This design comes from an exercise in tuning for small area on the open sky130 flow, not from production work.
At most, simulation tests tie the RTL to the original design; equivalence was not proved.
The series may have gaps, and a smaller design here may also do less where the tests do not look.
The RTL of run 1 was laid out without a check of its function.
Power is estimated from default activity; no workload was simulated.

Fig. 1: run 1, wiring by layer
Two of the layers only.
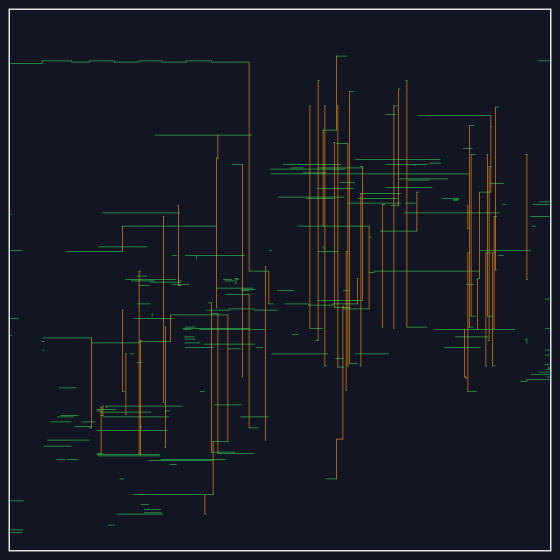
Fig. 2: run 1, the clock tree on the layout
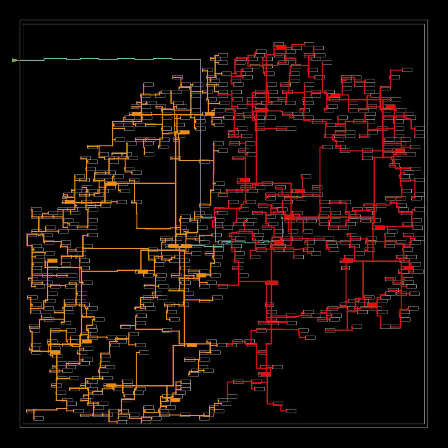
Fig. 3: run 1, I/O pins on the die edge
Pins as bars across the die edge, other pins in gray.
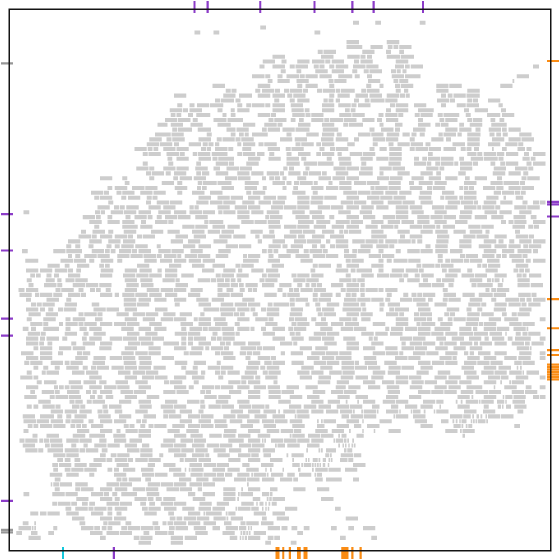
Fig. 4: run 1, metal 2
The bar under the picture is 100 um long.
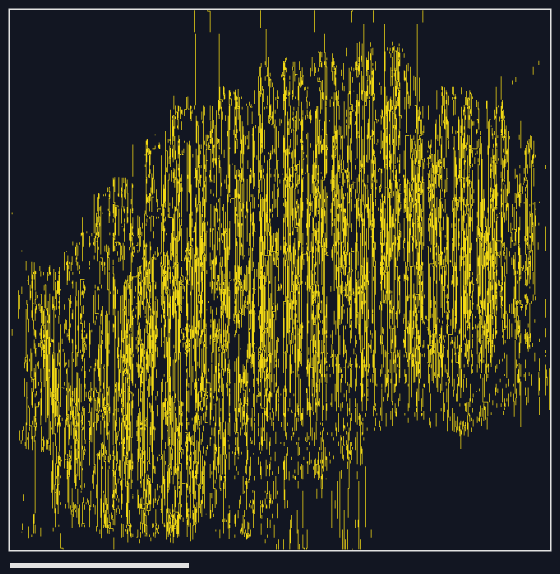
==> flow/design.v, too long to show whole: its modules and the start of the top module <==
// module FirFilterSym_top: 2845 lines
module FirFilterSym_top (
    input  logic        clk,
    input  logic        rst,
    input  logic        valid_in,
    output logic        valid_out,
    input  logic [15:0] din,
    output logic [25:0] dout
);
  // ...
==> flow/flow/run.sh <==
#!/bin/bash
# Own layout flow: the standard flow, with two changes to synthesis only.
#  1. Yosys's early "abc -fast" is skipped (SYNTH_ARGS=-noabc), so extract_fa sees the
#     RTL's full-adder equations as written and maps them without extra inverters.
#  2. flow/post.py rewrites the delay-line next-state logic of the synthesized netlist
#     (one a22o/a221o per register instead of o22ai + inverter); registers are untouched.
# Then the standard flow runs from the netlist on (floorplan ... finish).
set -euo pipefail
W=$(pwd)
RES=$W/orfs/results/${FLOW_PLATFORM}/FirFilterSym_top/base
bash standard.sh SYNTH_ARGS=-noabc synth > $W/synth.log 2>&1
cp $RES/1_2_yosys.v $W/synth_orig.v
python3 $W/flow/post.py $W/synth_orig.v $W/synth_post.v > $W/post.log 2>&1
cp $W/synth_post.v $RES/1_2_yosys.v
rm -f $RES/1_synth.odb $RES/1_synth.sdc
bash standard.sh SYNTH_ARGS=-noabc finish > $W/layout.log 2>&1
==> flow/flow/post.py <==
#!/usr/bin/env python3
"""Rewrite the delay-line next-state logic of the synthesized netlist.

Each delay-line register x<k>[i] loads x<k-1>[i] (din for k=1) on an accepted
sample, holds otherwise, and clears on reset (bit 15 is stored inverted, so it
sets).  ABC maps this as o22ai plus inverters; here every such D input gets one
a22o (a221o for bit 15) fed by two shared select nets, and the old cones that
become unused are removed.  Everything else is left as it was.

usage: post.py IN.v OUT.v
"""
import re
import sys
from collections import defaultdict

OUTPINS = {'X', 'Y', 'Q', 'Q_N', 'SUM', 'COUT', 'HI', 'LO'}
P = 'sky130_fd_sc_hd__'


def esc(n):
    return n + ' ' if n.startswith('\\') else n


def push_bubbles(cells, ports, assign_refs, newwires):
    """A full adder is self-dual: FA(~a,~b,~c) = (~s,~co).  Flip an adder's polarity
    wherever that removes more inverters around it than it adds."""
    def isinv(c):
        return c[0].startswith(P + 'inv_')
    cnt = [0]

    def newnet():
        cnt[0] += 1
        n = 'bp_n%d' % cnt[0]
        newwires.append(n)
        return n
    flips = 0
    while True:
        drv = {}
        loads = defaultdict(list)
        for idx, c in enumerate(cells):
            for p, n in c[2].items():
                if p in OUTPINS:
                    drv[n] = idx
                else:
                    loads[n].append(idx)
        best = None
        for idx, c in enumerate(cells):
            if not c[0].startswith(P + 'fa_'):
                continue
            delta = 0
            ok = True
            for p in ('A', 'B', 'CIN'):
                n = c[2][p]
                d = drv.get(n)
                if d is not None and isinv(cells[d]):
                    if len(loads[n]) == 1:
                        delta -= 1
                else:
                    delta += 1
            for p in ('SUM', 'COUT'):
                o = c[2][p]
                invs = [l for l in loads[o] if isinv(cells[l])]
                others = [l for l in loads[o] if not isinv(cells[l])]
                ext = o in ports or o in assign_refs
                for l in invs[1:]:
                    q = cells[l][2]['Y']
                    if q in ports or q in assign_refs:
                        ok = False
                delta -= len(invs)
                if others or ext:
                    delta += 1
            if ok and delta < 0 and (best is None or delta < best[0]):
                best = (delta, idx)
        if best is None:
            break
        idx = best[1]
        c = cells[idx]
        dead = set()
        added = []
        for p in ('A', 'B', 'CIN'):
            n = c[2][p]
            d = drv.get(n)
            if d is not None and isinv(cells[d]):
                c[2][p] = cells[d][2]['A']
                if len(loads[n]) == 1:
                    dead.add(d)
            else:
                m = newnet()
                added.append([P + 'inv_1', 'bp_i' + m[4:], {'A': n, 'Y': m}])
                c[2][p] = m
        rename = {}
        for p in ('SUM', 'COUT'):
            o = c[2][p]
            invs = [l for l in loads[o] if isinv(cells[l])]
            others = [l for l in loads[o] if not isinv(cells[l])]
            ext = o in ports or o in assign_refs
            if invs:
                q0 = cells[invs[0]][2]['Y']
                c[2][p] = q0
                for l in invs:
                    dead.add(l)
                    if l != invs[0]:
                        rename[cells[l][2]['Y']] = q0
            else:
                q0 = newnet()
                c[2][p] = q0
            if others or ext:
                added.append([P + 'inv_1', 'bp_i%d_%s' % (flips, p), {'A': q0, 'Y': o}])
        cells[:] = [x for i, x in enumerate(cells) if i not in dead] + added
        if rename:
            for x in cells:
                for p, n in list(x[2].items()):
                    if p not in OUTPINS and n in rename:
                        x[2][p] = rename[n]
        flips += 1
    return flips


def main(src, dst):
    text = open(src).read()
    text = re.sub(r'\(\*.*?\*\)', '', text, flags=re.S)
    text = re.sub(r'/\*.*?\*/', '', text, flags=re.S)
    text = re.sub(r'//[^\n]*', '', text)
    m = re.search(r'\bmodule\b', text)
    body = text[m.start():]
    end = body.rfind('endmodule')
    body = body[:end]
    stmts = [s.strip() for s in body.split(';')]
    header = stmts[0]
    decls, assigns, cells = [], [], []
    for s in stmts[1:]:
        if not s:
            continue
        w = s.split(None, 1)[0]
        if w in ('input', 'output', 'wire', 'inout'):
            decls.append(s)
        elif w == 'assign':
            assigns.append(s)
        else:
            mm = re.match(r'^(\S+)\s+(\\\S+\s|\S+)\s*\((.*)\)$', s, re.S)
            if not mm:
                raise SystemExit('cannot parse: %r' % s[:200])
            typ, name, pbody = mm.group(1), mm.group(2).strip(), mm.group(3)
            pins = {}
            for pm in re.finditer(r'\.(\w+)\s*\(\s*(\\\S+\s|[^()\s]+)\s*\)', pbody):
                pins[pm.group(1)] = pm.group(2).strip()
            cells.append([typ, name, pins])

    # nets read by assigns or driving ports count as loads
    assign_refs = set()
    for a in assigns:
        for tok in re.findall(r'\\\S+|[A-Za-z_][\w$]*(?:\s*\[\d+\])?', a[len('assign'):]):
            assign_refs.add(re.sub(r'\s+', '', tok))
    ports = set()
    for d in decls:
        w = d.split(None, 1)[0]
        if w in ('input', 'output'):
            mm = re.match(r'(input|output)\s*(\[(\d+):(\d+)\])?\s*(.*)$', d, re.S)
            for nm in mm.group(5).split(','):
                nm = nm.strip()
                if mm.group(2):
                    hi, lo = int(mm.group(3)), int(mm.group(4))
                    for b in range(min(hi, lo), max(hi, lo) + 1):
                        ports.add('%s[%d]' % (nm, b))
                else:
                    ports.add(nm)

    qnet = {}
    ff = {}
    for c in cells:
        mm = re.match(r'^\\x(\d+)\[(\d+)\]\$_DFF_P_$', c[1])
        if mm and c[0].startswith(P + 'dfxtp'):
            k, i = int(mm.group(1)), int(mm.group(2))
            qnet[(k, i)] = c[2]['Q']
            ff[(k, i)] = c
    nk = max(k for k, i in ff) if ff else 0
    assert len(ff) == nk * 16, (len(ff), nk)

    new = []
    newwires = ['dl_sh', 'dl_hd', 'dl_din15n']
    new.append([P + 'nor2b_1', 'dl_shg', {'A': 'rst', 'B_N': 'valid_in', 'Y': 'dl_sh'}])
    new.append([P + 'nor2_1', 'dl_hdg', {'A': 'valid_in', 'B': 'rst', 'Y': 'dl_hd'}])
    new.append([P + 'inv_1', 'dl_dinv', {'A': 'din[15]', 'Y': 'dl_din15n'}])
    for (k, i), c in sorted(ff.items()):
        if k == 1:
            prev = 'dl_din15n' if i == 15 else 'din[%d]' % i
        else:
            prev = qnet[(k - 1, i)]
        dn = 'dl_d_%d_%d' % (k, i)
        newwires.append(dn)
        if i == 15:
            new.append([P + 'a221o_1', 'dl_g_%d_%d' % (k, i),
                        {'A1': prev, 'A2': 'dl_sh', 'B1': qnet[(k, i)], 'B2': 'dl_hd', 'C1': 'rst', 'X': dn}])
        else:
            new.append([P + 'a22o_1', 'dl_g_%d_%d' % (k, i),
                        {'A1': prev, 'A2': 'dl_sh', 'B1': qnet[(k, i)], 'B2': 'dl_hd', 'X': dn}])
        c[2]['D'] = dn
    cells += new
    nflip = push_bubbles(cells, ports, assign_refs, newwires)

    # remove cells that drive nothing, repeatedly (never registers)
    removed = 0
    while True:
        loads = defaultdict(int)
        for typ, name, pins in cells:
            for p, n in pins.items():
                if p not in OUTPINS:
                    loads[n] += 1
        keep = []
        for c in cells:
            outs = [n for p, n in c[2].items() if p in OUTPINS]
            isreg = re.search(r'__(df|edf|sdf|dl)', c[0]) is not None
            if not isreg and outs and all(loads[n] == 0 and n not in ports and n not in assign_refs
                                          for n in outs):
                removed += 1
                continue
            keep.append(c)
        if len(keep) == len(cells):
            break
        cells = keep

    with open(dst, 'w') as f:
        f.write(header + ' ;\n')
        for d in decls:
            f.write('  ' + d + ' ;\n')
        for w in newwires:
            f.write('  wire %s;\n' % w)
        for a in assigns:
            f.write('  ' + a + ' ;\n')
        for typ, name, pins in cells:
            f.write('  %s %s (%s);\n' % (typ, esc(name),
                    ', '.join('.%s(%s)' % (p, esc(n)) for p, n in pins.items())))
        f.write('endmodule\n')
    print('delay-line registers rewired: %d; adders flipped: %d; cells removed: %d; cells now: %d'
          % (len(ff), nflip, removed, len(cells)))


if __name__ == '__main__':
    main(sys.argv[1], sys.argv[2])
==> flow/standard.sh <==
#!/bin/bash
# synth_recipe.tcl (not shown) runs the flow's synth.tcl, then flattens the netlist and writes it again
# the make line also repeats each setting of config.mk as NAME=value (left out here)
make -C /OpenROAD-flow-scripts/flow DESIGN_CONFIG=/design/flow/config.mk WORK_HOME=/design/flow/orfs CLKGATE_MAP_FILE= SYNTH_SCRIPT=/design/flow/synth_recipe.tcl "${@:-finish}"
==> flow/config.mk <==
export PLATFORM = sky130hd
export DESIGN_NAME = FirFilterSym_top
export DESIGN_NICKNAME = FirFilterSym_top
export VERILOG_FILES = /design/flow/design.v
export SDC_FILE = /design/flow/constraint.sdc
export NUM_CORES = 4
export LEC_CHECK = 0
export ABC_AREA = 1
export CAP_MARGIN = 20
export CORE_MARGIN = 2
export CORE_UTILIZATION = 40
export CTS_BUF_LIST = sky130_fd_sc_hd__clkbuf_16
export CTS_CLUSTER_DIAMETER = 100
export CTS_CLUSTER_SIZE = 30
export SLEW_MARGIN = 20
==> flow/constraint.sdc <==
create_clock -name core_clock -period 5.0 [get_ports {clk}]
set_input_delay 1.0000 -clock core_clock [delete_from_list [all_inputs] [get_ports {clk}]]
set_output_delay 1.0000 -clock core_clock [all_outputs]
set_load 0.01 [all_outputs]
==> impl_results.md, run 1 <==
* CP cell instances: ha_2 > fa_2 > fa_1 > fa_1 > fa_1 > fa_1 > fa_1 > fa_1 > fa_1 > fa_1
* First-pass GRT wire length at 134900 um
* Crit Path Category: reg2reg
* CP Launch Type: flip-flop
* Clkbuf count at 31
* Hold Fails Final Rpt at 0
* Antenna-violating nets left at 0
* Total overflow reported by the global router at 0
* FMAX at 204.3 MHz
* Fraction of area in multi-input gates at 54.54%
* Met3 routed WL at 2817 um
* CP bufs+invs at 0
* Status: complete, no violations
* Cells on worst reg2reg path at 10
* Lkg Pwr at 18.23 nW
* GR peak layer: met2
* WP data arrival at 5.42 ns
* Internal power at 8.768 mW
* CP Depth at 10
* Crit-path max cell delay at 0.49 ns
* Antenna violations before repair at 0
* # setup viols final at 0
* Worst Hold Path Cells at 1
* Starting Density at 40.32%
* Sum Neg Setup Slack at 0 ns
* Worst Tran Pin Value at 0.7548 ns
* Sw Ratio at 31.67%
* Most used cell along the critical path: fa_1
* Sequential share of cell area at 34.64%
* ANT cells at 0
* Most frequent cells in the layout: 709 x fa_1, 669 x dfxtp_1, 540 x a22o_1
* DRT iter0 DRCs at 1382
* Clk network pwr share at 24.6%
* Clock-cell share at 2.485%
* Finished Cell Area at 0.03983 mm^2
* Post-place setup slack at -0.4246 ns
* Max-cap violations at 0
* # IOs at 46
* RSZ-0062 raised after global routing: no
* Non-clk invs at 78
* Design Power at 12.83 mW
* Critical Path RT at 5.52 ns
* Placed cell areas at 0.03860 mm^2
* Nets at 3312
* Switch Pwr at 4.064 mW
* Port bufs at 45
* Fin crit share at 97.90%
* Clock Latency Late Sink at 0.65 ns
* Gate family responsible for the most delay along the worst path: adder cells
* Cts repair resizes at 13
* Sequential cell area at 0.01380 mm^2
* Core Rows at 109
* Cell Pwr Density at 322.2 mW/mm^2
* Gr usage total at 19.65%
* Non-clock buffering overhead in the final layout at 3.933%
* Peak supply drop at 0.3074 mV
* Area growth, synth to finish at 11.94%
* Clock Path Buffers at 3
## Picture notes: Fig. 1
legend:
  orange:
    layer: M4
    wire_length: 4200 um
  green:
    layer: M3
    wire_length: 2820 um

## Picture notes: Fig. 2
CTS root buf: clkbuf_16
Clock Sinks: 688
Seq cells: 688
Max H-tree Level: 1
cts bufs inserted: 31

## Picture notes: Fig. 3
legend:
  purple:
    port: `din`
    pins: 16
    direction: input
    edge: 7 top, 5 left, 3 right, 1 bottom
  orange:
    port: `dout`
    pins: 26
    direction: output
    edge: 14 bottom, 12 right
  cyan:
    port: `rst`
    pins: 1
    direction: input
    edge: bottom

## Picture notes: Fig. 4
nets with wire on the layer: 2969
share of all routed wire: 52%
longest straight run: 140 um
main direction: vertical
vias: 19440
met2 usage: 34.65%
Routed WL: 87140 um

Fig. 5: run 1, cell area per tile
The die is cut into 30 by 30 equal tiles; black is low, pale yellow is high, 0 to 100% covered.
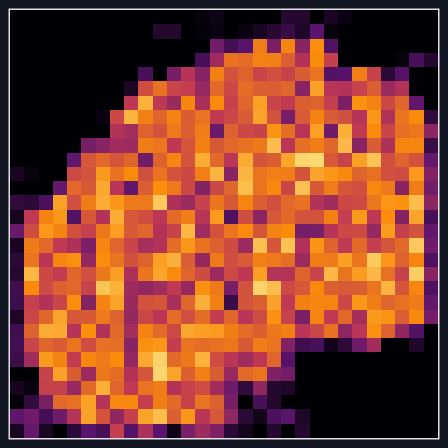

==> run 2: too many edits to list; what changed since run 1 <==
flow/design.v: 2845 -> 2886 lines; modules unchanged: 0
  FirFilterSym_top: edited, 2845 -> 2886 lines
==> flow/run.sh (new file) <==
#!/bin/bash
# synth_recipe.tcl (not shown) runs the flow's synth.tcl, then flattens the netlist and writes it again
# the make line also repeats each setting of config.mk as NAME=value (left out here)
make -C /OpenROAD-flow-scripts/flow DESIGN_CONFIG=/design/flow/config.mk WORK_HOME=/design/flow/orfs CLKGATE_MAP_FILE= SYNTH_SCRIPT=/design/flow/synth_recipe.tcl finish
--- a/flow/config.mk
+++ b/flow/config.mk
@@ -10,6 +10,4 @@
 export CORE_MARGIN = 2
 export CORE_UTILIZATION = 40
-export CTS_BUF_LIST = sky130_fd_sc_hd__clkbuf_16
-export CTS_CLUSTER_DIAMETER = 100
-export CTS_CLUSTER_SIZE = 30
+export CTS_BUF_LIST = sky130_fd_sc_hd__clkbuf_4
 export SLEW_MARGIN = 20
removed: flow/flow/run.sh
removed: flow/flow/post.py
removed: flow/standard.sh
Fig. 6: run 2, cell area per tile
The die is cut into 32 by 32 equal tiles; black is low, pale yellow is high, 0 to 100% covered.
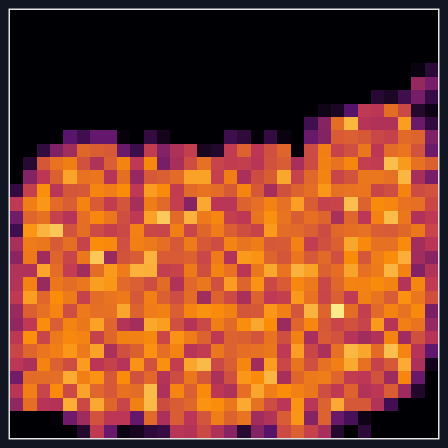
tiles over 75% full: 9.3%
mean over tiles: 41%
nearly empty tiles: 30%
fullest tile: 96%

Fig. 7: run 2, metal 2
The bar under the picture is 100 um long.
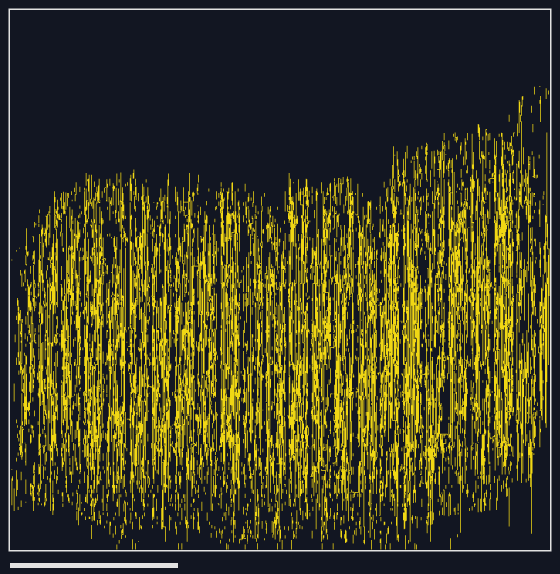
share of all routed wire: 53%
wire length on this layer: 51.4 mm
nets with wire on the layer: 4112
met2 usage: 35.00%
vias: 24420
Routed WL: 96200 um

==> impl_results.md, run 2 <==
* Port bufs at 45 (unchanged)
* Peak supply drop at 0.2173 mV (was 0.3074 mV)
* Placed cells at 5041 (was 3587)
* Non-clk invs at 1462 (was 78)
* Finished Cell Area at 0.04448 mm^2 (was 0.03983 mm^2)
* Crit-path max cell delay at 0.68 ns (was 0.49 ns)
* Post-Synth XOR/XNOR Area at 0.2168%
* WL met2 at 51410 um (was 44940 um)
* Max-cap violations at 0 (unchanged)
* Nets at 4783 (was 3312)
* Met3 routed WL at 3761 um (was 2817 um)
* Netlist cell types at 24
* CP cell instances: ha_1 > inv_1 > fa_1 > inv_1 > fa_1 > inv_1 > fa_1 > fa_1 > fa_1 > fa_1 > inv_1 > fa_1 (was ha_2 > fa_2 > fa_1 > fa_1 > fa_1 > fa_1 > fa_1 > fa_1 > fa_1 > fa_1)
* Fraction of area in multi-input gates at 45.22% (was 54.54%)
* Critical Path RT at 5.95 ns (was 5.52 ns)
* Hold_buf cts at 0 (unchanged)
* WP data arrival at 5.67 ns (was 5.42 ns)
* CP Depth at 12 (was 10)
* Antenna violations before repair at 2 (was 0)
* FMAX at 211.9 MHz (was 204.3 MHz)
* Most used cell along the critical path: fa_1 (unchanged)
* Final Util at 44.42% (was 45.14%)
* Clock Path Buffers at 3 (unchanged)
* Worst Hold Path Cells at 1 (unchanged)
* Cell area after synthesis at 0.04040 mm^2 (was 0.03558 mm^2)
* Mux cell area share after synthesis at 0%
* Post-place setup slack at 0.1477 ns (was -0.4246 ns)
* Clk network pwr share at 38.3% (was 24.6%)
* Status: complete, no violations (unchanged)
* Cts repair resizes at 0 (was 13)
* Post-synth EDFFs at 0
* CORE AREA at 0.1001 mm^2 (was 0.08824 mm^2)
* Cells on worst reg2reg path at 12 (was 10)
* First-pass GRT wire length at 148300 um (was 134900 um)
* Starting Density at 40.34% (was 40.32%)
* ANT cells at 3 (was 0)
* Clkbuf count at 259 (was 31)
* Minimum clock period at 4.719 ns (was 4.895 ns)
* Largest cell class by area: multi-input gates (unchanged)
* Slowest CP cell: fa_1 (was fa_2)
* Sw Ratio at 28.76% (was 31.67%)
* # setup viols final at 0 (unchanged)
* Sequential share of cell area at 31.91% (was 34.64%)
* Clock transition at the registers of the reported paths at 0.07 ns (was 0.11 ns)
* Total overflow reported by the global router at 0 (unchanged)
* Mapped Avg Cell Area at 10.63 um^2 (was 15.83 um^2)
* Hold Fails Final Rpt at 0 (unchanged)
* Vias in the first global route at 26040 (was 21830)
* Non-clock buffering overhead in the final layout at 1.598% (was 3.933%)
* Sum Neg Setup Slack at 0 ns (unchanged)
* CP Launch Type: flip-flop (unchanged)
* Placed cell areas at 0.04214 mm^2 (was 0.03860 mm^2)
* RSZ-0062 raised after global routing: no (unchanged)
* Cell Pwr Density at 297.1 mW/mm^2 (was 322.2 mW/mm^2)
* CP bufs+invs at 4 (was 0)
* Buffers, non-clock at 68 (was 177)
* Largest net degree at the start of global routing at 114 (was 177)
* Share of flip-flops with an asynchronous set or reset at 0%
* Design Power at 13.21 mW (was 12.83 mW)
* Sequential cell area at 0.01419 mm^2 (was 0.01380 mm^2)
* Core Rows at 116 (was 109)
* Die width at 321.8 um (was 302.2 um)
* GR peak layer: met2 (unchanged)
* Internal power at 9.413 mW (was 8.768 mW)
* DP HPWL at 78400 um (was 72100 um)
* Via density at 4.555 (was 5.345)
* Area growth, synth to finish at 10.11% (was 11.94%)
* Residual DRC at 0 (unchanged)
* Fin crit share at 94.37% (was 97.90%)
* Gr usage total at 19.30% (was 19.65%)
* DRT iter0 DRCs at 1303 (was 1382)
* # IOs at 46 (unchanged)
* Clock-cell share at 5.235% (was 2.485%)
* Lkg Pwr at 18.68 nW (was 18.23 nW)
* Largest family of logic cells by synthesized area: adder cells
* Clock Latency Late Sink at 1.03 ns (was 0.65 ns)
* Most frequent cells in the layout: 1460 x inv_1, 745 x fa_1, 709 x dfxtp_1 (was 709 x fa_1, 669 x dfxtp_1, 540 x a22o_1)
* Gate family responsible for the most delay along the worst path: adder cells (unchanged)
* Seq cells at 709 (was 688)
* Seq cells post-synth at 709
* Antenna-violating nets left at 0 (unchanged)
* Post-Layout Cell Count at 5362 (was 3636)
* Worst Tran Pin Value at 0.7471 ns (was 0.7548 ns)
* Setup slack, reg-to-reg at 0.28 ns (was 0.11 ns)
* Crit Path Category: reg2reg (unchanged)
* Switch Pwr at 3.800 mW (was 4.064 mW)
Fig. 8: run 2, the clock tree on the layout
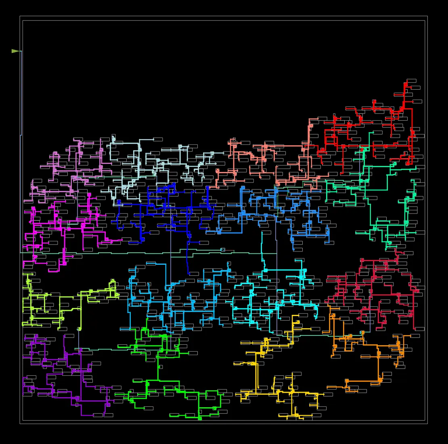
CTS root buf: clkbuf_4
cts bufs inserted: 184
Clock Sinks: 709
Max H-tree Level: 4

Fig. 9: run 2, I/O pins on the die edge
Pins as bars across the die edge, other pins in gray.
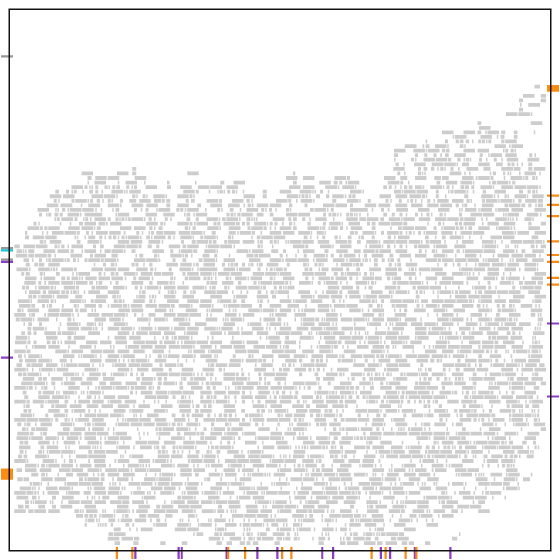

==> run 2 -> run 3 <==
--- a/flow/config.mk
+++ b/flow/config.mk
@@ -11,3 +11,2 @@
 export CORE_UTILIZATION = 40
-export CTS_BUF_LIST = sky130_fd_sc_hd__clkbuf_4
 export SLEW_MARGIN = 20
Fig. 10: run 3, I/O pins on the die edge
Pins as bars across the die edge, other pins in gray.
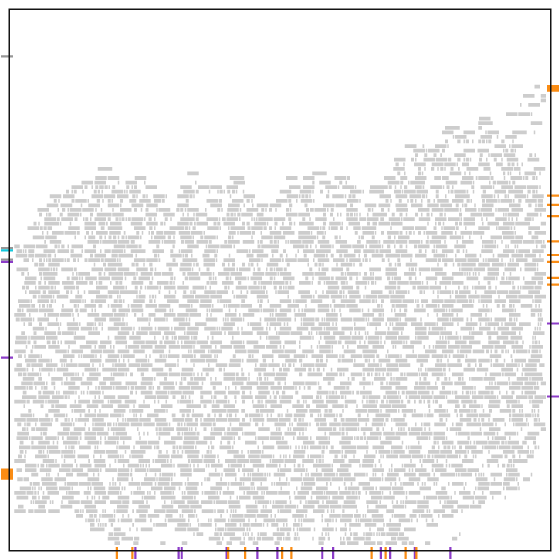
legend:
  purple:
    port: `din`
    pins: 16
    direction: input
    edge: 12 bottom, 2 right, 2 left
  cyan:
    port: `rst`
    pins: 1
    direction: input
    edge: left
  orange:
    port: `dout`
    pins: 26
    direction: output
    edge: 11 right, 10 bottom, 5 left
all pins by edge: 22 bottom, 13 right, 11 left

Fig. 11: run 3, wiring by layer
Two of the layers only.
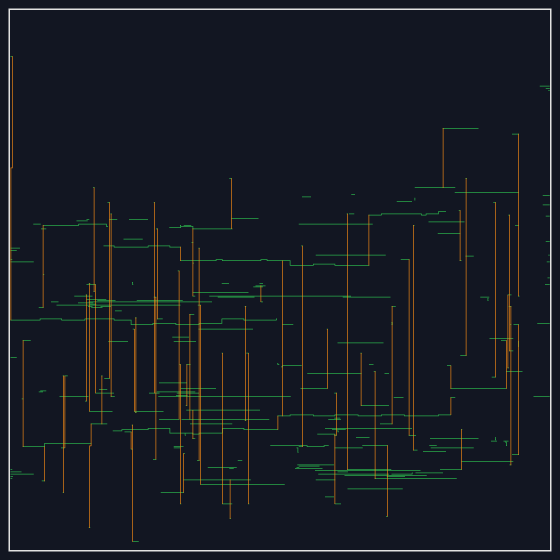
legend:
  green:
    layer: M3
    wire_length: 3090 um
  orange:
    layer: M4
    wire_length: 4010 um
Routed WL: 95620 um
wire length per cell: 18.45 um
gr usage total: 19.17%
vias: 23710

==> impl_results.md, run 3 <==
* Status: complete, no violations (unchanged)
* Post-synth EDFFs at 0 (unchanged)
* Fin crit share at 93.92% (was 94.37%)
* Max H-tree Level at 3 (was 4)
* # IOs at 46 (unchanged)
* Setup slack, reg-to-reg at 0.30 ns (was 0.28 ns)
* Max-cap violations at 0 (unchanged)
* Sum Neg Setup Slack at 0 ns (unchanged)
* WL met2 at 51430 um (was 51410 um)
* Sequential share of cell area at 31.68% (was 31.91%)
* Met3 routed WL at 3090 um (was 3761 um)
* Switch Pwr at 3.817 mW (was 3.800 mW)
* Die width at 321.8 um (unchanged)
* Post-Synth XOR/XNOR Area at 0.2168% (unchanged)
* Cells on worst reg2reg path at 12 (unchanged)
* Post-Layout Cell Count at 5182 (was 5362)
* Seq cells at 709 (unchanged)
* Placed cells at 5041 (unchanged)
* Final Util at 44.73% (was 44.42%)
* Clock Latency Late Sink at 0.65 ns (was 1.03 ns)
* GR peak layer: met2 (unchanged)
* Worst Hold Path Cells at 1 (unchanged)
* Clock-cell share at 5.924% (was 5.235%)
* CP cell instances: ha_1 > inv_1 > fa_1 > inv_1 > fa_1 > fa_1 > inv_1 > fa_1 > fa_1 > fa_1 > inv_1 > fa_1 (was ha_1 > inv_1 > fa_1 > inv_1 > fa_1 > inv_1 > fa_1 > fa_1 > fa_1 > fa_1 > inv_1 > fa_1)
* Core Rows at 116 (unchanged)
* Residual DRC at 0 (unchanged)
* CP Depth at 12 (unchanged)
* Netlist cell types at 24 (unchanged)
* Non-clk invs at 1462 (unchanged)
* Largest family of logic cells by synthesized area: adder cells (unchanged)
* Port bufs at 45 (unchanged)
* Non-clock buffering overhead in the final layout at 1.586% (was 1.598%)
* Design Power at 14.14 mW (was 13.21 mW)
* Mux cell area share after synthesis at 0% (unchanged)
* Via density at 4.576 (was 4.555)
* Clock transition at the registers of the reported paths at 0.06 ns (was 0.07 ns)
* Critical Path RT at 5.52 ns (was 5.95 ns)
* Hold Fails Final Rpt at 0 (unchanged)
* Lkg Pwr at 18.58 nW (was 18.68 nW)
* RSZ-0062 raised after global routing: no (unchanged)
* Hold_buf cts at 0 (unchanged)
* Peak supply drop at 0.2445 mV (was 0.2173 mV)
* CP bufs+invs at 4 (unchanged)
* Worst Tran Pin Value at 0.7524 ns (was 0.7471 ns)
* Slowest CP cell: fa_1 (unchanged)
* Cts repair resizes at 0 (unchanged)
* Fraction of area in multi-input gates at 44.90% (was 45.22%)
* CTS root buf: clkbuf_16 (was clkbuf_4)
* Cell area after synthesis at 0.04040 mm^2 (unchanged)
* Antenna-violating nets left at 0 (unchanged)
* CP Launch Type: flip-flop (unchanged)
* CORE AREA at 0.1001 mm^2 (unchanged)
* Sw Ratio at 26.99% (was 28.76%)
* # setup viols final at 0 (unchanged)
* Crit-path max cell delay at 0.75 ns (was 0.68 ns)
* Largest cell class by area: multi-input gates (unchanged)
* Crit Path Category: reg2reg (unchanged)
* Clkbuf count at 104 (was 259)
* DRT iter0 DRCs at 1345 (was 1303)
Fig. 12: run 3, metal 2
The bar under the picture is 100 um long.
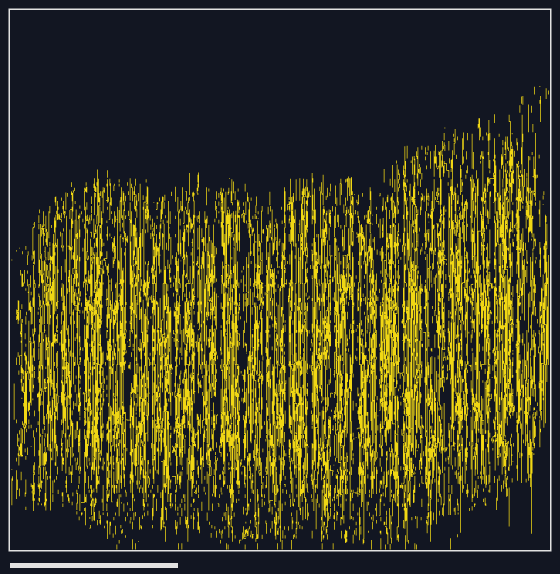
wire length on this layer: 51.4 mm
nets with wire on the layer: 4003
share of all routed wire: 54%
met2 usage: 35.26%

Fig. 13: run 3, the clock tree on the layout
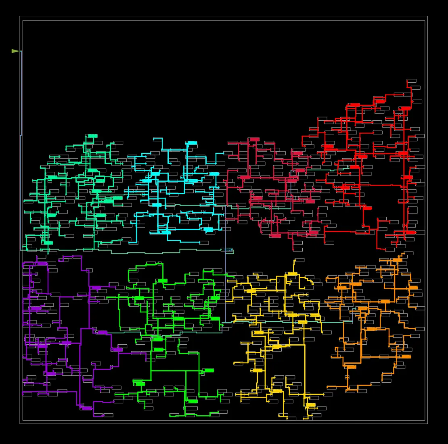

==> run 3 -> run 4 <==
==> flow/flow/run.sh (new file) <==
#!/bin/bash
# Own layout flow: the standard flow, with two changes to synthesis only.
#  1. Yosys's early "abc -fast" is skipped (SYNTH_ARGS=-noabc), so extract_fa sees the
#     RTL's full-adder equations as written and maps them without extra inverters.
#  2. flow/post.py rewrites the delay-line next-state logic of the synthesized netlist
#     (one a22o/a221o per register instead of o22ai + inverter); registers are untouched.
# Then the standard flow runs from the netlist on (floorplan ... finish).
set -euo pipefail
W=$(pwd)
RES=$W/orfs/results/${FLOW_PLATFORM}/FirFilterSym_top/base
bash standard.sh SYNTH_ARGS=-noabc synth > $W/synth.log 2>&1
cp $RES/1_2_yosys.v $W/synth_orig.v
python3 $W/flow/post.py $W/synth_orig.v $W/synth_post.v > $W/post.log 2>&1
cp $W/synth_post.v $RES/1_2_yosys.v
rm -f $RES/1_synth.odb $RES/1_synth.sdc
bash standard.sh SYNTH_ARGS=-noabc finish > $W/layout.log 2>&1
==> flow/flow/post.py (new file) <==
#!/usr/bin/env python3
"""Rewrite the delay-line next-state logic of the synthesized netlist.

Each delay-line register x<k>[i] loads x<k-1>[i] (din for k=1) on an accepted
sample, holds otherwise, and clears on reset (bit 15 is stored inverted, so it
sets).  ABC maps this as o22ai plus inverters; here every such D input gets one
a22o (a221o for bit 15) fed by two shared select nets, and the old cones that
become unused are removed.  Everything else is left as it was.

usage: post.py IN.v OUT.v
"""
import re
import sys
from collections import defaultdict

OUTPINS = {'X', 'Y', 'Q', 'Q_N', 'SUM', 'COUT', 'HI', 'LO'}
P = 'sky130_fd_sc_hd__'


def esc(n):
    return n + ' ' if n.startswith('\\') else n


def main(src, dst):
    text = open(src).read()
    text = re.sub(r'\(\*.*?\*\)', '', text, flags=re.S)
    text = re.sub(r'/\*.*?\*/', '', text, flags=re.S)
    text = re.sub(r'//[^\n]*', '', text)
    m = re.search(r'\bmodule\b', text)
    body = text[m.start():]
    end = body.rfind('endmodule')
    body = body[:end]
    stmts = [s.strip() for s in body.split(';')]
    header = stmts[0]
    decls, assigns, cells = [], [], []
    for s in stmts[1:]:
        if not s:
            continue
        w = s.split(None, 1)[0]
        if w in ('input', 'output', 'wire', 'inout'):
            decls.append(s)
        elif w == 'assign':
            assigns.append(s)
        else:
            mm = re.match(r'^(\S+)\s+(\\\S+\s|\S+)\s*\((.*)\)$', s, re.S)
            if not mm:
                raise SystemExit('cannot parse: %r' % s[:200])
            typ, name, pbody = mm.group(1), mm.group(2).strip(), mm.group(3)
            pins = {}
            for pm in re.finditer(r'\.(\w+)\s*\(\s*(\\\S+\s|[^()\s]+)\s*\)', pbody):
                pins[pm.group(1)] = pm.group(2).strip()
            cells.append([typ, name, pins])

    # nets read by assigns or driving ports count as loads
    assign_refs = set()
    for a in assigns:
        for tok in re.findall(r'\\\S+|[A-Za-z_][\w$]*(?:\s*\[\d+\])?', a[len('assign'):]):
            assign_refs.add(re.sub(r'\s+', '', tok))
    ports = set()
    for d in decls:
        w = d.split(None, 1)[0]
        if w in ('input', 'output'):
            mm = re.match(r'(input|output)\s*(\[(\d+):(\d+)\])?\s*(.*)$', d, re.S)
            for nm in mm.group(5).split(','):
                nm = nm.strip()
                if mm.group(2):
                    hi, lo = int(mm.group(3)), int(mm.group(4))
                    for b in range(min(hi, lo), max(hi, lo) + 1):
                        ports.add('%s[%d]' % (nm, b))
                else:
                    ports.add(nm)

    qnet = {}
    ff = {}
    for c in cells:
        mm = re.match(r'^\\x(\d+)\[(\d+)\]\$_DFF_P_$', c[1])
        if mm and c[0].startswith(P + 'dfxtp'):
            k, i = int(mm.group(1)), int(mm.group(2))
            qnet[(k, i)] = c[2]['Q']
            ff[(k, i)] = c
    nk = max(k for k, i in ff) if ff else 0
    assert len(ff) == nk * 16, (len(ff), nk)

    new = []
    newwires = ['dl_sh', 'dl_hd', 'dl_din15n']
    new.append([P + 'nor2b_1', 'dl_shg', {'A': 'rst', 'B_N': 'valid_in', 'Y': 'dl_sh'}])
    new.append([P + 'nor2_1', 'dl_hdg', {'A': 'valid_in', 'B': 'rst', 'Y': 'dl_hd'}])
    new.append([P + 'inv_1', 'dl_dinv', {'A': 'din[15]', 'Y': 'dl_din15n'}])
    for (k, i), c in sorted(ff.items()):
        if k == 1:
            prev = 'dl_din15n' if i == 15 else 'din[%d]' % i
        else:
            prev = qnet[(k - 1, i)]
        dn = 'dl_d_%d_%d' % (k, i)
        newwires.append(dn)
        if i == 15:
            new.append([P + 'a221o_1', 'dl_g_%d_%d' % (k, i),
                        {'A1': prev, 'A2': 'dl_sh', 'B1': qnet[(k, i)], 'B2': 'dl_hd', 'C1': 'rst', 'X': dn}])
        else:
            new.append([P + 'a22o_1', 'dl_g_%d_%d' % (k, i),
                        {'A1': prev, 'A2': 'dl_sh', 'B1': qnet[(k, i)], 'B2': 'dl_hd', 'X': dn}])
        c[2]['D'] = dn
    cells += new

    # remove cells that drive nothing, repeatedly (never registers)
    removed = 0
    while True:
        loads = defaultdict(int)
        for typ, name, pins in cells:
            for p, n in pins.items():
                if p not in OUTPINS:
                    loads[n] += 1
        keep = []
        for c in cells:
            outs = [n for p, n in c[2].items() if p in OUTPINS]
            isreg = re.search(r'__(df|edf|sdf|dl)', c[0]) is not None
            if not isreg and outs and all(loads[n] == 0 and n not in ports and n not in assign_refs
                                          for n in outs):
                removed += 1
                continue
            keep.append(c)
        if len(keep) == len(cells):
            break
        cells = keep

    with open(dst, 'w') as f:
        f.write(header + ' ;\n')
        for d in decls:
            f.write('  ' + d + ' ;\n')
        for w in newwires:
            f.write('  wire %s;\n' % w)
        for a in assigns:
            f.write('  ' + a + ' ;\n')
        for typ, name, pins in cells:
            f.write('  %s %s (%s);\n' % (typ, esc(name),
                    ', '.join('.%s(%s)' % (p, esc(n)) for p, n in pins.items())))
        f.write('endmodule\n')
    print('delay-line registers rewired: %d; cells removed: %d; cells now: %d'
          % (len(ff), removed, len(cells)))


if __name__ == '__main__':
    main(sys.argv[1], sys.argv[2])
==> flow/standard.sh (new file) <==
#!/bin/bash
# synth_recipe.tcl (not shown) runs the flow's synth.tcl, then flattens the netlist and writes it again
# the make line also repeats each setting of config.mk as NAME=value (left out here)
make -C /OpenROAD-flow-scripts/flow DESIGN_CONFIG=/design/flow/config.mk WORK_HOME=/design/flow/orfs CLKGATE_MAP_FILE= SYNTH_SCRIPT=/design/flow/synth_recipe.tcl "${@:-finish}"
--- a/flow/config.mk
+++ b/flow/config.mk
@@ -11,2 +11,5 @@
 export CORE_UTILIZATION = 40
+export CTS_BUF_LIST = sky130_fd_sc_hd__clkbuf_8
+export CTS_CLUSTER_DIAMETER = 60
+export CTS_CLUSTER_SIZE = 20
 export SLEW_MARGIN = 20
removed: flow/run.sh
Fig. 14: run 4, the clock tree on the layout
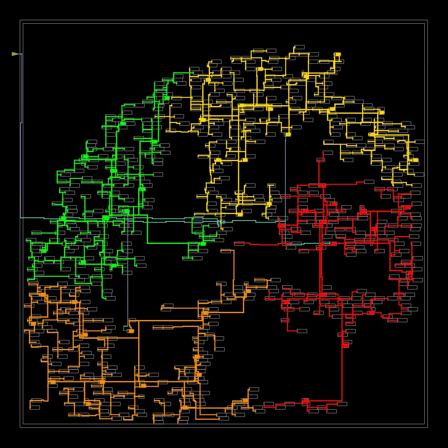
CTS root buf: clkbuf_8
Seq cells: 709
cts bufs inserted: 60
Max H-tree Level: 2

Fig. 15: run 4, metal 2
The bar under the picture is 100 um long.
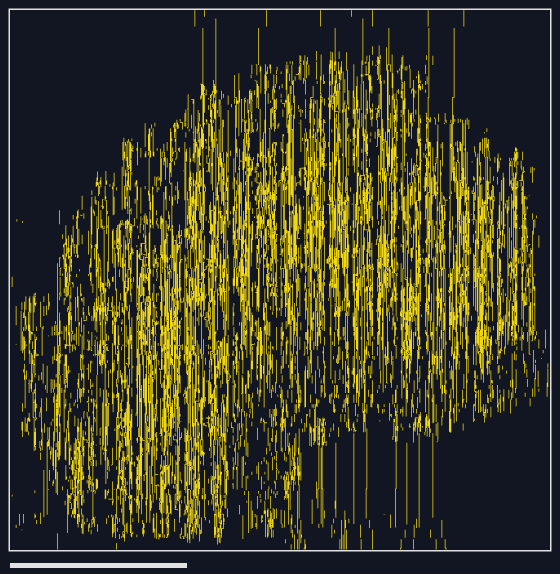
nets with wire on the layer: 2952
main direction: vertical
longest straight run: 105 um
wire length on this layer: 45.0 mm
Routed WL: 87670 um
vias: 19600

==> impl_results.md, run 4 <==
* Status: complete, no violations (unchanged)
* Placed cells at 3553 (was 5041)
* CP Depth at 9 (was 12)
* Sequential cell area at 0.01419 mm^2 (unchanged)
* Clk network pwr share at 26.7% (was 42.3%)
* Power Sequential at 6.19 mW (was 5.94 mW)
* Lkg Pwr at 18.39 nW (was 18.58 nW)
* Most frequent cells in the layout: 745 x fa_1, 709 x dfxtp_1, 540 x a22o_1 (was 1460 x inv_1, 745 x fa_1, 709 x dfxtp_1)
* Cts repair resizes at 0 (unchanged)
* Slew Limit Headroom at 48.71% (was 49.84%)
* # setup viols final at 0 (unchanged)
* Fin crit share at 93.36% (was 93.92%)
* Tapcells at 1176 (was 1298)
* CP bufs+invs at 0 (was 4)
* Clock-cell share at 3.679% (was 5.924%)
* DP HPWL at 71360 um (was 78400 um)
* Post-CTS Setup Repair Bufs at 0 (unchanged)
* Routability cong. at 0.9037 (was 0.8833)
* Post-Layout Cell Count at 3666 (was 5182)
* RSZ-0062 raised after global routing: no (unchanged)
* WP data arrival at 5.29 ns (was 5.22 ns)
* Vias in the first global route at 21870 (was 25310)
* Area growth, synth to finish at 10.15% (was 10.90%)
* Cell area after synthesis at 0.03612 mm^2 (was 0.04040 mm^2)
* Sequential share of cell area at 35.67% (was 31.68%)
* Residual DRC at 0 (unchanged)
* Minimum clock period at 4.668 ns (was 4.696 ns)
* Sw Ratio at 34.09% (was 26.99%)
* Placed cell areas at 0.03832 mm^2 (was 0.04214 mm^2)
* Multi-input gate area at 0.02150 mm^2 (was 0.02011 mm^2)
* Fillers at 7977 (was 9467)
* Crit-path max cell delay at 0.69 ns (was 0.75 ns)
* Wire length per cell at 23.91 um (was 18.45 um)
* Clkbuf count at 64 (was 104)
* ANT cells at 2 (was 0)
* Multi-Input Combinational at 1480 (was 1504)
* Antenna violations before repair at 2 (was 0)
* Gate family responsible for the most delay along the worst path: adder cells (unchanged)
* Layout cells sized above 1 at 5.667% (was 4.068%)
* Core Rows at 110 (was 116)
* Peak supply drop at 0.3367 mV (was 0.2445 mV)
* CP Launch Type: flip-flop (unchanged)
* Port bufs at 45 (unchanged)
* Setup slack, reg-to-reg at 0.33 ns (was 0.30 ns)
* # IOs at 46 (unchanged)
* Switch Pwr at 4.946 mW (was 3.817 mW)
* Cells on worst reg2reg path at 9 (was 12)
* Clock Sinks at 709 (unchanged)
* First-pass GRT wire length at 135600 um (was 147300 um)
* Via density at 5.347 (was 4.576)
* Met2 usage at 33.74% (was 35.26%)
* DIE HEIGHT at 304.5 um (was 321.8 um)
* Met3 routed WL at 3510 um (was 3090 um)
* Clock transition at the registers of the reported paths at 0.12 ns (was 0.06 ns)
* Top pwr grp: registers (was clock)
* Non-clock buffering overhead in the final layout at 1.792% (was 1.586%)
* CORE AREA at 0.08974 mm^2 (was 0.1001 mm^2)
* Largest cell class by area: multi-input gates (unchanged)
* DRT iter0 DRCs at 1457 (was 1345)
* Design Power at 14.51 mW (was 14.14 mW)
* Max-cap violations at 0 (unchanged)
* Met3 Use GR at 2.754% (was 3.081%)
* Most used cell along the critical path: fa_1 (unchanged)
* Buffers, non-clock at 70 (was 68)
* P_comb at 4.44 mW (was 2.22 mW)
* Fraction of area in multi-input gates at 54.03% (was 44.90%)
* Synthesized net count at 3162 (was 4654)
* Non-clk invs at 118 (was 1462)
* Sum Neg Setup Slack at 0 ns (unchanged)
* M1 wire length at 36310 um (was 37100 um)
* WL met2 at 45020 um (was 51430 um)
* Slowest CP cell: fa_1 (unchanged)
* Antenna-violating nets left at 0 (unchanged)
* Final Util at 44.34% (was 44.73%)
* Clock Latency Late Sink at 0.75 ns (was 0.65 ns)
* GR peak layer: met2 (unchanged)
* Post-place setup slack at 0.02979 ns (was 0.1477 ns)
* Critical Path RT at 5.62 ns (was 5.52 ns)
* Hold_buf cts at 0 (unchanged)
* Cell Pwr Density at 364.6 mW/mm^2 (was 315.7 mW/mm^2)
* Internal power at 9.561 mW (was 10.33 mW)
* Finished Cell Area at 0.03979 mm^2 (was 0.04480 mm^2)
* Crit Path Category: reg2reg (unchanged)
* FMAX at 214.2 MHz (was 213.0 MHz)
* Mapped Avg Cell Area at 15.65 um^2 (was 10.63 um^2)
* CP cell instances: ha_1 > fa_1 > fa_1 > fa_1 > fa_1 > fa_1 > fa_1 > fa_1 > fa_1 (was ha_1 > inv_1 > fa_1 > inv_1 > fa_1 > fa_1 > inv_1 > fa_1 > fa_1 > fa_1 > inv_1 > fa_1)
* Gr usage total at 19.29% (was 19.17%)
* Syn. warnings at 1 (unchanged)
* Nets at 3293 (was 4676)
* Largest net degree at the start of global routing at 140 (was 114)
* Starting Density at 40.26% (was 40.34%)
* Worst Hold Path Cells at 1 (unchanged)
* Die width at 304.5 um (was 321.8 um)
* Hold Fails Final Rpt at 0 (unchanged)
* Total overflow reported by the global router at 0 (unchanged)
* Clock Path Buffers at 3 (unchanged)
* Worst Tran Pin Value at 0.7676 ns (was 0.7524 ns)
* Routing usage on met1 at 24.84% (was 22.10%)
Fig. 16: run 4, cell area per tile
The die is cut into 30 by 30 equal tiles; black is low, pale yellow is high, 0 to 100% covered.
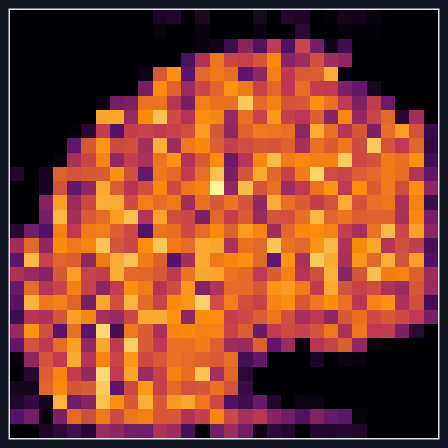
fullest tile: 98%
nearly empty tiles: 24%
mean over tiles: 41%
tiles over 75% full: 12%

Fig. 17: run 4, wiring by layer
Two of the layers only.
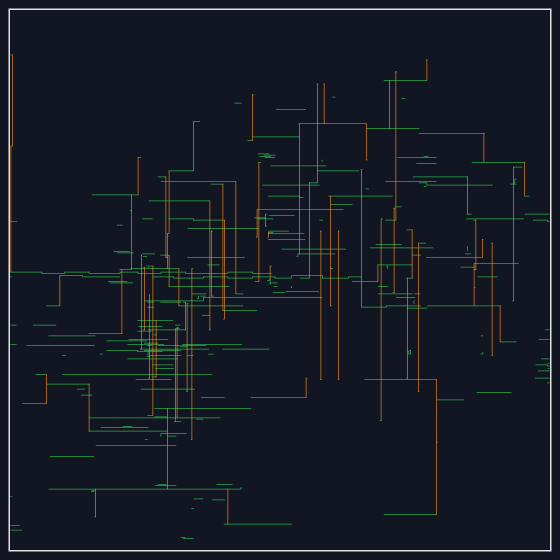

==> run 4 -> run 5 <==
--- a/flow/config.mk
+++ b/flow/config.mk
@@ -11,5 +11,3 @@
 export CORE_UTILIZATION = 40
-export CTS_BUF_LIST = sky130_fd_sc_hd__clkbuf_8
-export CTS_CLUSTER_DIAMETER = 60
-export CTS_CLUSTER_SIZE = 20
+export CTS_BUF_LIST = sky130_fd_sc_hd__clkbuf_4
 export SLEW_MARGIN = 20
Fig. 18: run 5, wiring by layer
Two of the layers only.
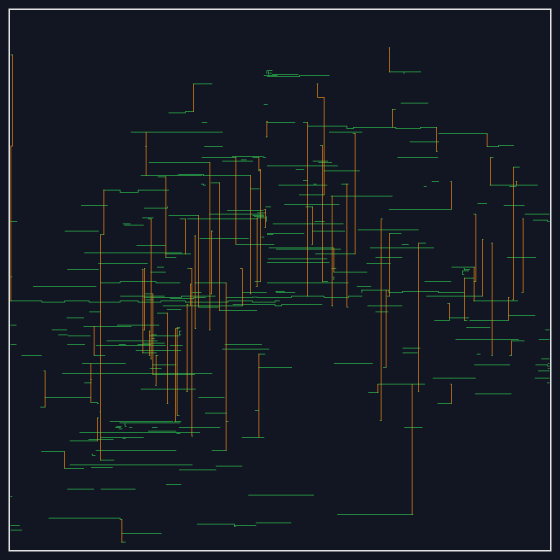
legend:
  green:
    layer: M3
    wire_length: 4260 um
  orange:
    layer: M4
    wire_length: 2990 um

Fig. 19: run 5, cell area per tile
The die is cut into 30 by 30 equal tiles; black is low, pale yellow is high, 0 to 100% covered.
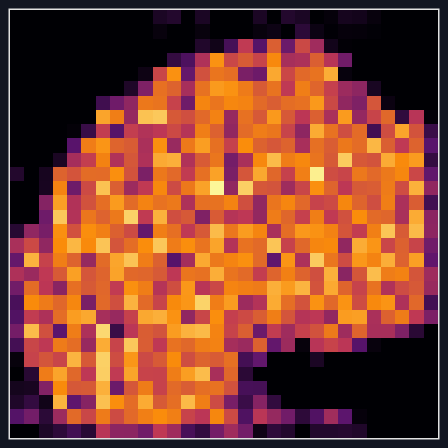
mean over tiles: 42%
fullest tile: 98%
nearly empty tiles: 24%
tiles over 75% full: 13%
emptiest ninth of the die: top left
CORE AREA: 0.08974 mm^2
Final Util: 45.17%
Starting Density: 40.26%

==> impl_results.md, run 5 <==
* Antenna violations before repair at 3 (was 2)
* Nets at 3415 (was 3293)
* Met3 Use GR at 4.332% (was 2.754%)
* Post-place setup slack at 0.02979 ns (unchanged)
* M1 wire length at 36020 um (was 36310 um)
* Seq cells at 709 (unchanged)
* Antenna-violating nets left at 0 (unchanged)
* Clk network pwr share at 31.1% (was 26.7%)
* Syn. warnings at 1 (unchanged)
* Routability cong. at 0.9037 (unchanged)
* Layout cells sized above 1 at 11.60% (was 5.667%)
* Die width at 304.5 um (unchanged)
* Finished Cell Area at 0.04053 mm^2 (was 0.03979 mm^2)
* Status: complete, no violations (unchanged)
* Max-cap violations at 0 (unchanged)
* Mapped Avg Cell Area at 15.65 um^2 (unchanged)
* WP data arrival at 5.55 ns (was 5.29 ns)
* RSZ-0062 raised after global routing: no (unchanged)
* Non-clock buffering overhead in the final layout at 1.759% (was 1.792%)
* CP bufs+invs at 0 (unchanged)
* Crit Path Category: reg2reg (unchanged)
* # setup viols final at 0 (unchanged)
* Residual DRC at 0 (unchanged)
* Setup slack, reg-to-reg at 0.34 ns (was 0.33 ns)
* Placed cell areas at 0.03832 mm^2 (unchanged)
* Max H-tree Level at 4 (was 2)
* Worst Tran Pin Value at 0.7776 ns (was 0.7676 ns)
* Lkg Pwr at 18.97 nW (was 18.39 nW)
* Minimum clock period at 4.662 ns (was 4.668 ns)
* ANT cells at 8 (was 2)
* Largest cell class by area: multi-input gates (unchanged)
* GR peak layer: met2 (unchanged)
* Hold_buf cts at 0 (unchanged)
* Slew Limit Headroom at 48.04% (was 48.71%)
* CTS root buf: clkbuf_4 (was clkbuf_8)
* P_comb at 4.44 mW (about the same)
* Design Power at 15.43 mW (was 14.51 mW)
* Synthesized net count at 3162 (unchanged)
* Routing usage on met1 at 24.54% (was 24.84%)
* Met2 usage at 33.78% (was 33.74%)
* Gate family responsible for the most delay along the worst path: adder cells (unchanged)
* Cell Pwr Density at 380.8 mW/mm^2 (was 364.6 mW/mm^2)
* Clock Latency Late Sink at 1.05 ns (was 0.75 ns)
* Fraction of area in multi-input gates at 53.04% (was 54.03%)
* Clock Sinks at 709 (unchanged)
* Slowest CP cell: fa_1 (unchanged)
* Cts repair resizes at 0 (unchanged)
* CP Depth at 9 (unchanged)
Fig. 20: run 5, metal 2
The bar under the picture is 100 um long.
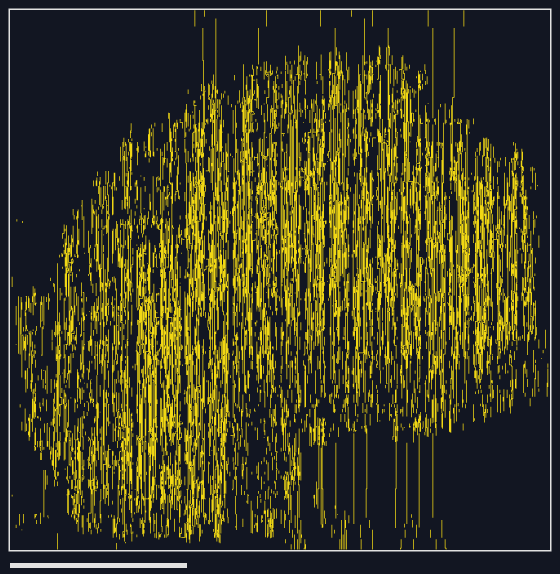
share of all routed wire: 51%
main direction: vertical
wire length on this layer: 45.7 mm
longest straight run: 117 um
nets with wire on the layer: 3084

Fig. 21: run 5, the clock tree on the layout
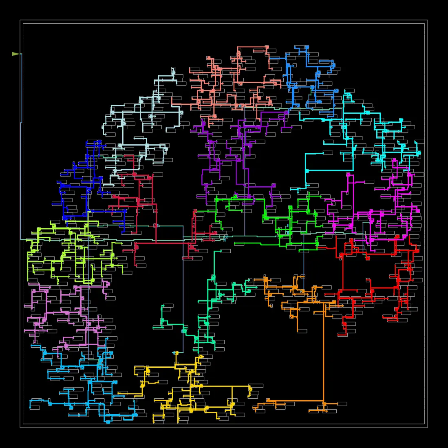

==> run 5 -> run 6 <==
--- a/flow/config.mk
+++ b/flow/config.mk
@@ -11,3 +11,5 @@
 export CORE_UTILIZATION = 40
-export CTS_BUF_LIST = sky130_fd_sc_hd__clkbuf_4
+export CTS_BUF_LIST = sky130_fd_sc_hd__clkbuf_16
+export CTS_CLUSTER_DIAMETER = 100
+export CTS_CLUSTER_SIZE = 30
 export SLEW_MARGIN = 20
Fig. 22: run 6, the clock tree on the layout
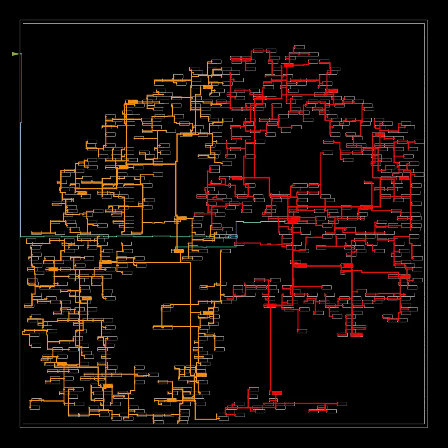
cts bufs inserted: 31
Max H-tree Level: 1

Fig. 23: run 6, cell area per tile
The die is cut into 30 by 30 equal tiles; black is low, pale yellow is high, 0 to 100% covered.
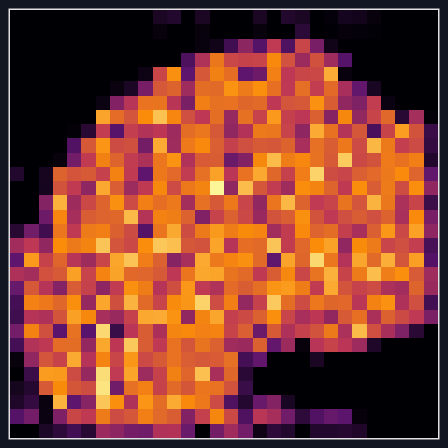
mean over tiles: 41%
fullest tile: 98%
nearly empty tiles: 24%

==> impl_results.md, run 6 <==
* Cell area after synthesis at 0.03612 mm^2 (unchanged)
* Nets at 3264 (was 3415)
* Lkg Pwr at 18.15 nW (was 18.97 nW)
* Fraction of area in multi-input gates at 54.65% (was 53.04%)
* Hold_buf cts at 0 (unchanged)
* Met3 Use GR at 2.545% (was 4.332%)
* Routing usage on met1 at 24.68% (was 24.54%)
* Status: complete, no violations (unchanged)
* WL met2 at 44460 um (was 45750 um)
* Clock Path Buffers at 3 (unchanged)
* Slowest CP cell: fa_1 (unchanged)
* Non-clk invs at 118 (unchanged)
* Internal power at 9.335 mW (was 10.45 mW)
* Antenna-violating nets left at 0 (unchanged)
* Multi-input gate area at 0.02150 mm^2 (unchanged)
* Max-cap violations at 0 (unchanged)
* Non-clock buffering overhead in the final layout at 1.813% (was 1.759%)
* ANT cells at 0 (was 8)
* WP data arrival at 5.18 ns (was 5.55 ns)
* Minimum clock period at 4.646 ns (was 4.662 ns)
* FMAX at 215.2 MHz (was 214.5 MHz)
* Area growth, synth to finish at 8.891% (was 12.21%)
* Switch Pwr at 4.546 mW (was 4.980 mW)
* Residual DRC at 0 (unchanged)
* Clock-cell share at 2.583% (was 5.414%)
* Clkbuf count at 31 (was 263)
* Layout cells sized above 1 at 3.137% (was 11.60%)
* Buffers, non-clock at 70 (unchanged)
* GR peak layer: met2 (unchanged)
* Power Sequential at 6.19 mW (was 6.20 mW)
* Port bufs at 45 (unchanged)
* CP cell instances: ha_1 > fa_1 > fa_1 > fa_1 > fa_1 > fa_1 > fa_1 > fa_1 > fa_1 (unchanged)
* Slew Limit Headroom at 49.19% (was 48.04%)
* DRT iter0 DRCs at 1633 (was 1352)
* Fillers at 7996 (was 8010)
* Routed WL at 86850 um (was 89010 um)
* Starting Density at 40.26% (unchanged)
* Finished Cell Area at 0.03934 mm^2 (was 0.04053 mm^2)
* Routability cong. at 0.9037 (unchanged)
* Die width at 304.5 um (unchanged)
* Vias at 19310 (was 20460)
* Worst Hold Path Cells at 1 (unchanged)
* Cts repair resizes at 0 (unchanged)
* Placed cell areas at 0.03832 mm^2 (unchanged)
* Wire length per cell at 24.13 um (was 23.02 um)
* CP Launch Type: flip-flop (unchanged)
* Worst Tran Pin Value at 0.7603 ns (was 0.7776 ns)
* Crit-path max cell delay at 0.69 ns (was 0.78 ns)
* Clk network pwr share at 23.5% (was 31.1%)
* Post-CTS Setup Repair Bufs at 0 (unchanged)
* Syn. warnings at 1 (unchanged)
* Multi-Input Combinational at 1480 (unchanged)
* Largest net degree at the start of global routing at 140 (unchanged)
* CP Depth at 9 (unchanged)
* First-pass GRT wire length at 133600 um (was 138300 um)
* CTS root buf: clkbuf_16 (was clkbuf_4)
* Fin crit share at 92.93% (was 93.25%)
* M1 wire length at 35600 um (was 36020 um)
* Most frequent cells in the layout: 745 x fa_1, 709 x dfxtp_1, 540 x a22o_1 (unchanged)
* Most used cell along the critical path: fa_1 (unchanged)
* Top pwr grp: registers (unchanged)
Fig. 24: run 6, metal 2
The bar under the picture is 100 um long.
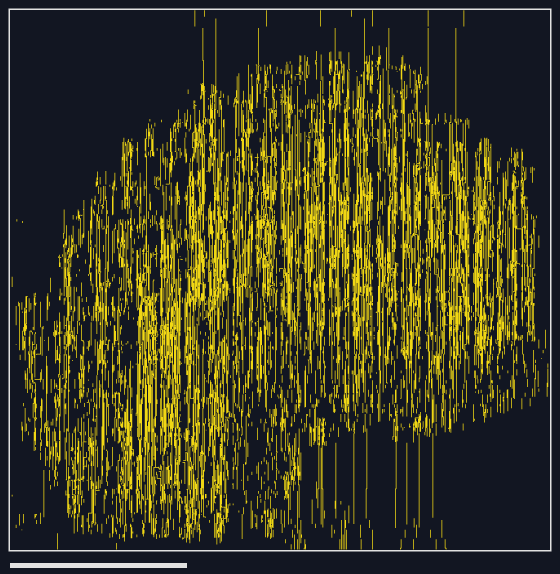
share of all routed wire: 51%
wire length on this layer: 44.5 mm
main direction: vertical

Fig. 25: run 6, I/O pins on the die edge
Pins as bars across the die edge, other pins in gray.
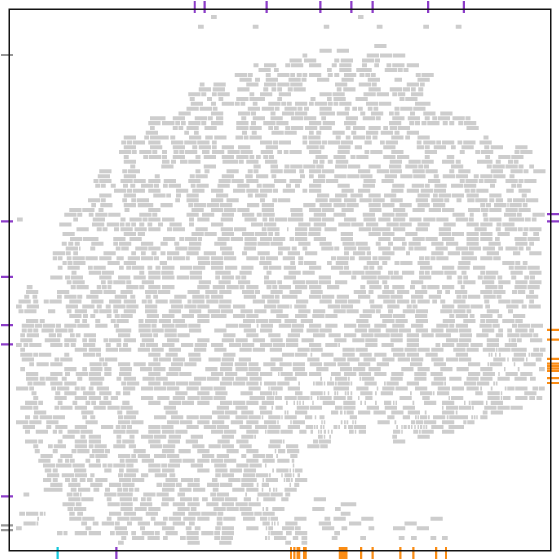

==> run 6 -> run 7 <==
--- a/flow/flow/post.py
+++ b/flow/flow/post.py
@@ -21,2 +21,97 @@
     return n + ' ' if n.startswith('\\') else n
+
+
+def push_bubbles(cells, ports, assign_refs, newwires):
+    """A full adder is self-dual: FA(~a,~b,~c) = (~s,~co).  Flip an adder's polarity
+    wherever that removes more inverters around it than it adds."""
+    def isinv(c):
+        return c[0].startswith(P + 'inv_')
+    cnt = [0]
+
+    def newnet():
+        cnt[0] += 1
+        n = 'bp_n%d' % cnt[0]
+        newwires.append(n)
+        return n
+    flips = 0
+    while True:
+        drv = {}
+        loads = defaultdict(list)
+        for idx, c in enumerate(cells):
+            for p, n in c[2].items():
+                if p in OUTPINS:
+                    drv[n] = idx
+                else:
+                    loads[n].append(idx)
+        best = None
+        for idx, c in enumerate(cells):
+            if not c[0].startswith(P + 'fa_'):
+                continue
+            delta = 0
+            ok = True
+            for p in ('A', 'B', 'CIN'):
+                n = c[2][p]
+                d = drv.get(n)
+                if d is not None and isinv(cells[d]):
+                    if len(loads[n]) == 1:
+                        delta -= 1
+                else:
+                    delta += 1
+            for p in ('SUM', 'COUT'):
+                o = c[2][p]
+                invs = [l for l in loads[o] if isinv(cells[l])]
+                others = [l for l in loads[o] if not isinv(cells[l])]
+                ext = o in ports or o in assign_refs
+                for l in invs[1:]:
+                    q = cells[l][2]['Y']
+                    if q in ports or q in assign_refs:
+                        ok = False
+                delta -= len(invs)
+                if others or ext:
+                    delta += 1
+            if ok and delta < 0 and (best is None or delta < best[0]):
+                best = (delta, idx)
+        if best is None:
+            break
+        idx = best[1]
+        c = cells[idx]
+        dead = set()
+        added = []
+        for p in ('A', 'B', 'CIN'):
+            n = c[2][p]
+            d = drv.get(n)
+            if d is not None and isinv(cells[d]):
+                c[2][p] = cells[d][2]['A']
+                if len(loads[n]) == 1:
+                    dead.add(d)
+            else:
+                m = newnet()
+                added.append([P + 'inv_1', 'bp_i' + m[4:], {'A': n, 'Y': m}])
+                c[2][p] = m
+        rename = {}
+        for p in ('SUM', 'COUT'):
+            o = c[2][p]
+            invs = [l for l in loads[o] if isinv(cells[l])]
+            others = [l for l in loads[o] if not isinv(cells[l])]
+            ext = o in ports or o in assign_refs
+            if invs:
+                q0 = cells[invs[0]][2]['Y']
+                c[2][p] = q0
+                for l in invs:
+                    dead.add(l)
+                    if l != invs[0]:
+                        rename[cells[l][2]['Y']] = q0
+            else:
+                q0 = newnet()
+                c[2][p] = q0
+            if others or ext:
+                added.append([P + 'inv_1', 'bp_i%d_%s' % (flips, p), {'A': q0, 'Y': o}])
+        cells[:] = [x for i, x in enumerate(cells) if i not in dead] + added
+        if rename:
+            for x in cells:
+                for p, n in list(x[2].items()):
+                    if p not in OUTPINS and n in rename:
+                        x[2][p] = rename[n]
+        flips += 1
+    return flips
 
@@ -103,2 +198,3 @@
     cells += new
+    nflip = push_bubbles(cells, ports, assign_refs, newwires)
 
@@ -137,4 +233,4 @@
         f.write('endmodule\n')
-    print('delay-line registers rewired: %d; cells removed: %d; cells now: %d'
-          % (len(ff), removed, len(cells)))
+    print('delay-line registers rewired: %d; adders flipped: %d; cells removed: %d; cells now: %d'
+          % (len(ff), nflip, removed, len(cells)))
 
--- a/flow/config.mk
+++ b/flow/config.mk
@@ -12,3 +12,3 @@
 export CTS_BUF_LIST = sky130_fd_sc_hd__clkbuf_16
-export CTS_CLUSTER_DIAMETER = 100
+export CTS_CLUSTER_DIAMETER = 60
 export CTS_CLUSTER_SIZE = 30
Fig. 26: run 7, I/O pins on the die edge
Pins as bars across the die edge, other pins in gray.
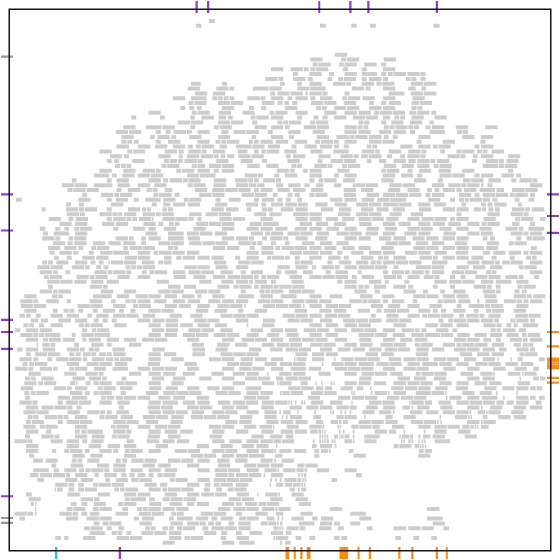
legend:
  purple:
    port: `din`
    pins: 16
    direction: input
    edge: 6 left, 6 top, 3 right, 1 bottom
  orange:
    port: `dout`
    pins: 26
    direction: output
    edge: 17 bottom, 9 right
  cyan:
    port: `rst`
    pins: 1
    direction: input
    edge: bottom
all pins by edge: 19 bottom, 12 right, 9 left, 6 top

Fig. 27: run 7, wiring by layer
Two of the layers only.
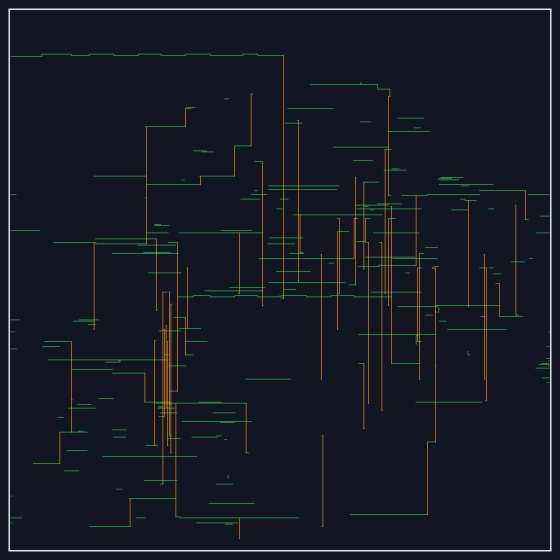
legend:
  orange:
    layer: M4
    wire_length: 2860 um
  green:
    layer: M3
    wire_length: 2930 um

==> impl_results.md, run 7 <==
* Cell area after synthesis at 0.03600 mm^2 (was 0.03612 mm^2)
* Area growth, synth to finish at 11.92% (was 8.891%)
* Minimum clock period at 4.677 ns (was 4.646 ns)
* HP Class: reg2reg (unchanged)
* Slowest CP cell: fa_1 (unchanged)
* Most common cell after layout, fill and taps aside: fa_1 (unchanged)
* Sequential cell area at 0.01419 mm^2 (unchanged)
* Clk power at 4.85 mW (was 3.26 mW)
* CP Launch Type: flip-flop (unchanged)
* Slew Limit Headroom at 46.09% (was 49.19%)
* Clock-cell share at 4.950% (was 2.583%)
* Tapcells at 1176 (unchanged)
* Met3 routed WL at 2932 um (was 3653 um)
* Residual DRC at 0 (unchanged)
* P_comb at 4.42 mW (was 4.43 mW)
* Met2 usage at 33.69% (was 33.11%)
* DRT iter0 DRCs at 1429 (was 1633)
* Sum Neg Setup Slack at 0 ns (unchanged)
* M1 wire length at 37300 um (was 35600 um)
* Vias in the first global route at 21850 (was 21490)
* Post-Layout Cell Count at 3632 (was 3599)
* Largest cell class by area: multi-input gates (unchanged)
* Fillers at 7786 (was 7996)
* Worst Hold Path Cells at 1 (unchanged)
* Non-clk invs at 85 (was 118)
* Post-CTS Setup Repair Bufs at 0 (unchanged)
* Crit Path Category: reg2reg (unchanged)
* Cells on worst reg2reg path at 9 (unchanged)
* Clock Path Buffers at 3 (unchanged)
* Cell Pwr Density at 384.0 mW/mm^2 (was 352.9 mW/mm^2)
* Largest net degree at the start of global routing at 131 (was 140)
* Vias at 19530 (was 19310)
* CP Depth at 9 (unchanged)
* Routability cong. at 0.9168 (was 0.9037)
* Buffers, non-clock at 80 (was 70)
* Met3 Use GR at 2.166% (was 2.545%)
* Most frequent cells in the layout: 745 x fa_1, 709 x dfxtp_1, 540 x a22o_1 (unchanged)
* Cts bufs inserted at 54 (was 31)
* Critical Path RT at 5.51 ns (was 5.54 ns)
* Internal power at 10.37 mW (was 9.335 mW)
* Hold Fails Final Rpt at 0 (unchanged)
* Clock Latency Late Sink at 0.65 ns (was 0.66 ns)
* Top pwr grp: registers (unchanged)
* Max-cap violations at 0 (unchanged)
* Power Sequential at 6.19 mW (about the same)
* Sequential share of cell area at 35.23% (was 36.08%)
* Routed WL at 88120 um (was 86850 um)
* Wire length per cell at 24.26 um (was 24.13 um)
* Status: complete, no violations (unchanged)
* Placed cell areas at 0.03830 mm^2 (was 0.03832 mm^2)
* Non-clock buffering overhead in the final layout at 2.019% (was 1.813%)
* Fraction of area in multi-input gates at 53.36% (was 54.65%)
* Hold_buf cts at 0 (unchanged)
* # IOs at 46 (unchanged)
* Starting Density at 40.18% (was 40.26%)
* Gate family responsible for the most delay along the worst path: adder cells (unchanged)
* Final Util at 44.97% (was 43.83%)
* Multi-Input Combinational at 1480 (unchanged)
* ANT cells at 0 (unchanged)
* Placed cells at 3530 (was 3553)
* Mapped Avg Cell Area at 15.82 um^2 (was 15.65 um^2)
* WP data arrival at 5.19 ns (was 5.18 ns)
* DIE HEIGHT at 304 um (was 304.5 um)
* Port bufs at 45 (unchanged)
* DP HPWL at 72230 um (was 71360 um)
* Clock Sinks at 709 (unchanged)
* Core Rows at 110 (unchanged)
* Clk network pwr share at 31.4% (was 23.5%)
* # setup viols final at 0 (unchanged)
* CP bufs+invs at 0 (unchanged)
* Via density at 5.376 (was 5.365)
* Post-place setup slack at -0.009259 ns (was 0.02979 ns)
* Cts repair resizes at 0 (unchanged)
* Max H-tree Level at 2 (was 1)
* Routing usage on met1 at 25.68% (was 24.68%)
* Antenna-violating nets left at 0 (unchanged)
* First-pass GRT wire length at 136500 um (was 133600 um)
* Total overflow reported by the global router at 0 (unchanged)
* RSZ-0062 raised after global routing: no (unchanged)
* WL met2 at 45020 um (was 44460 um)
* Crit-path max cell delay at 0.67 ns (was 0.69 ns)
* Maximum fanout along the worst path at 3 (unchanged)
* Clkbuf count at 57 (was 31)
* Design Power at 15.47 mW (was 13.88 mW)
* Finished Cell Area at 0.04029 mm^2 (was 0.03934 mm^2)
* Syn. warnings at 1 (unchanged)
* Gr usage total at 19.49% (was 19.03%)
* Die width at 304 um (was 304.5 um)
* Synthesized net count at 3129 (was 3162)
* Layout cells sized above 1 at 5.700% (was 3.137%)
* Hold WS at 0.3614 ns (was 0.3680 ns)
* Most used cell along the critical path: fa_1 (unchanged)
* Worst Tran Pin Value at 0.8067 ns (was 0.7603 ns)
* FMAX at 213.8 MHz (was 215.2 MHz)
* Multi-input gate area at 0.02150 mm^2 (unchanged)
* GR peak layer: met2 (unchanged)
* Lkg Pwr at 18.49 nW (was 18.15 nW)
* Peak supply drop at 0.3945 mV (was 0.3369 mV)
* Clock transition at the registers of the reported paths at 0.09 ns (was 0.11 ns)
* Antenna violations before repair at 0 (was 2)
* Drt first pass iters at 5 (was 7)
Fig. 28: run 7, metal 2
The bar under the picture is 100 um long.
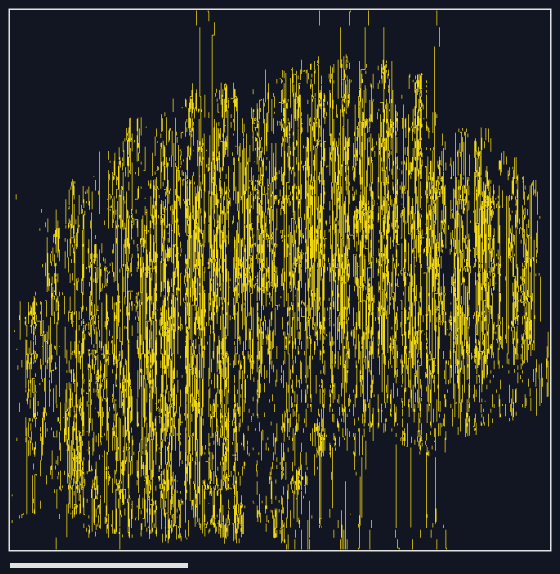
wire length on this layer: 45.0 mm
main direction: vertical
longest straight run: 121 um
nets with wire on the layer: 2937

Fig. 29: run 7, cell area per tile
The die is cut into 30 by 30 equal tiles; black is low, pale yellow is high, 0 to 100% covered.
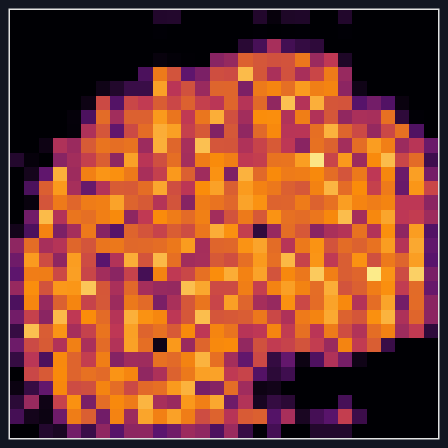

==> run 7 -> run 8 <==
--- a/flow/config.mk
+++ b/flow/config.mk
@@ -12,3 +12,3 @@
 export CTS_BUF_LIST = sky130_fd_sc_hd__clkbuf_16
-export CTS_CLUSTER_DIAMETER = 60
+export CTS_CLUSTER_DIAMETER = 100
 export CTS_CLUSTER_SIZE = 30
Fig. 30: run 8, cell area per tile
The die is cut into 30 by 30 equal tiles; black is low, pale yellow is high, 0 to 100% covered.
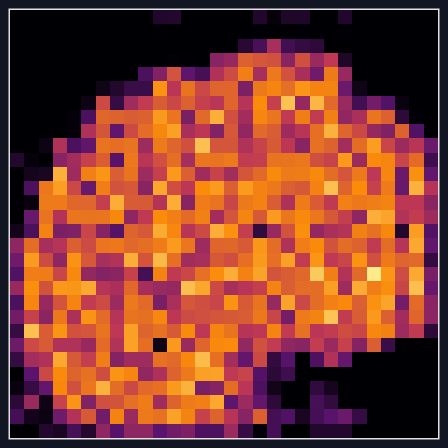
fullest tile: 96%
nearly empty tiles: 23%
mean over tiles: 41%
emptiest ninth of the die: top left
tiles over 75% full: 9.3%
CORE AREA: 0.08960 mm^2
Final Util: 43.76%
Starting Density: 40.18%

Fig. 31: run 8, wiring by layer
Two of the layers only.
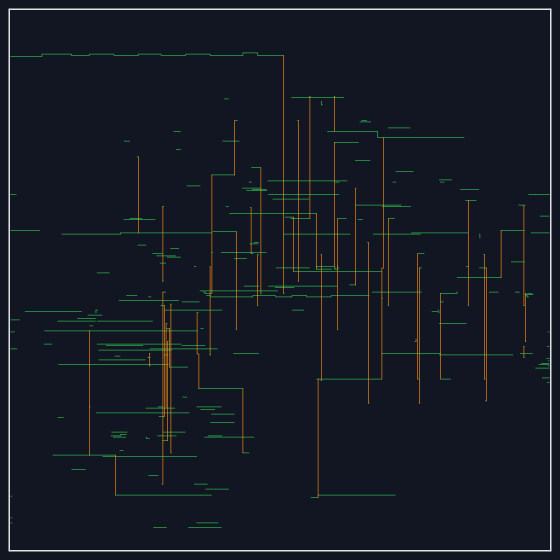
legend:
  orange:
    layer: M4
    wire_length: 2460 um
  green:
    layer: M3
    wire_length: 2700 um

==> impl_results.md, run 8 <==
* ANT cells at 0 (unchanged)
* Cells on worst reg2reg path at 9 (unchanged)
* Clock Sinks at 709 (unchanged)
* Sequential share of cell area at 36.20% (was 35.23%)
* Top pwr grp: registers (unchanged)
* Core Rows at 110 (unchanged)
* Peak supply drop at 0.3921 mV (was 0.3945 mV)
* Most frequent cells in the layout: 745 x fa_1, 709 x dfxtp_1, 540 x a22o_1 (unchanged)
* Multi-input gate area at 0.02150 mm^2 (unchanged)
* Sw Ratio at 32.83% (was 32.97%)
* Met3 Use GR at 1.825% (was 2.166%)
* Fillers at 7859 (was 7786)
* RSZ-0062 raised after global routing: no (unchanged)
* Worst Tran Pin Value at 0.8087 ns (was 0.8067 ns)
* Fraction of area in multi-input gates at 54.83% (was 53.36%)
* Non-clk invs at 85 (unchanged)
* Hold Fails Final Rpt at 0 (unchanged)
* Slew Limit Headroom at 45.96% (was 46.09%)
* Finished Cell Area at 0.03921 mm^2 (was 0.04029 mm^2)
* Synthesized net count at 3129 (unchanged)
* Clock-cell share at 2.336% (was 4.950%)
* Largest cell class by area: multi-input gates (unchanged)
* Clock Latency Late Sink at 0.65 ns (about the same)
* Placed cell areas at 0.03830 mm^2 (unchanged)
* # IOs at 46 (unchanged)
* Lkg Pwr at 17.96 nW (was 18.49 nW)
* First-pass GRT wire length at 135000 um (was 136500 um)
* Most used cell along the critical path: fa_1 (unchanged)
* Fin crit share at 93.34% (was 93.55%)
* Crit Path Category: reg2reg (unchanged)
* Gate family responsible for the most delay along the worst path: adder cells (unchanged)
* Cts bufs inserted at 30 (was 54)
* Met2 usage at 33.78% (was 33.69%)
* Routing usage on met1 at 25.60% (was 25.68%)
* Non-clock buffering overhead in the final layout at 2.074% (was 2.019%)
* Status: complete, no violations (unchanged)
* Antenna-violating nets left at 0 (unchanged)
* # setup viols final at 0 (unchanged)
* Total overflow reported by the global router at 0 (unchanged)
* Mapped Avg Cell Area at 15.82 um^2 (unchanged)
* Power Sequential at 6.20 mW (was 6.19 mW)
* Cts repair resizes at 0 (unchanged)
* Die width at 304 um (unchanged)
* CTS root buf: clkbuf_16 (unchanged)
* Post-CTS Setup Repair Bufs at 0 (unchanged)
* M1 wire length at 37110 um (was 37300 um)
* Buffers, non-clock at 80 (unchanged)
* Clkbuf count at 31 (was 57)
* Sum Neg Setup Slack at 0 ns (unchanged)
* WP data arrival at 5.20 ns (was 5.19 ns)
* FMAX at 214.3 MHz (was 213.8 MHz)
* Cell Pwr Density at 348.5 mW/mm^2 (was 384.0 mW/mm^2)
* Hold WS at 0.3684 ns (was 0.3614 ns)
* Post-Layout Cell Count at 3573 (was 3632)
* Setup slack, reg-to-reg at 0.33 ns (was 0.32 ns)
* Gr usage total at 19.20% (was 19.49%)
* Largest net degree at the start of global routing at 131 (unchanged)
* DP HPWL at 72230 um (unchanged)
* Antenna violations before repair at 0 (unchanged)
* Wire length per cell at 24.45 um (was 24.26 um)
* Crit-path max cell delay at 0.53 ns (was 0.67 ns)
* CP cell instances: ha_1 > fa_1 > fa_1 > fa_1 > fa_1 > fa_1 > fa_1 > fa_1 > fa_1 (unchanged)
* Met3 routed WL at 2703 um (was 2932 um)
* Vias in the first global route at 21570 (was 21850)
* Post-place setup slack at -0.009259 ns (unchanged)
* Clk power at 3.04 mW (was 4.85 mW)
* Routed WL at 87360 um (was 88120 um)
Fig. 32: run 8, I/O pins on the die edge
Pins as bars across the die edge, other pins in gray.
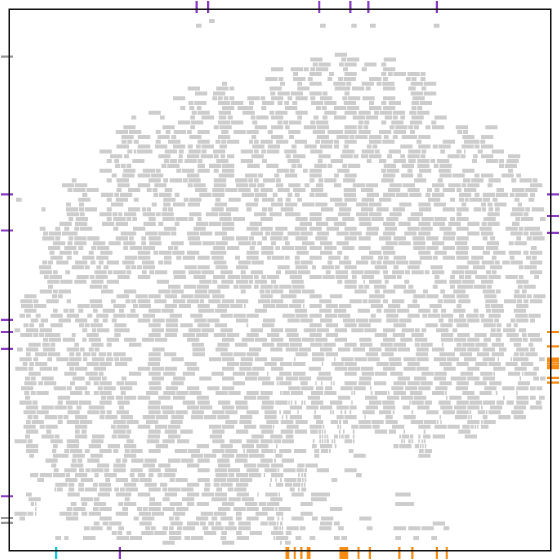
legend:
  cyan:
    port: `rst`
    pins: 1
    direction: input
    edge: bottom
  purple:
    port: `din`
    pins: 16
    direction: input
    edge: 6 left, 6 top, 3 right, 1 bottom
  orange:
    port: `dout`
    pins: 26
    direction: output
    edge: 17 bottom, 9 right
all pins by edge: 19 bottom, 12 right, 9 left, 6 top

Fig. 33: run 8, metal 2
The bar under the picture is 100 um long.
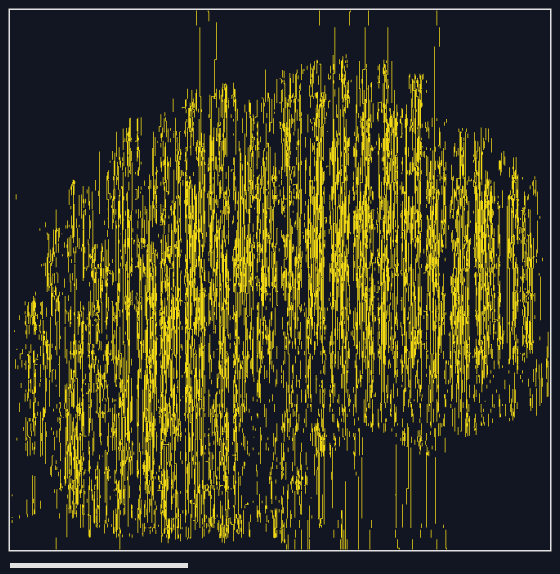

==> run 8 -> run 9 <==
--- a/flow/config.mk
+++ b/flow/config.mk
@@ -10,3 +10,3 @@
 export CORE_MARGIN = 2
-export CORE_UTILIZATION = 40
+export CORE_UTILIZATION = 60
 export CTS_BUF_LIST = sky130_fd_sc_hd__clkbuf_16
Fig. 34: run 9, metal 2
The bar under the picture is 50 um long.
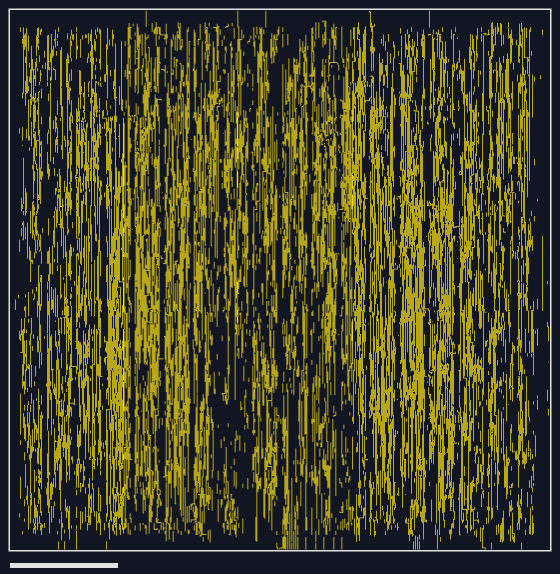
longest straight run: 81.2 um
nets with wire on the layer: 2929
wire length on this layer: 44.6 mm
main direction: vertical
share of all routed wire: 51%

Fig. 35: run 9, cell area per tile
The die is cut into 25 by 25 equal tiles; black is low, pale yellow is high, 0 to 100% covered.
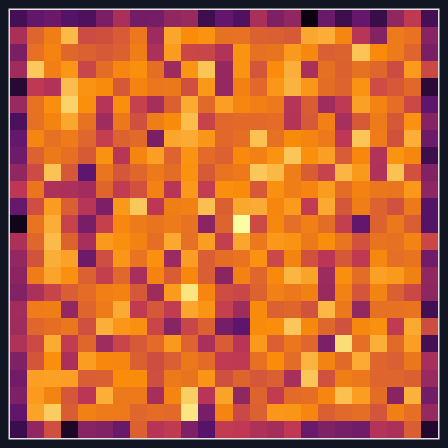
tiles over 75% full: 21%
densest ninth of the die: middle
fullest tile: 100%
mean over tiles: 61%
Final Util: 65.71%
CORE AREA: 0.05913 mm^2
Starting Density: 60.88%

Fig. 36: run 9, the clock tree on the layout
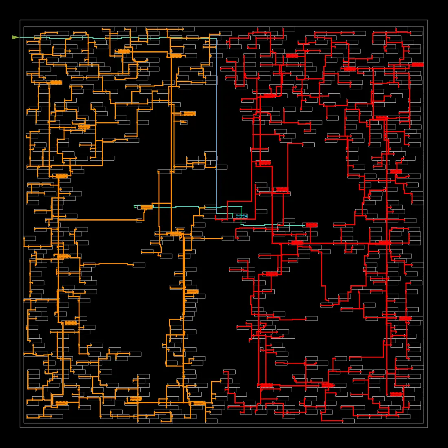
CTS root buf: clkbuf_16

==> impl_results.md, run 9 <==
* Most common cell after layout, fill and taps aside: fa_1 (unchanged)
* Mapped Avg Cell Area at 15.82 um^2 (unchanged)
* Fillers at 4233 (was 7859)
* Core Rows at 89 (was 110)
* DRT iter0 DRCs at 1405 (was 1368)
* Placed cells at 3140 (was 3530)
* Clock Latency Late Sink at 0.65 ns (about the same)
* Total overflow reported by the global router at 0 (unchanged)
* Die width at 248.9 um (was 304 um)
* Sequential cell area at 0.01419 mm^2 (unchanged)
* Routing usage on met1 at 40.27% (was 25.60%)
* Status: complete, no violations (unchanged)
* CP cell instances: ha_1 > fa_1 > fa_1 > fa_1 > fa_1 > fa_1 > fa_1 > fa_1 > fa_1 (unchanged)
* CP Launch Type: flip-flop (unchanged)
* Top Metal Used: met4 (unchanged)
* Power Sequential at 6.21 mW (was 6.20 mW)
* Port bufs at 45 (unchanged)
* Minimum clock period at 4.665 ns (was 4.667 ns)
* Slew Limit Fails at 0 (unchanged)
* Gr usage total at 29.45% (was 19.20%)
* Critical Path RT at 5.51 ns (was 5.53 ns)
* # setup viols final at 0 (unchanged)
* Seq cells at 709 (unchanged)
* Non-clock buffering overhead in the final layout at 2.344% (was 2.074%)
* Sequential share of cell area at 36.53% (was 36.20%)
* DP HPWL at 72510 um (was 72230 um)
* Cell area after synthesis at 0.03600 mm^2 (unchanged)
* Peak supply drop at 0.4161 mV (was 0.3921 mV)
* Sum Neg Setup Slack at 0 ns (unchanged)
* Placed cell areas at 0.03789 mm^2 (was 0.03830 mm^2)
* Clkbuf count at 31 (unchanged)
* CP Depth at 9 (unchanged)
* # IOs at 46 (unchanged)
* Largest cell class by area: multi-input gates (unchanged)
* Area growth, synth to finish at 7.935% (was 8.922%)
* First-pass GRT wire length at 135800 um (was 135000 um)
* Most used cell along the critical path: fa_1 (unchanged)
* Tapcells at 773 (was 1176)
* Routed WL at 87300 um (was 87360 um)
* Multi-input gate area at 0.02150 mm^2 (unchanged)
* Internal power at 9.266 mW (was 9.179 mW)
* M1 wire length at 35930 um (was 37110 um)
* Non-clk invs at 85 (unchanged)
* Maximum fanout along the worst path at 3 (unchanged)
* Wire length per cell at 27.43 um (was 24.45 um)
* Cell Pwr Density at 357.2 mW/mm^2 (was 348.5 mW/mm^2)
* Antenna violations before repair at 0 (unchanged)
* Met2 usage at 50.18% (was 33.78%)
* Largest net degree at the start of global routing at 148 (was 131)
* Cts repair resizes at 0 (unchanged)
* Syn. warnings at 1 (unchanged)
* Hold_buf cts at 0 (unchanged)
* Synthesized net count at 3129 (unchanged)
* Vias at 19580 (was 19350)
* Slew Limit Headroom at 43.83% (was 45.96%)
* Most frequent cells in the layout: 745 x fa_1, 709 x dfxtp_1, 540 x a22o_1 (unchanged)
* Cts bufs inserted at 31 (was 30)
* ANT cells at 0 (unchanged)
* Met3 Use GR at 3.250% (was 1.825%)
* Buffers, non-clock at 93 (was 80)
* Layout cells sized above 1 at 3.983% (was 3.379%)
* Post-place setup slack at 0.03169 ns (was -0.009259 ns)
* Lkg Pwr at 18.04 nW (was 17.96 nW)
* Drt first pass iters at 5 (unchanged)
* RSZ-0062 raised after global routing: no (unchanged)
* Setup slack, reg-to-reg at 0.34 ns (was 0.33 ns)
* Via density at 6.151 (was 5.414)
* Sw Ratio at 33.24% (was 32.83%)
* Design Power at 13.88 mW (was 13.66 mW)
* Multi-Input Combinational at 1480 (unchanged)
* DIE HEIGHT at 248.9 um (was 304 um)
* FMAX at 214.4 MHz (was 214.3 MHz)
* Hold WS at 0.3707 ns (was 0.3684 ns)
* Fin crit share at 93.29% (was 93.34%)
* Clk network pwr share at 22.7% (was 22.2%)
* Worst Hold Path Cells at 1 (unchanged)
* Hold Fails Final Rpt at 0 (unchanged)
* Clock Sinks at 709 (unchanged)
* Met3 routed WL at 3363 um (was 2703 um)
* WP data arrival at 5.17 ns (was 5.20 ns)
* Max H-tree Level at 1 (unchanged)
* Crit-path max cell delay at 0.53 ns (about the same)
* Residual DRC at 0 (unchanged)
* Worst Tran Pin Value at 0.8405 ns (was 0.8087 ns)
* GR peak layer: met2 (unchanged)
* WL met2 at 44640 um (was 45090 um)
* Fraction of area in multi-input gates at 55.33% (was 54.83%)
* Cells on worst reg2reg path at 9 (unchanged)
* Post-CTS Setup Repair Bufs at 0 (unchanged)
* Clock Path Buffers at 3 (unchanged)
* Gate family responsible for the most delay along the worst path: adder cells (unchanged)
* Nets at 3254 (was 3240)
* Finished Cell Area at 0.03886 mm^2 (was 0.03921 mm^2)
* Switch Pwr at 4.613 mW (was 4.486 mW)
* HP Class: reg2reg (unchanged)
* Routability cong. at 0.9431 (was 0.9168)
* Clock transition at the registers of the reported paths at 0.11 ns (about the same)
* Max-cap violations at 0 (unchanged)
* Clk power at 3.15 mW (was 3.04 mW)
* Clock-cell share at 2.489% (was 2.336%)
* Vias in the first global route at 21410 (was 21570)
* Antenna-violating nets left at 0 (unchanged)
Fig. 37: run 9, I/O pins on the die edge
Pins as bars across the die edge, other pins in gray.
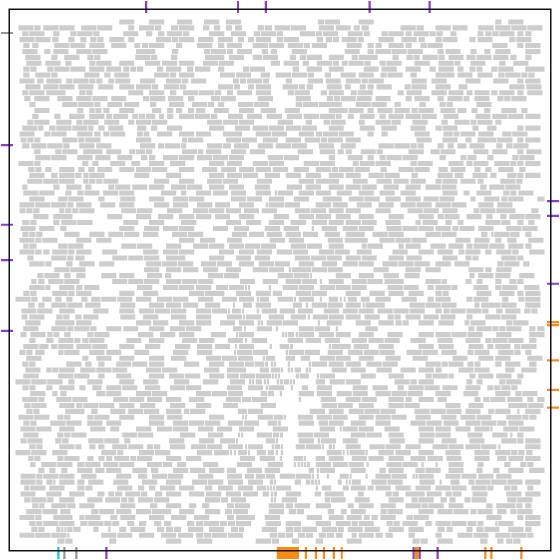

==> run 10: too many edits to list; what changed since run 9 <==
flow/design.v: 2886 -> 2847 lines; modules unchanged: 0
  FirFilterSym_top: edited, 2886 -> 2847 lines
--- a/flow/config.mk
+++ b/flow/config.mk
@@ -9,5 +9,5 @@
 export CAP_MARGIN = 20
 export CORE_MARGIN = 2
-export CORE_UTILIZATION = 60
+export CORE_UTILIZATION = 40
 export CTS_BUF_LIST = sky130_fd_sc_hd__clkbuf_16
 export CTS_CLUSTER_DIAMETER = 100
Fig. 38: run 10, I/O pins on the die edge
Pins as bars across the die edge, other pins in gray.
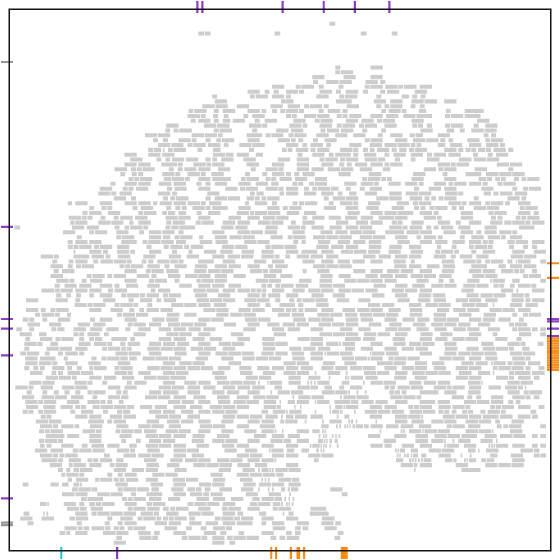
legend:
  cyan:
    port: `rst`
    pins: 1
    direction: input
    edge: bottom
  orange:
    port: `dout`
    pins: 26
    direction: output
    edge: 16 right, 10 bottom
  purple:
    port: `din`
    pins: 16
    direction: input
    edge: 6 top, 5 left, 4 right, 1 bottom
all pins by edge: 20 right, 12 bottom, 8 left, 6 top

Fig. 39: run 10, the clock tree on the layout
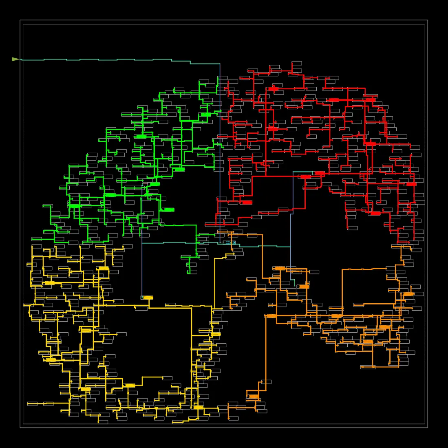
Max H-tree Level: 2
cts bufs inserted: 35

Fig. 40: run 10, cell area per tile
The die is cut into 30 by 30 equal tiles; black is low, pale yellow is high, 0 to 100% covered.
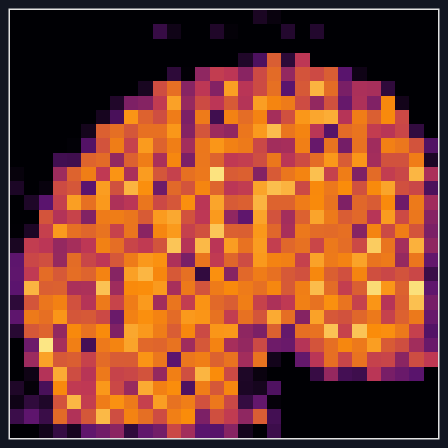
nearly empty tiles: 26%
fullest tile: 95%
tiles over 75% full: 11%
mean over tiles: 41%

==> impl_results.md, run 10 <==
* WP data arrival at 5.15 ns (was 5.17 ns)
* Area growth, synth to finish at 9.369% (was 7.935%)
* Clock Sinks at 700 (was 709)
* P_comb at 4.33 mW (was 4.52 mW)
* Starting Density at 40.36% (was 60.88%)
* Clkbuf count at 36 (was 31)
* Clock-cell share at 3.109% (was 2.489%)
* First-pass GRT wire length at 134400 um (was 135800 um)
* Worst Tran Pin Value at 0.7476 ns (was 0.8405 ns)
* Peak supply drop at 0.4502 mV (was 0.4161 mV)
* Gr usage total at 19.64% (was 29.45%)
* Via density at 5.440 (was 6.151)
* Power Sequential at 6.13 mW (was 6.21 mW)
* GR peak layer: met2 (unchanged)
* WL met2 at 44600 um (was 44640 um)
* Setup slack, reg-to-reg at 0.33 ns (was 0.34 ns)
* Hold Fails Final Rpt at 0 (unchanged)
* Worst Hold Path Cells at 0 (was 1)
* Sum Neg Setup Slack at 0 ns (unchanged)
* CORE AREA at 0.08851 mm^2 (was 0.05913 mm^2)
* CP bufs+invs at 0 (unchanged)
* HP Class: reg2reg (unchanged)
* Most used cell along the critical path: fa_1 (unchanged)
* Gate family responsible for the most delay along the worst path: adder cells (unchanged)
* Port bufs at 45 (unchanged)
* Cts repair resizes at 0 (unchanged)
* Top Metal Used: met4 (unchanged)
* Routing usage on met1 at 26.32% (was 40.27%)
* Fillers at 7750 (was 4233)
* Slew Limit Headroom at 50.16% (was 43.83%)
* Sequential cell area at 0.01401 mm^2 (was 0.01419 mm^2)
* Maximum fanout along the worst path at 3 (unchanged)
* Buffers, non-clock at 70 (was 93)
* Routability cong. at 0.9256 (was 0.9431)
* Layout cells sized above 1 at 3.490% (was 3.983%)
* Fin crit share at 93.45% (was 93.29%)
* Status: complete, no violations (unchanged)
* Core Rows at 109 (was 89)
* Clk power at 3.50 mW (was 3.15 mW)
* # IOs at 46 (unchanged)
* Vias in the first global route at 21260 (was 21410)
* Placed cell areas at 0.03786 mm^2 (was 0.03789 mm^2)
Fig. 41: run 10, metal 2
The bar under the picture is 100 um long.
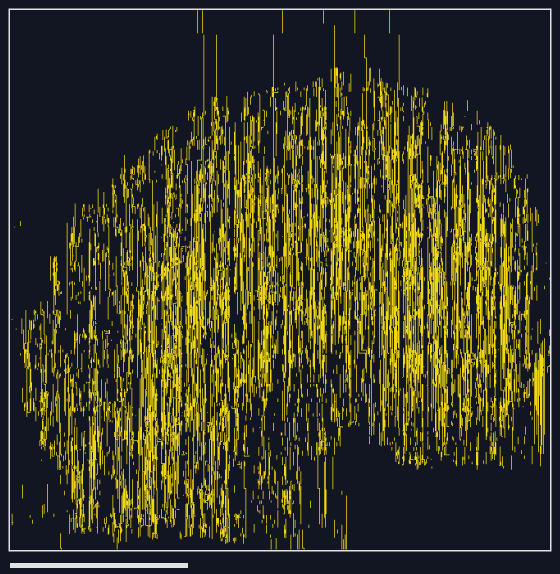

==> run 10 -> run 11 <==
--- a/flow/flow/run.sh
+++ b/flow/flow/run.sh
@@ -5,4 +5,6 @@
 #  2. flow/post.py rewrites the delay-line next-state logic of the synthesized netlist
-#     (one a22o/a221o per register instead of o22ai + inverter); registers are untouched.
-# Then the standard flow runs from the netlist on (floorplan ... finish).
+#     (one a22o/a221o per register instead of o22ai + inverter) and flips full adders'
+#     polarity where that saves inverters; registers are untouched.
+# Then the standard flow runs from the netlist on (floorplan ... finish); every port still
+# gets its own buffer, but a buf_1 instead of the larger delay buffer buffer_ports picks.
 set -euo pipefail
@@ -15,2 +17,2 @@
 rm -f $RES/1_synth.odb $RES/1_synth.sdc
-bash standard.sh SYNTH_ARGS=-noabc finish > $W/layout.log 2>&1
+bash standard.sh SYNTH_ARGS=-noabc 'BUFFER_PORTS_ARGS=-buffer_cell sky130_fd_sc_hd__buf_1' finish > $W/layout.log 2>&1
--- a/flow/flow/post.py
+++ b/flow/flow/post.py
@@ -7,3 +7,5 @@
 a22o (a221o for bit 15) fed by two shared select nets, and the old cones that
-become unused are removed.  Everything else is left as it was.
+become unused are removed.  Then full adders are flipped to their dual
+polarity (FA(~a,~b,~c) = ~FA(a,b,c)) where that removes inverters around them.
+Registers are never touched.
 
--- a/flow/config.mk
+++ b/flow/config.mk
@@ -8,3 +8,3 @@
 export ABC_AREA = 1
-export CAP_MARGIN = 20
+export CAP_MARGIN = 5
 export CORE_MARGIN = 2
@@ -14,2 +14,2 @@
 export CTS_CLUSTER_SIZE = 30
-export SLEW_MARGIN = 20
+export SLEW_MARGIN = 5
Fig. 42: run 11, metal 2
The bar under the picture is 100 um long.
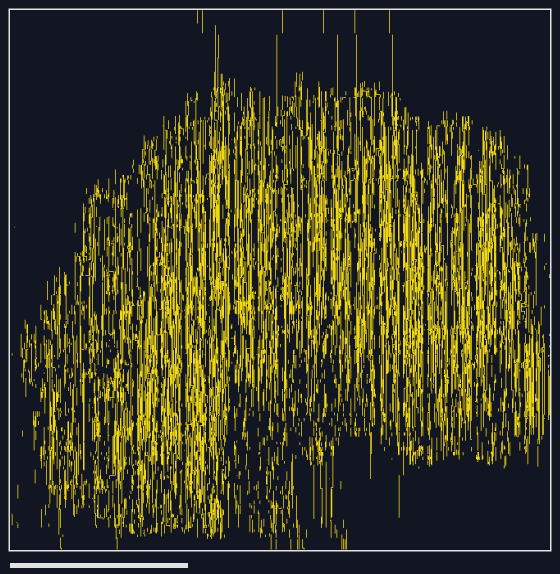
share of all routed wire: 52%
main direction: vertical
longest straight run: 104 um
wire length on this layer: 45.7 mm
nets with wire on the layer: 2848
vias: 19240
met2 usage: 34.93%
Routed WL: 87970 um

Fig. 43: run 11, cell area per tile
The die is cut into 30 by 30 equal tiles; black is low, pale yellow is high, 0 to 100% covered.
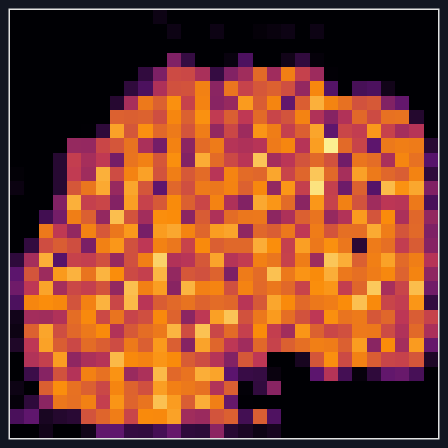
nearly empty tiles: 27%
mean over tiles: 41%
fullest tile: 97%

==> impl_results.md, run 11 <==
* Crit-path max cell delay at 0.57 ns (was 0.51 ns)
* Switch Pwr at 4.509 mW (was 4.606 mW)
* Cts bufs inserted at 34 (was 35)
* Sum Neg Setup Slack at 0 ns (unchanged)
* CP bufs+invs at 0 (unchanged)
* Hold_buf cts at 0 (unchanged)
* Gate family responsible for the most delay along the worst path: adder cells (unchanged)
* # setup viols final at 0 (unchanged)
* Slew Limit Headroom at 33.71% (was 50.16%)
* FMAX at 215.8 MHz (was 214.0 MHz)
* Tapcells at 1165 (unchanged)
* Internal power at 9.095 mW (was 9.357 mW)
* Sw Ratio at 33.14% (was 32.99%)
* Mapped Avg Cell Area at 15.84 um^2 (unchanged)
* Antenna-violating nets left at 0 (unchanged)
* WL met2 at 45710 um (was 44600 um)
* CORE AREA at 0.08851 mm^2 (unchanged)
* Sequential cell area at 0.01401 mm^2 (unchanged)
* Cells on worst reg2reg path at 9 (unchanged)
* Clock Latency Late Sink at 0.62 ns (was 0.61 ns)
* Most frequent cells in the layout: 747 x fa_1, 700 x dfxtp_1, 540 x a22o_1 (unchanged)
* Core Rows at 109 (unchanged)
* Total overflow reported by the global router at 0 (unchanged)
* DP HPWL at 72300 um (was 71290 um)
* Max H-tree Level at 2 (unchanged)
* Synthesized net count at 3102 (unchanged)
* Slowest CP cell: fa_1 (unchanged)
* Top pwr grp: registers (unchanged)
* Met3 Use GR at 2.664% (was 1.969%)
* Fin crit share at 92.68% (was 93.45%)
* ANT cells at 0 (unchanged)
* Cell area after synthesis at 0.03572 mm^2 (unchanged)
* Starting Density at 40.36% (unchanged)
* Sequential share of cell area at 36.23% (was 35.87%)
* # IOs at 46 (unchanged)
* Post-CTS Setup Repair Bufs at 0 (unchanged)
* Fraction of area in multi-input gates at 55.34% (was 54.79%)
* Largest cell class by area: multi-input gates (unchanged)
* Most common cell after layout, fill and taps aside: fa_1 (unchanged)
* M1 wire length at 35670 um (was 36950 um)
* First-pass GRT wire length at 133900 um (was 134400 um)
* Layout cells sized above 1 at 3.165% (was 3.490%)
* Hold WS at 0.3400 ns (was 0.3444 ns)
* Hold Fails Final Rpt at 0 (unchanged)
* Post-place setup slack at 0.3605 ns (was 0.01104 ns)
* GR peak layer: met2 (unchanged)
* Largest net degree at the start of global routing at 213 (was 167)
* Residual DRC at 0 (unchanged)
* Antenna violations before repair at 0 (was 1)
* Routing usage on met1 at 25.09% (was 26.32%)
* Clock Sinks at 700 (unchanged)
* Seq cells at 700 (unchanged)
* Clkbuf count at 35 (was 36)
* Design Power at 13.60 mW (was 13.96 mW)
* Clk power at 3.32 mW (was 3.50 mW)
* Post-Layout Cell Count at 3535 (was 3543)
* Crit Path Category: reg2reg (unchanged)
* Buffers, non-clock at 67 (was 70)
* Most used cell along the critical path: fa_1 (unchanged)
* Multi-input gate area at 0.02141 mm^2 (unchanged)
* CP Launch Type: flip-flop (unchanged)
* WP data arrival at 5.12 ns (was 5.15 ns)
* Final Util at 43.70% (was 44.14%)
* Gr usage total at 19.73% (was 19.64%)
* Fillers at 7841 (was 7750)
* Nets at 3204 (was 3208)
* Minimum clock period at 4.634 ns (was 4.673 ns)
* Status: complete, no violations (unchanged)
Fig. 44: run 11, I/O pins on the die edge
Pins as bars across the die edge, other pins in gray.
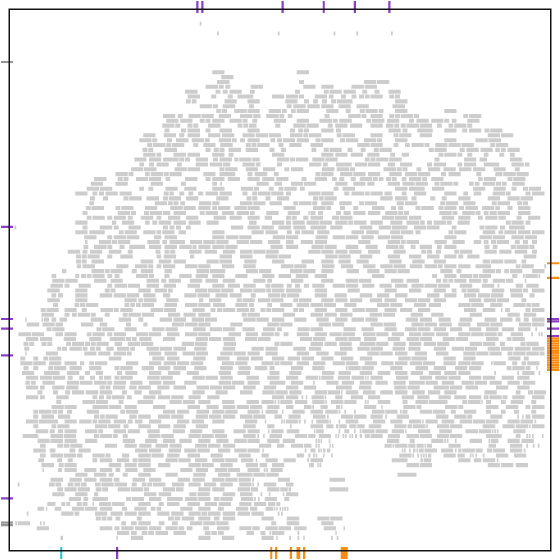
legend:
  orange:
    port: `dout`
    pins: 26
    direction: output
    edge: 16 right, 10 bottom
  purple:
    port: `din`
    pins: 16
    direction: input
    edge: 6 top, 5 left, 4 right, 1 bottom
  cyan:
    port: `rst`
    pins: 1
    direction: input
    edge: bottom
all pins by edge: 20 right, 12 bottom, 8 left, 6 top
die width: 302.9 um
DIE HEIGHT: 302.9 um
port bufs: 45

==> run 11 -> run 12 <==
--- a/flow/config.mk
+++ b/flow/config.mk
@@ -8,3 +8,3 @@
 export ABC_AREA = 1
-export CAP_MARGIN = 5
+export CAP_MARGIN = 20
 export CORE_MARGIN = 2
@@ -14,2 +14,2 @@
 export CTS_CLUSTER_SIZE = 30
-export SLEW_MARGIN = 5
+export SLEW_MARGIN = 20
Fig. 45: run 12, the clock tree on the layout
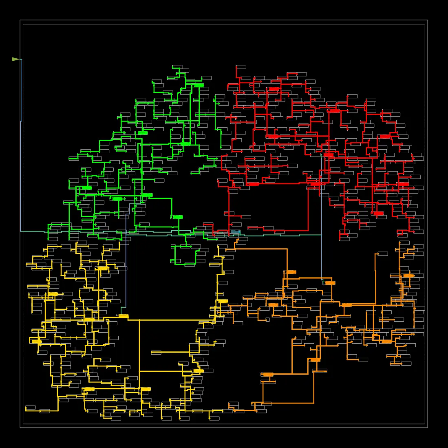
Clock Sinks: 700
cts bufs inserted: 34
Seq cells: 700

==> impl_results.md, run 12 <==
* Final Util at 43.70% (unchanged)
* Sequential share of cell area at 36.23% (unchanged)
* DP HPWL at 72300 um (unchanged)
* CP bufs+invs at 0 (unchanged)
* Power Sequential at 6.13 mW (about the same)
* DIE HEIGHT at 302.9 um (unchanged)
* Fraction of area in multi-input gates at 55.34% (unchanged)
* Status: complete, no violations (unchanged)
* Synthesized net count at 3102 (unchanged)
* Setup slack, reg-to-reg at 0.37 ns (about the same)
* Worst Hold Path Cells at 0 (unchanged)
* Mapped Avg Cell Area at 15.84 um^2 (unchanged)
* Internal power at 9.095 mW (unchanged)
* Largest net degree at the start of global routing at 213 (unchanged)
* Cells on worst reg2reg path at 9 (unchanged)
* Cell area after synthesis at 0.03572 mm^2 (unchanged)
* M1 wire length at 35670 um (unchanged)
* Switch Pwr at 4.509 mW (unchanged)
* Vias at 19240 (unchanged)
* Clk power at 3.32 mW (about the same)
* Cts repair resizes at 0 (unchanged)
* Layout cells sized above 1 at 3.165% (unchanged)
* WP data arrival at 5.12 ns (about the same)
* Clock Latency Late Sink at 0.62 ns (about the same)
* Peak supply drop at 0.4056 mV (unchanged)
* Routed WL at 87970 um (unchanged)
* CP Launch Type: flip-flop (unchanged)
* Total overflow reported by the global router at 0 (unchanged)
* Non-clk invs at 84 (unchanged)
* Post-CTS Setup Repair Bufs at 0 (unchanged)
* CP cell instances: ha_1 > fa_1 > fa_1 > fa_1 > fa_1 > fa_1 > fa_1 > fa_1 > fa_1 (unchanged)
* Non-clock buffering overhead in the final layout at 1.029% (unchanged)
* Multi-input gate area at 0.02141 mm^2 (unchanged)
* Clock-cell share at 2.817% (unchanged)
* First-pass GRT wire length at 133900 um (unchanged)
* Post-place setup slack at 0.3605 ns (unchanged)
* Minimum clock period at 4.634 ns (unchanged)
* Buffers, non-clock at 67 (unchanged)
* Vias in the first global route at 21290 (unchanged)
* Met3 Use GR at 2.664% (unchanged)
* Tapcells at 1165 (unchanged)
* Top pwr grp: registers (unchanged)
* HP Class: reg2reg (unchanged)
* Worst Tran Pin Value at 0.9944 ns (unchanged)
* Antenna-violating nets left at 0 (unchanged)
* Clock transition at the registers of the reported paths at 0.11 ns (about the same)
* Antenna violations before repair at 0 (unchanged)
* Critical Path RT at 5.49 ns (about the same)
* Gate family responsible for the most delay along the worst path: adder cells (unchanged)
* Met3 routed WL at 3594 um (unchanged)
* CTS tree: built (unchanged)
* Multi-Input Combinational at 1470 (unchanged)
* Hold_buf cts at 0 (unchanged)
* Nets at 3204 (unchanged)
* Crit-path max cell delay at 0.57 ns (about the same)
* Lkg Pwr at 17.69 nW (unchanged)
* Fin crit share at 92.68% (unchanged)
* Core Rows at 109 (unchanged)
* Drt first pass iters at 19 (unchanged)
* GR peak layer: met2 (unchanged)
* Slowest CP cell: fa_1 (unchanged)
* P_comb at 4.15 mW (about the same)
* ANT cells at 0 (unchanged)
* RSZ-0062 raised after global routing: no (unchanged)
* Crit Path Category: reg2reg (unchanged)
* # IOs at 46 (unchanged)
* Design Power at 13.60 mW (unchanged)
* Clock Path Buffers at 3 (unchanged)
* DRT iter0 DRCs at 1601 (unchanged)
* Routing usage on met1 at 25.09% (unchanged)
* Most used cell along the critical path: fa_1 (unchanged)
* Slew Limit Fails at 0 (unchanged)
* CTS root buf: clkbuf_16 (unchanged)
* # setup viols final at 0 (unchanged)
* Most common cell after layout, fill and taps aside: fa_1 (unchanged)
* Routability cong. at 0.9226 (unchanged)
* Finished Cell Area at 0.03868 mm^2 (unchanged)
* Placed cells at 3486 (unchanged)
* Sequential cell area at 0.01401 mm^2 (unchanged)
* Most frequent cells in the layout: 747 x fa_1, 700 x dfxtp_1, 540 x a22o_1 (unchanged)
* Met2 usage at 34.93% (unchanged)
* Sum Neg Setup Slack at 0 ns (unchanged)
* Post-Layout Cell Count at 3535 (unchanged)
* Max-cap violations at 0 (unchanged)
* Starting Density at 40.36% (unchanged)
* Slew Limit Headroom at 33.71% (unchanged)
* Via density at 5.442 (unchanged)
* Sw Ratio at 33.14% (unchanged)
* Largest cell class by area: multi-input gates (unchanged)
* Clkbuf count at 35 (unchanged)
* Placed cell areas at 0.03759 mm^2 (unchanged)
* Clk network pwr share at 24.4% (about the same)
* Residual DRC at 0 (unchanged)
Fig. 46: run 12, wiring by layer
Two of the layers only.
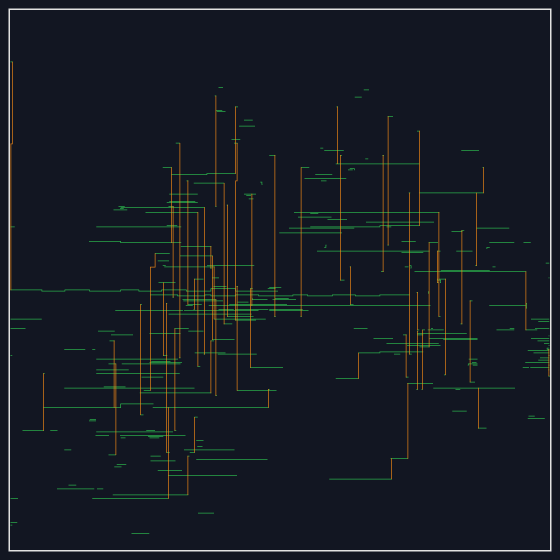
legend:
  orange:
    layer: M4
    wire_length: 2990 um
  green:
    layer: M3
    wire_length: 3590 um
gr usage total: 19.73%
wire length per cell: 24.89 um

==> run 12 -> run 13 <==
--- a/flow/config.mk
+++ b/flow/config.mk
@@ -11,3 +11,3 @@
 export CORE_UTILIZATION = 40
-export CTS_BUF_LIST = sky130_fd_sc_hd__clkbuf_16
+export CTS_BUF_LIST = sky130_fd_sc_hd__clkbuf_16 sky130_fd_sc_hd__clkbuf_8
 export CTS_CLUSTER_DIAMETER = 100
Fig. 47: run 13, the clock tree on the layout
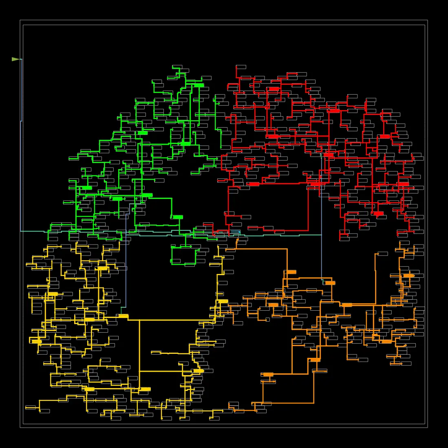

Fig. 48: run 13, I/O pins on the die edge
Pins as bars across the die edge, other pins in gray.
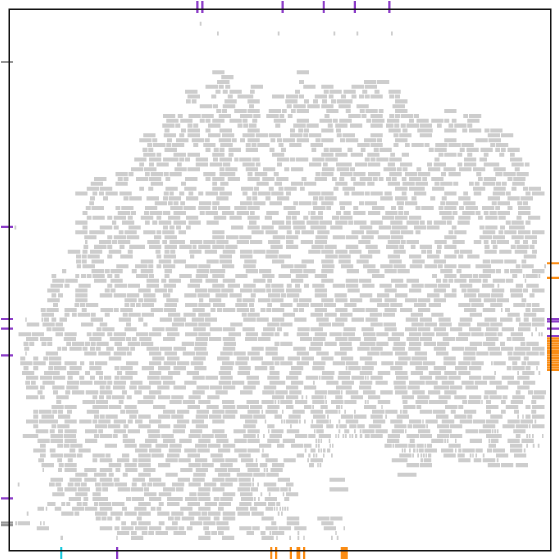
legend:
  purple:
    port: `din`
    pins: 16
    direction: input
    edge: 6 top, 5 left, 4 right, 1 bottom
  orange:
    port: `dout`
    pins: 26
    direction: output
    edge: 16 right, 10 bottom
  cyan:
    port: `rst`
    pins: 1
    direction: input
    edge: bottom
all pins by edge: 20 right, 12 bottom, 8 left, 6 top

Fig. 49: run 13, wiring by layer
Two of the layers only.
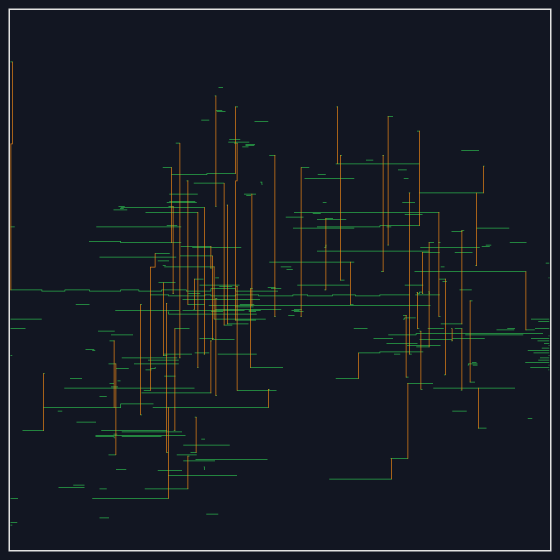
legend:
  green:
    layer: M3
    wire_length: 3630 um
  orange:
    layer: M4
    wire_length: 3040 um
wire length per cell: 24.86 um
gr usage total: 19.73%
Routed WL: 87890 um
vias: 19210

==> impl_results.md, run 13 <==
* Status: complete, no violations (unchanged)
* Minimum clock period at 4.635 ns (was 4.634 ns)
* Starting Density at 40.36% (unchanged)
* M1 wire length at 35700 um (was 35670 um)
* Hold Fails Final Rpt at 0 (unchanged)
* Synthesized net count at 3102 (unchanged)
* Crit Path Category: reg2reg (unchanged)
* Fraction of area in multi-input gates at 55.31% (was 55.34%)
* Sequential cell area at 0.01401 mm^2 (unchanged)
* CTS root buf: clkbuf_16 (unchanged)
* Fin crit share at 92.70% (was 92.68%)
* Max-cap violations at 0 (unchanged)
* Post-CTS Setup Repair Bufs at 0 (unchanged)
* Finished Cell Area at 0.03870 mm^2 (was 0.03868 mm^2)
* Slew Limit Fails at 0 (unchanged)
* First-pass GRT wire length at 133900 um (about the same)
* Tapcells at 1165 (unchanged)
* Clock transition at the registers of the reported paths at 0.11 ns (about the same)
* WP data arrival at 5.12 ns (about the same)
* Critical Path RT at 5.49 ns (about the same)
* Met2 usage at 34.92% (was 34.93%)
* Slowest CP cell: fa_1 (unchanged)
* Placed cells at 3486 (unchanged)
* Hold_buf cts at 0 (unchanged)
* RSZ-0062 raised after global routing: no (unchanged)
* Layout cells sized above 1 at 3.249% (was 3.165%)
* Placed cell areas at 0.03759 mm^2 (unchanged)
* Drt first pass iters at 20 (was 19)
* Total overflow reported by the global router at 0 (unchanged)
* Post-place setup slack at 0.3605 ns (unchanged)
* HP Class: reg2reg (unchanged)
* FMAX at 215.7 MHz (was 215.8 MHz)
* Clock Sinks at 700 (unchanged)
* Cell Pwr Density at 352.3 mW/mm^2 (was 351.7 mW/mm^2)
* Most used cell along the critical path: fa_1 (unchanged)
* Multi-Input Combinational at 1470 (unchanged)
* Fillers at 7836 (was 7841)
* Via density at 5.435 (was 5.442)
* ANT cells at 0 (unchanged)
* Largest cell class by area: multi-input gates (unchanged)
* Switch Pwr at 4.509 mW (about the same)
* Sequential share of cell area at 36.21% (was 36.23%)
* Clk power at 3.36 mW (was 3.32 mW)
* Port bufs at 45 (unchanged)
* Clock Latency Late Sink at 0.62 ns (about the same)
* CP Launch Type: flip-flop (unchanged)
* CP cell instances: ha_1 > fa_1 > fa_1 > fa_1 > fa_1 > fa_1 > fa_1 > fa_1 > fa_1 (unchanged)
* Lkg Pwr at 17.70 nW (was 17.69 nW)
* Cts repair resizes at 0 (unchanged)
* Seq cells at 700 (unchanged)
* Mapped Avg Cell Area at 15.84 um^2 (unchanged)
* Sum Neg Setup Slack at 0 ns (unchanged)
* GR peak layer: met2 (unchanged)
* Routing usage on met1 at 25.10% (was 25.09%)
* Gate family responsible for the most delay along the worst path: adder cells (unchanged)
* Hold WS at 0.3395 ns (was 0.3400 ns)
* Clock-cell share at 2.868% (was 2.817%)
* CORE AREA at 0.08851 mm^2 (unchanged)
* Non-clock buffering overhead in the final layout at 1.028% (was 1.029%)

## Gallery

Wiring by layer.
Two of the layers only.
Plate I
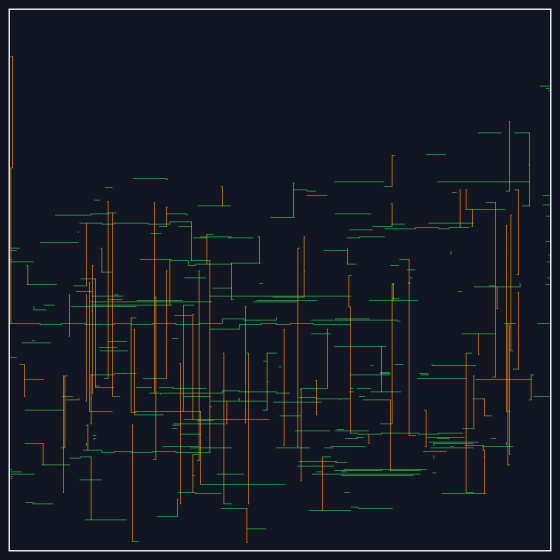
Plate II
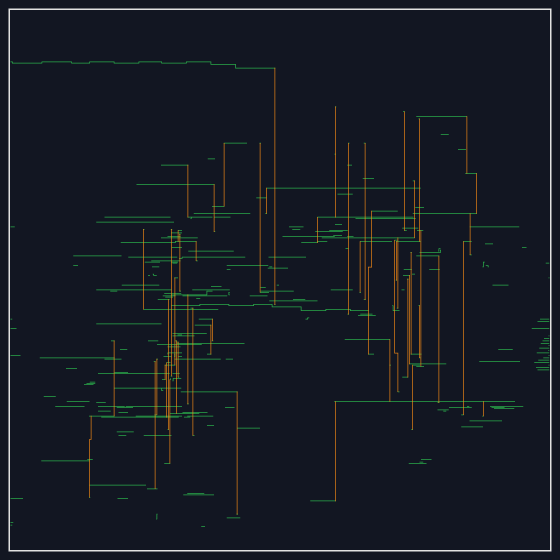
Plate III
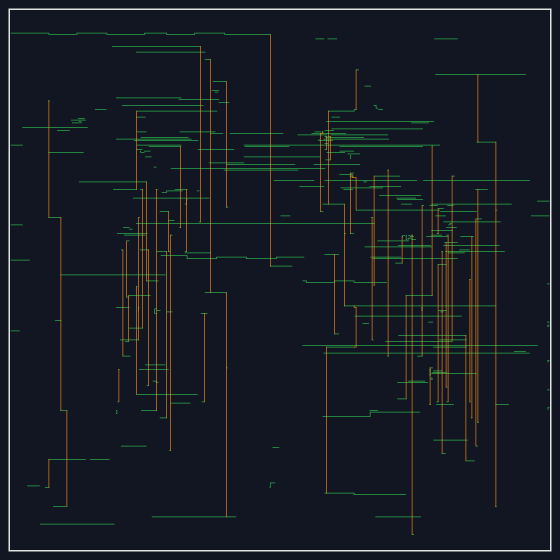
Plate IV
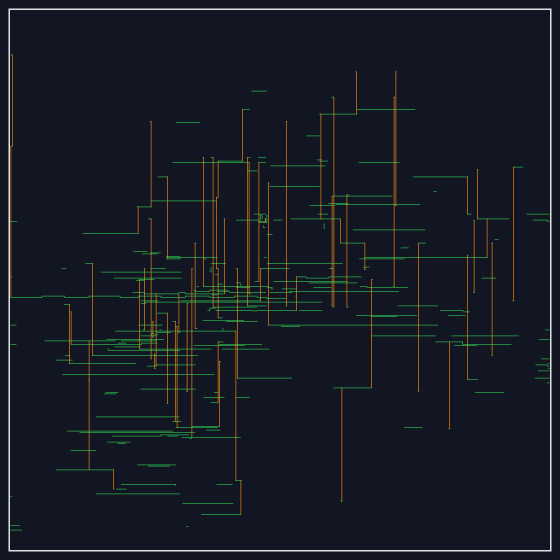
Plate I comes from run 2.
Plate IV comes from run 6.
Plate II comes from run 10.
Plate III comes from run 9.

[what the ideal ports hide]
The flow's constraints put no driver on any port. The routed layouts listed below were extracted and timed again, unchanged, in two steps.
Step 1 assumes that a clkbuf_16 drives the clock port and a buf_2 every other input.
Step 2 also shifts input and output timing later by t, the mid clock arrival at the registers, as if the neighbouring blocks saw the same clock.
Three values: ideal, step 1, step 2; two values: the first two.
run	t (ns)	setup slack, ns	cell pins on the clock port's net
run 1	0.698	0.105 / 0.105 / -0.302	1
run 2	1.070	0.281 / 0.281 / 0.174	1
run 3	0.700	0.304 / 0.304 / 0.211	1
run 4	0.794	0.332 / 0.332 / 0.053	1
run 5	1.084	0.338 / 0.338 / 0.057	1
run 6	0.703	0.354 / 0.354 / 0.058	1
run 7	0.699	0.323 / 0.323 / -0.033	1
run 8	0.705	0.333 / 0.333 / -0.003	1
run 9	0.702	0.335 / 0.335 / 0.035	1
run 10	0.655	0.327 / 0.327 / 0.062	1
run 11	0.661	0.366 / 0.366 / 0.366	1
run 12	0.661	0.366 / 0.366 / 0.366	1
run 13	0.661	0.365 / 0.365 / 0.365	1
With both steps, setup timing fails in run 1, run 7 and run 8, where it was met with ideal ports. The setup slack of run 1, which loses most, moves by 0.000 ns with the drivers and by -0.407 ns with both steps.
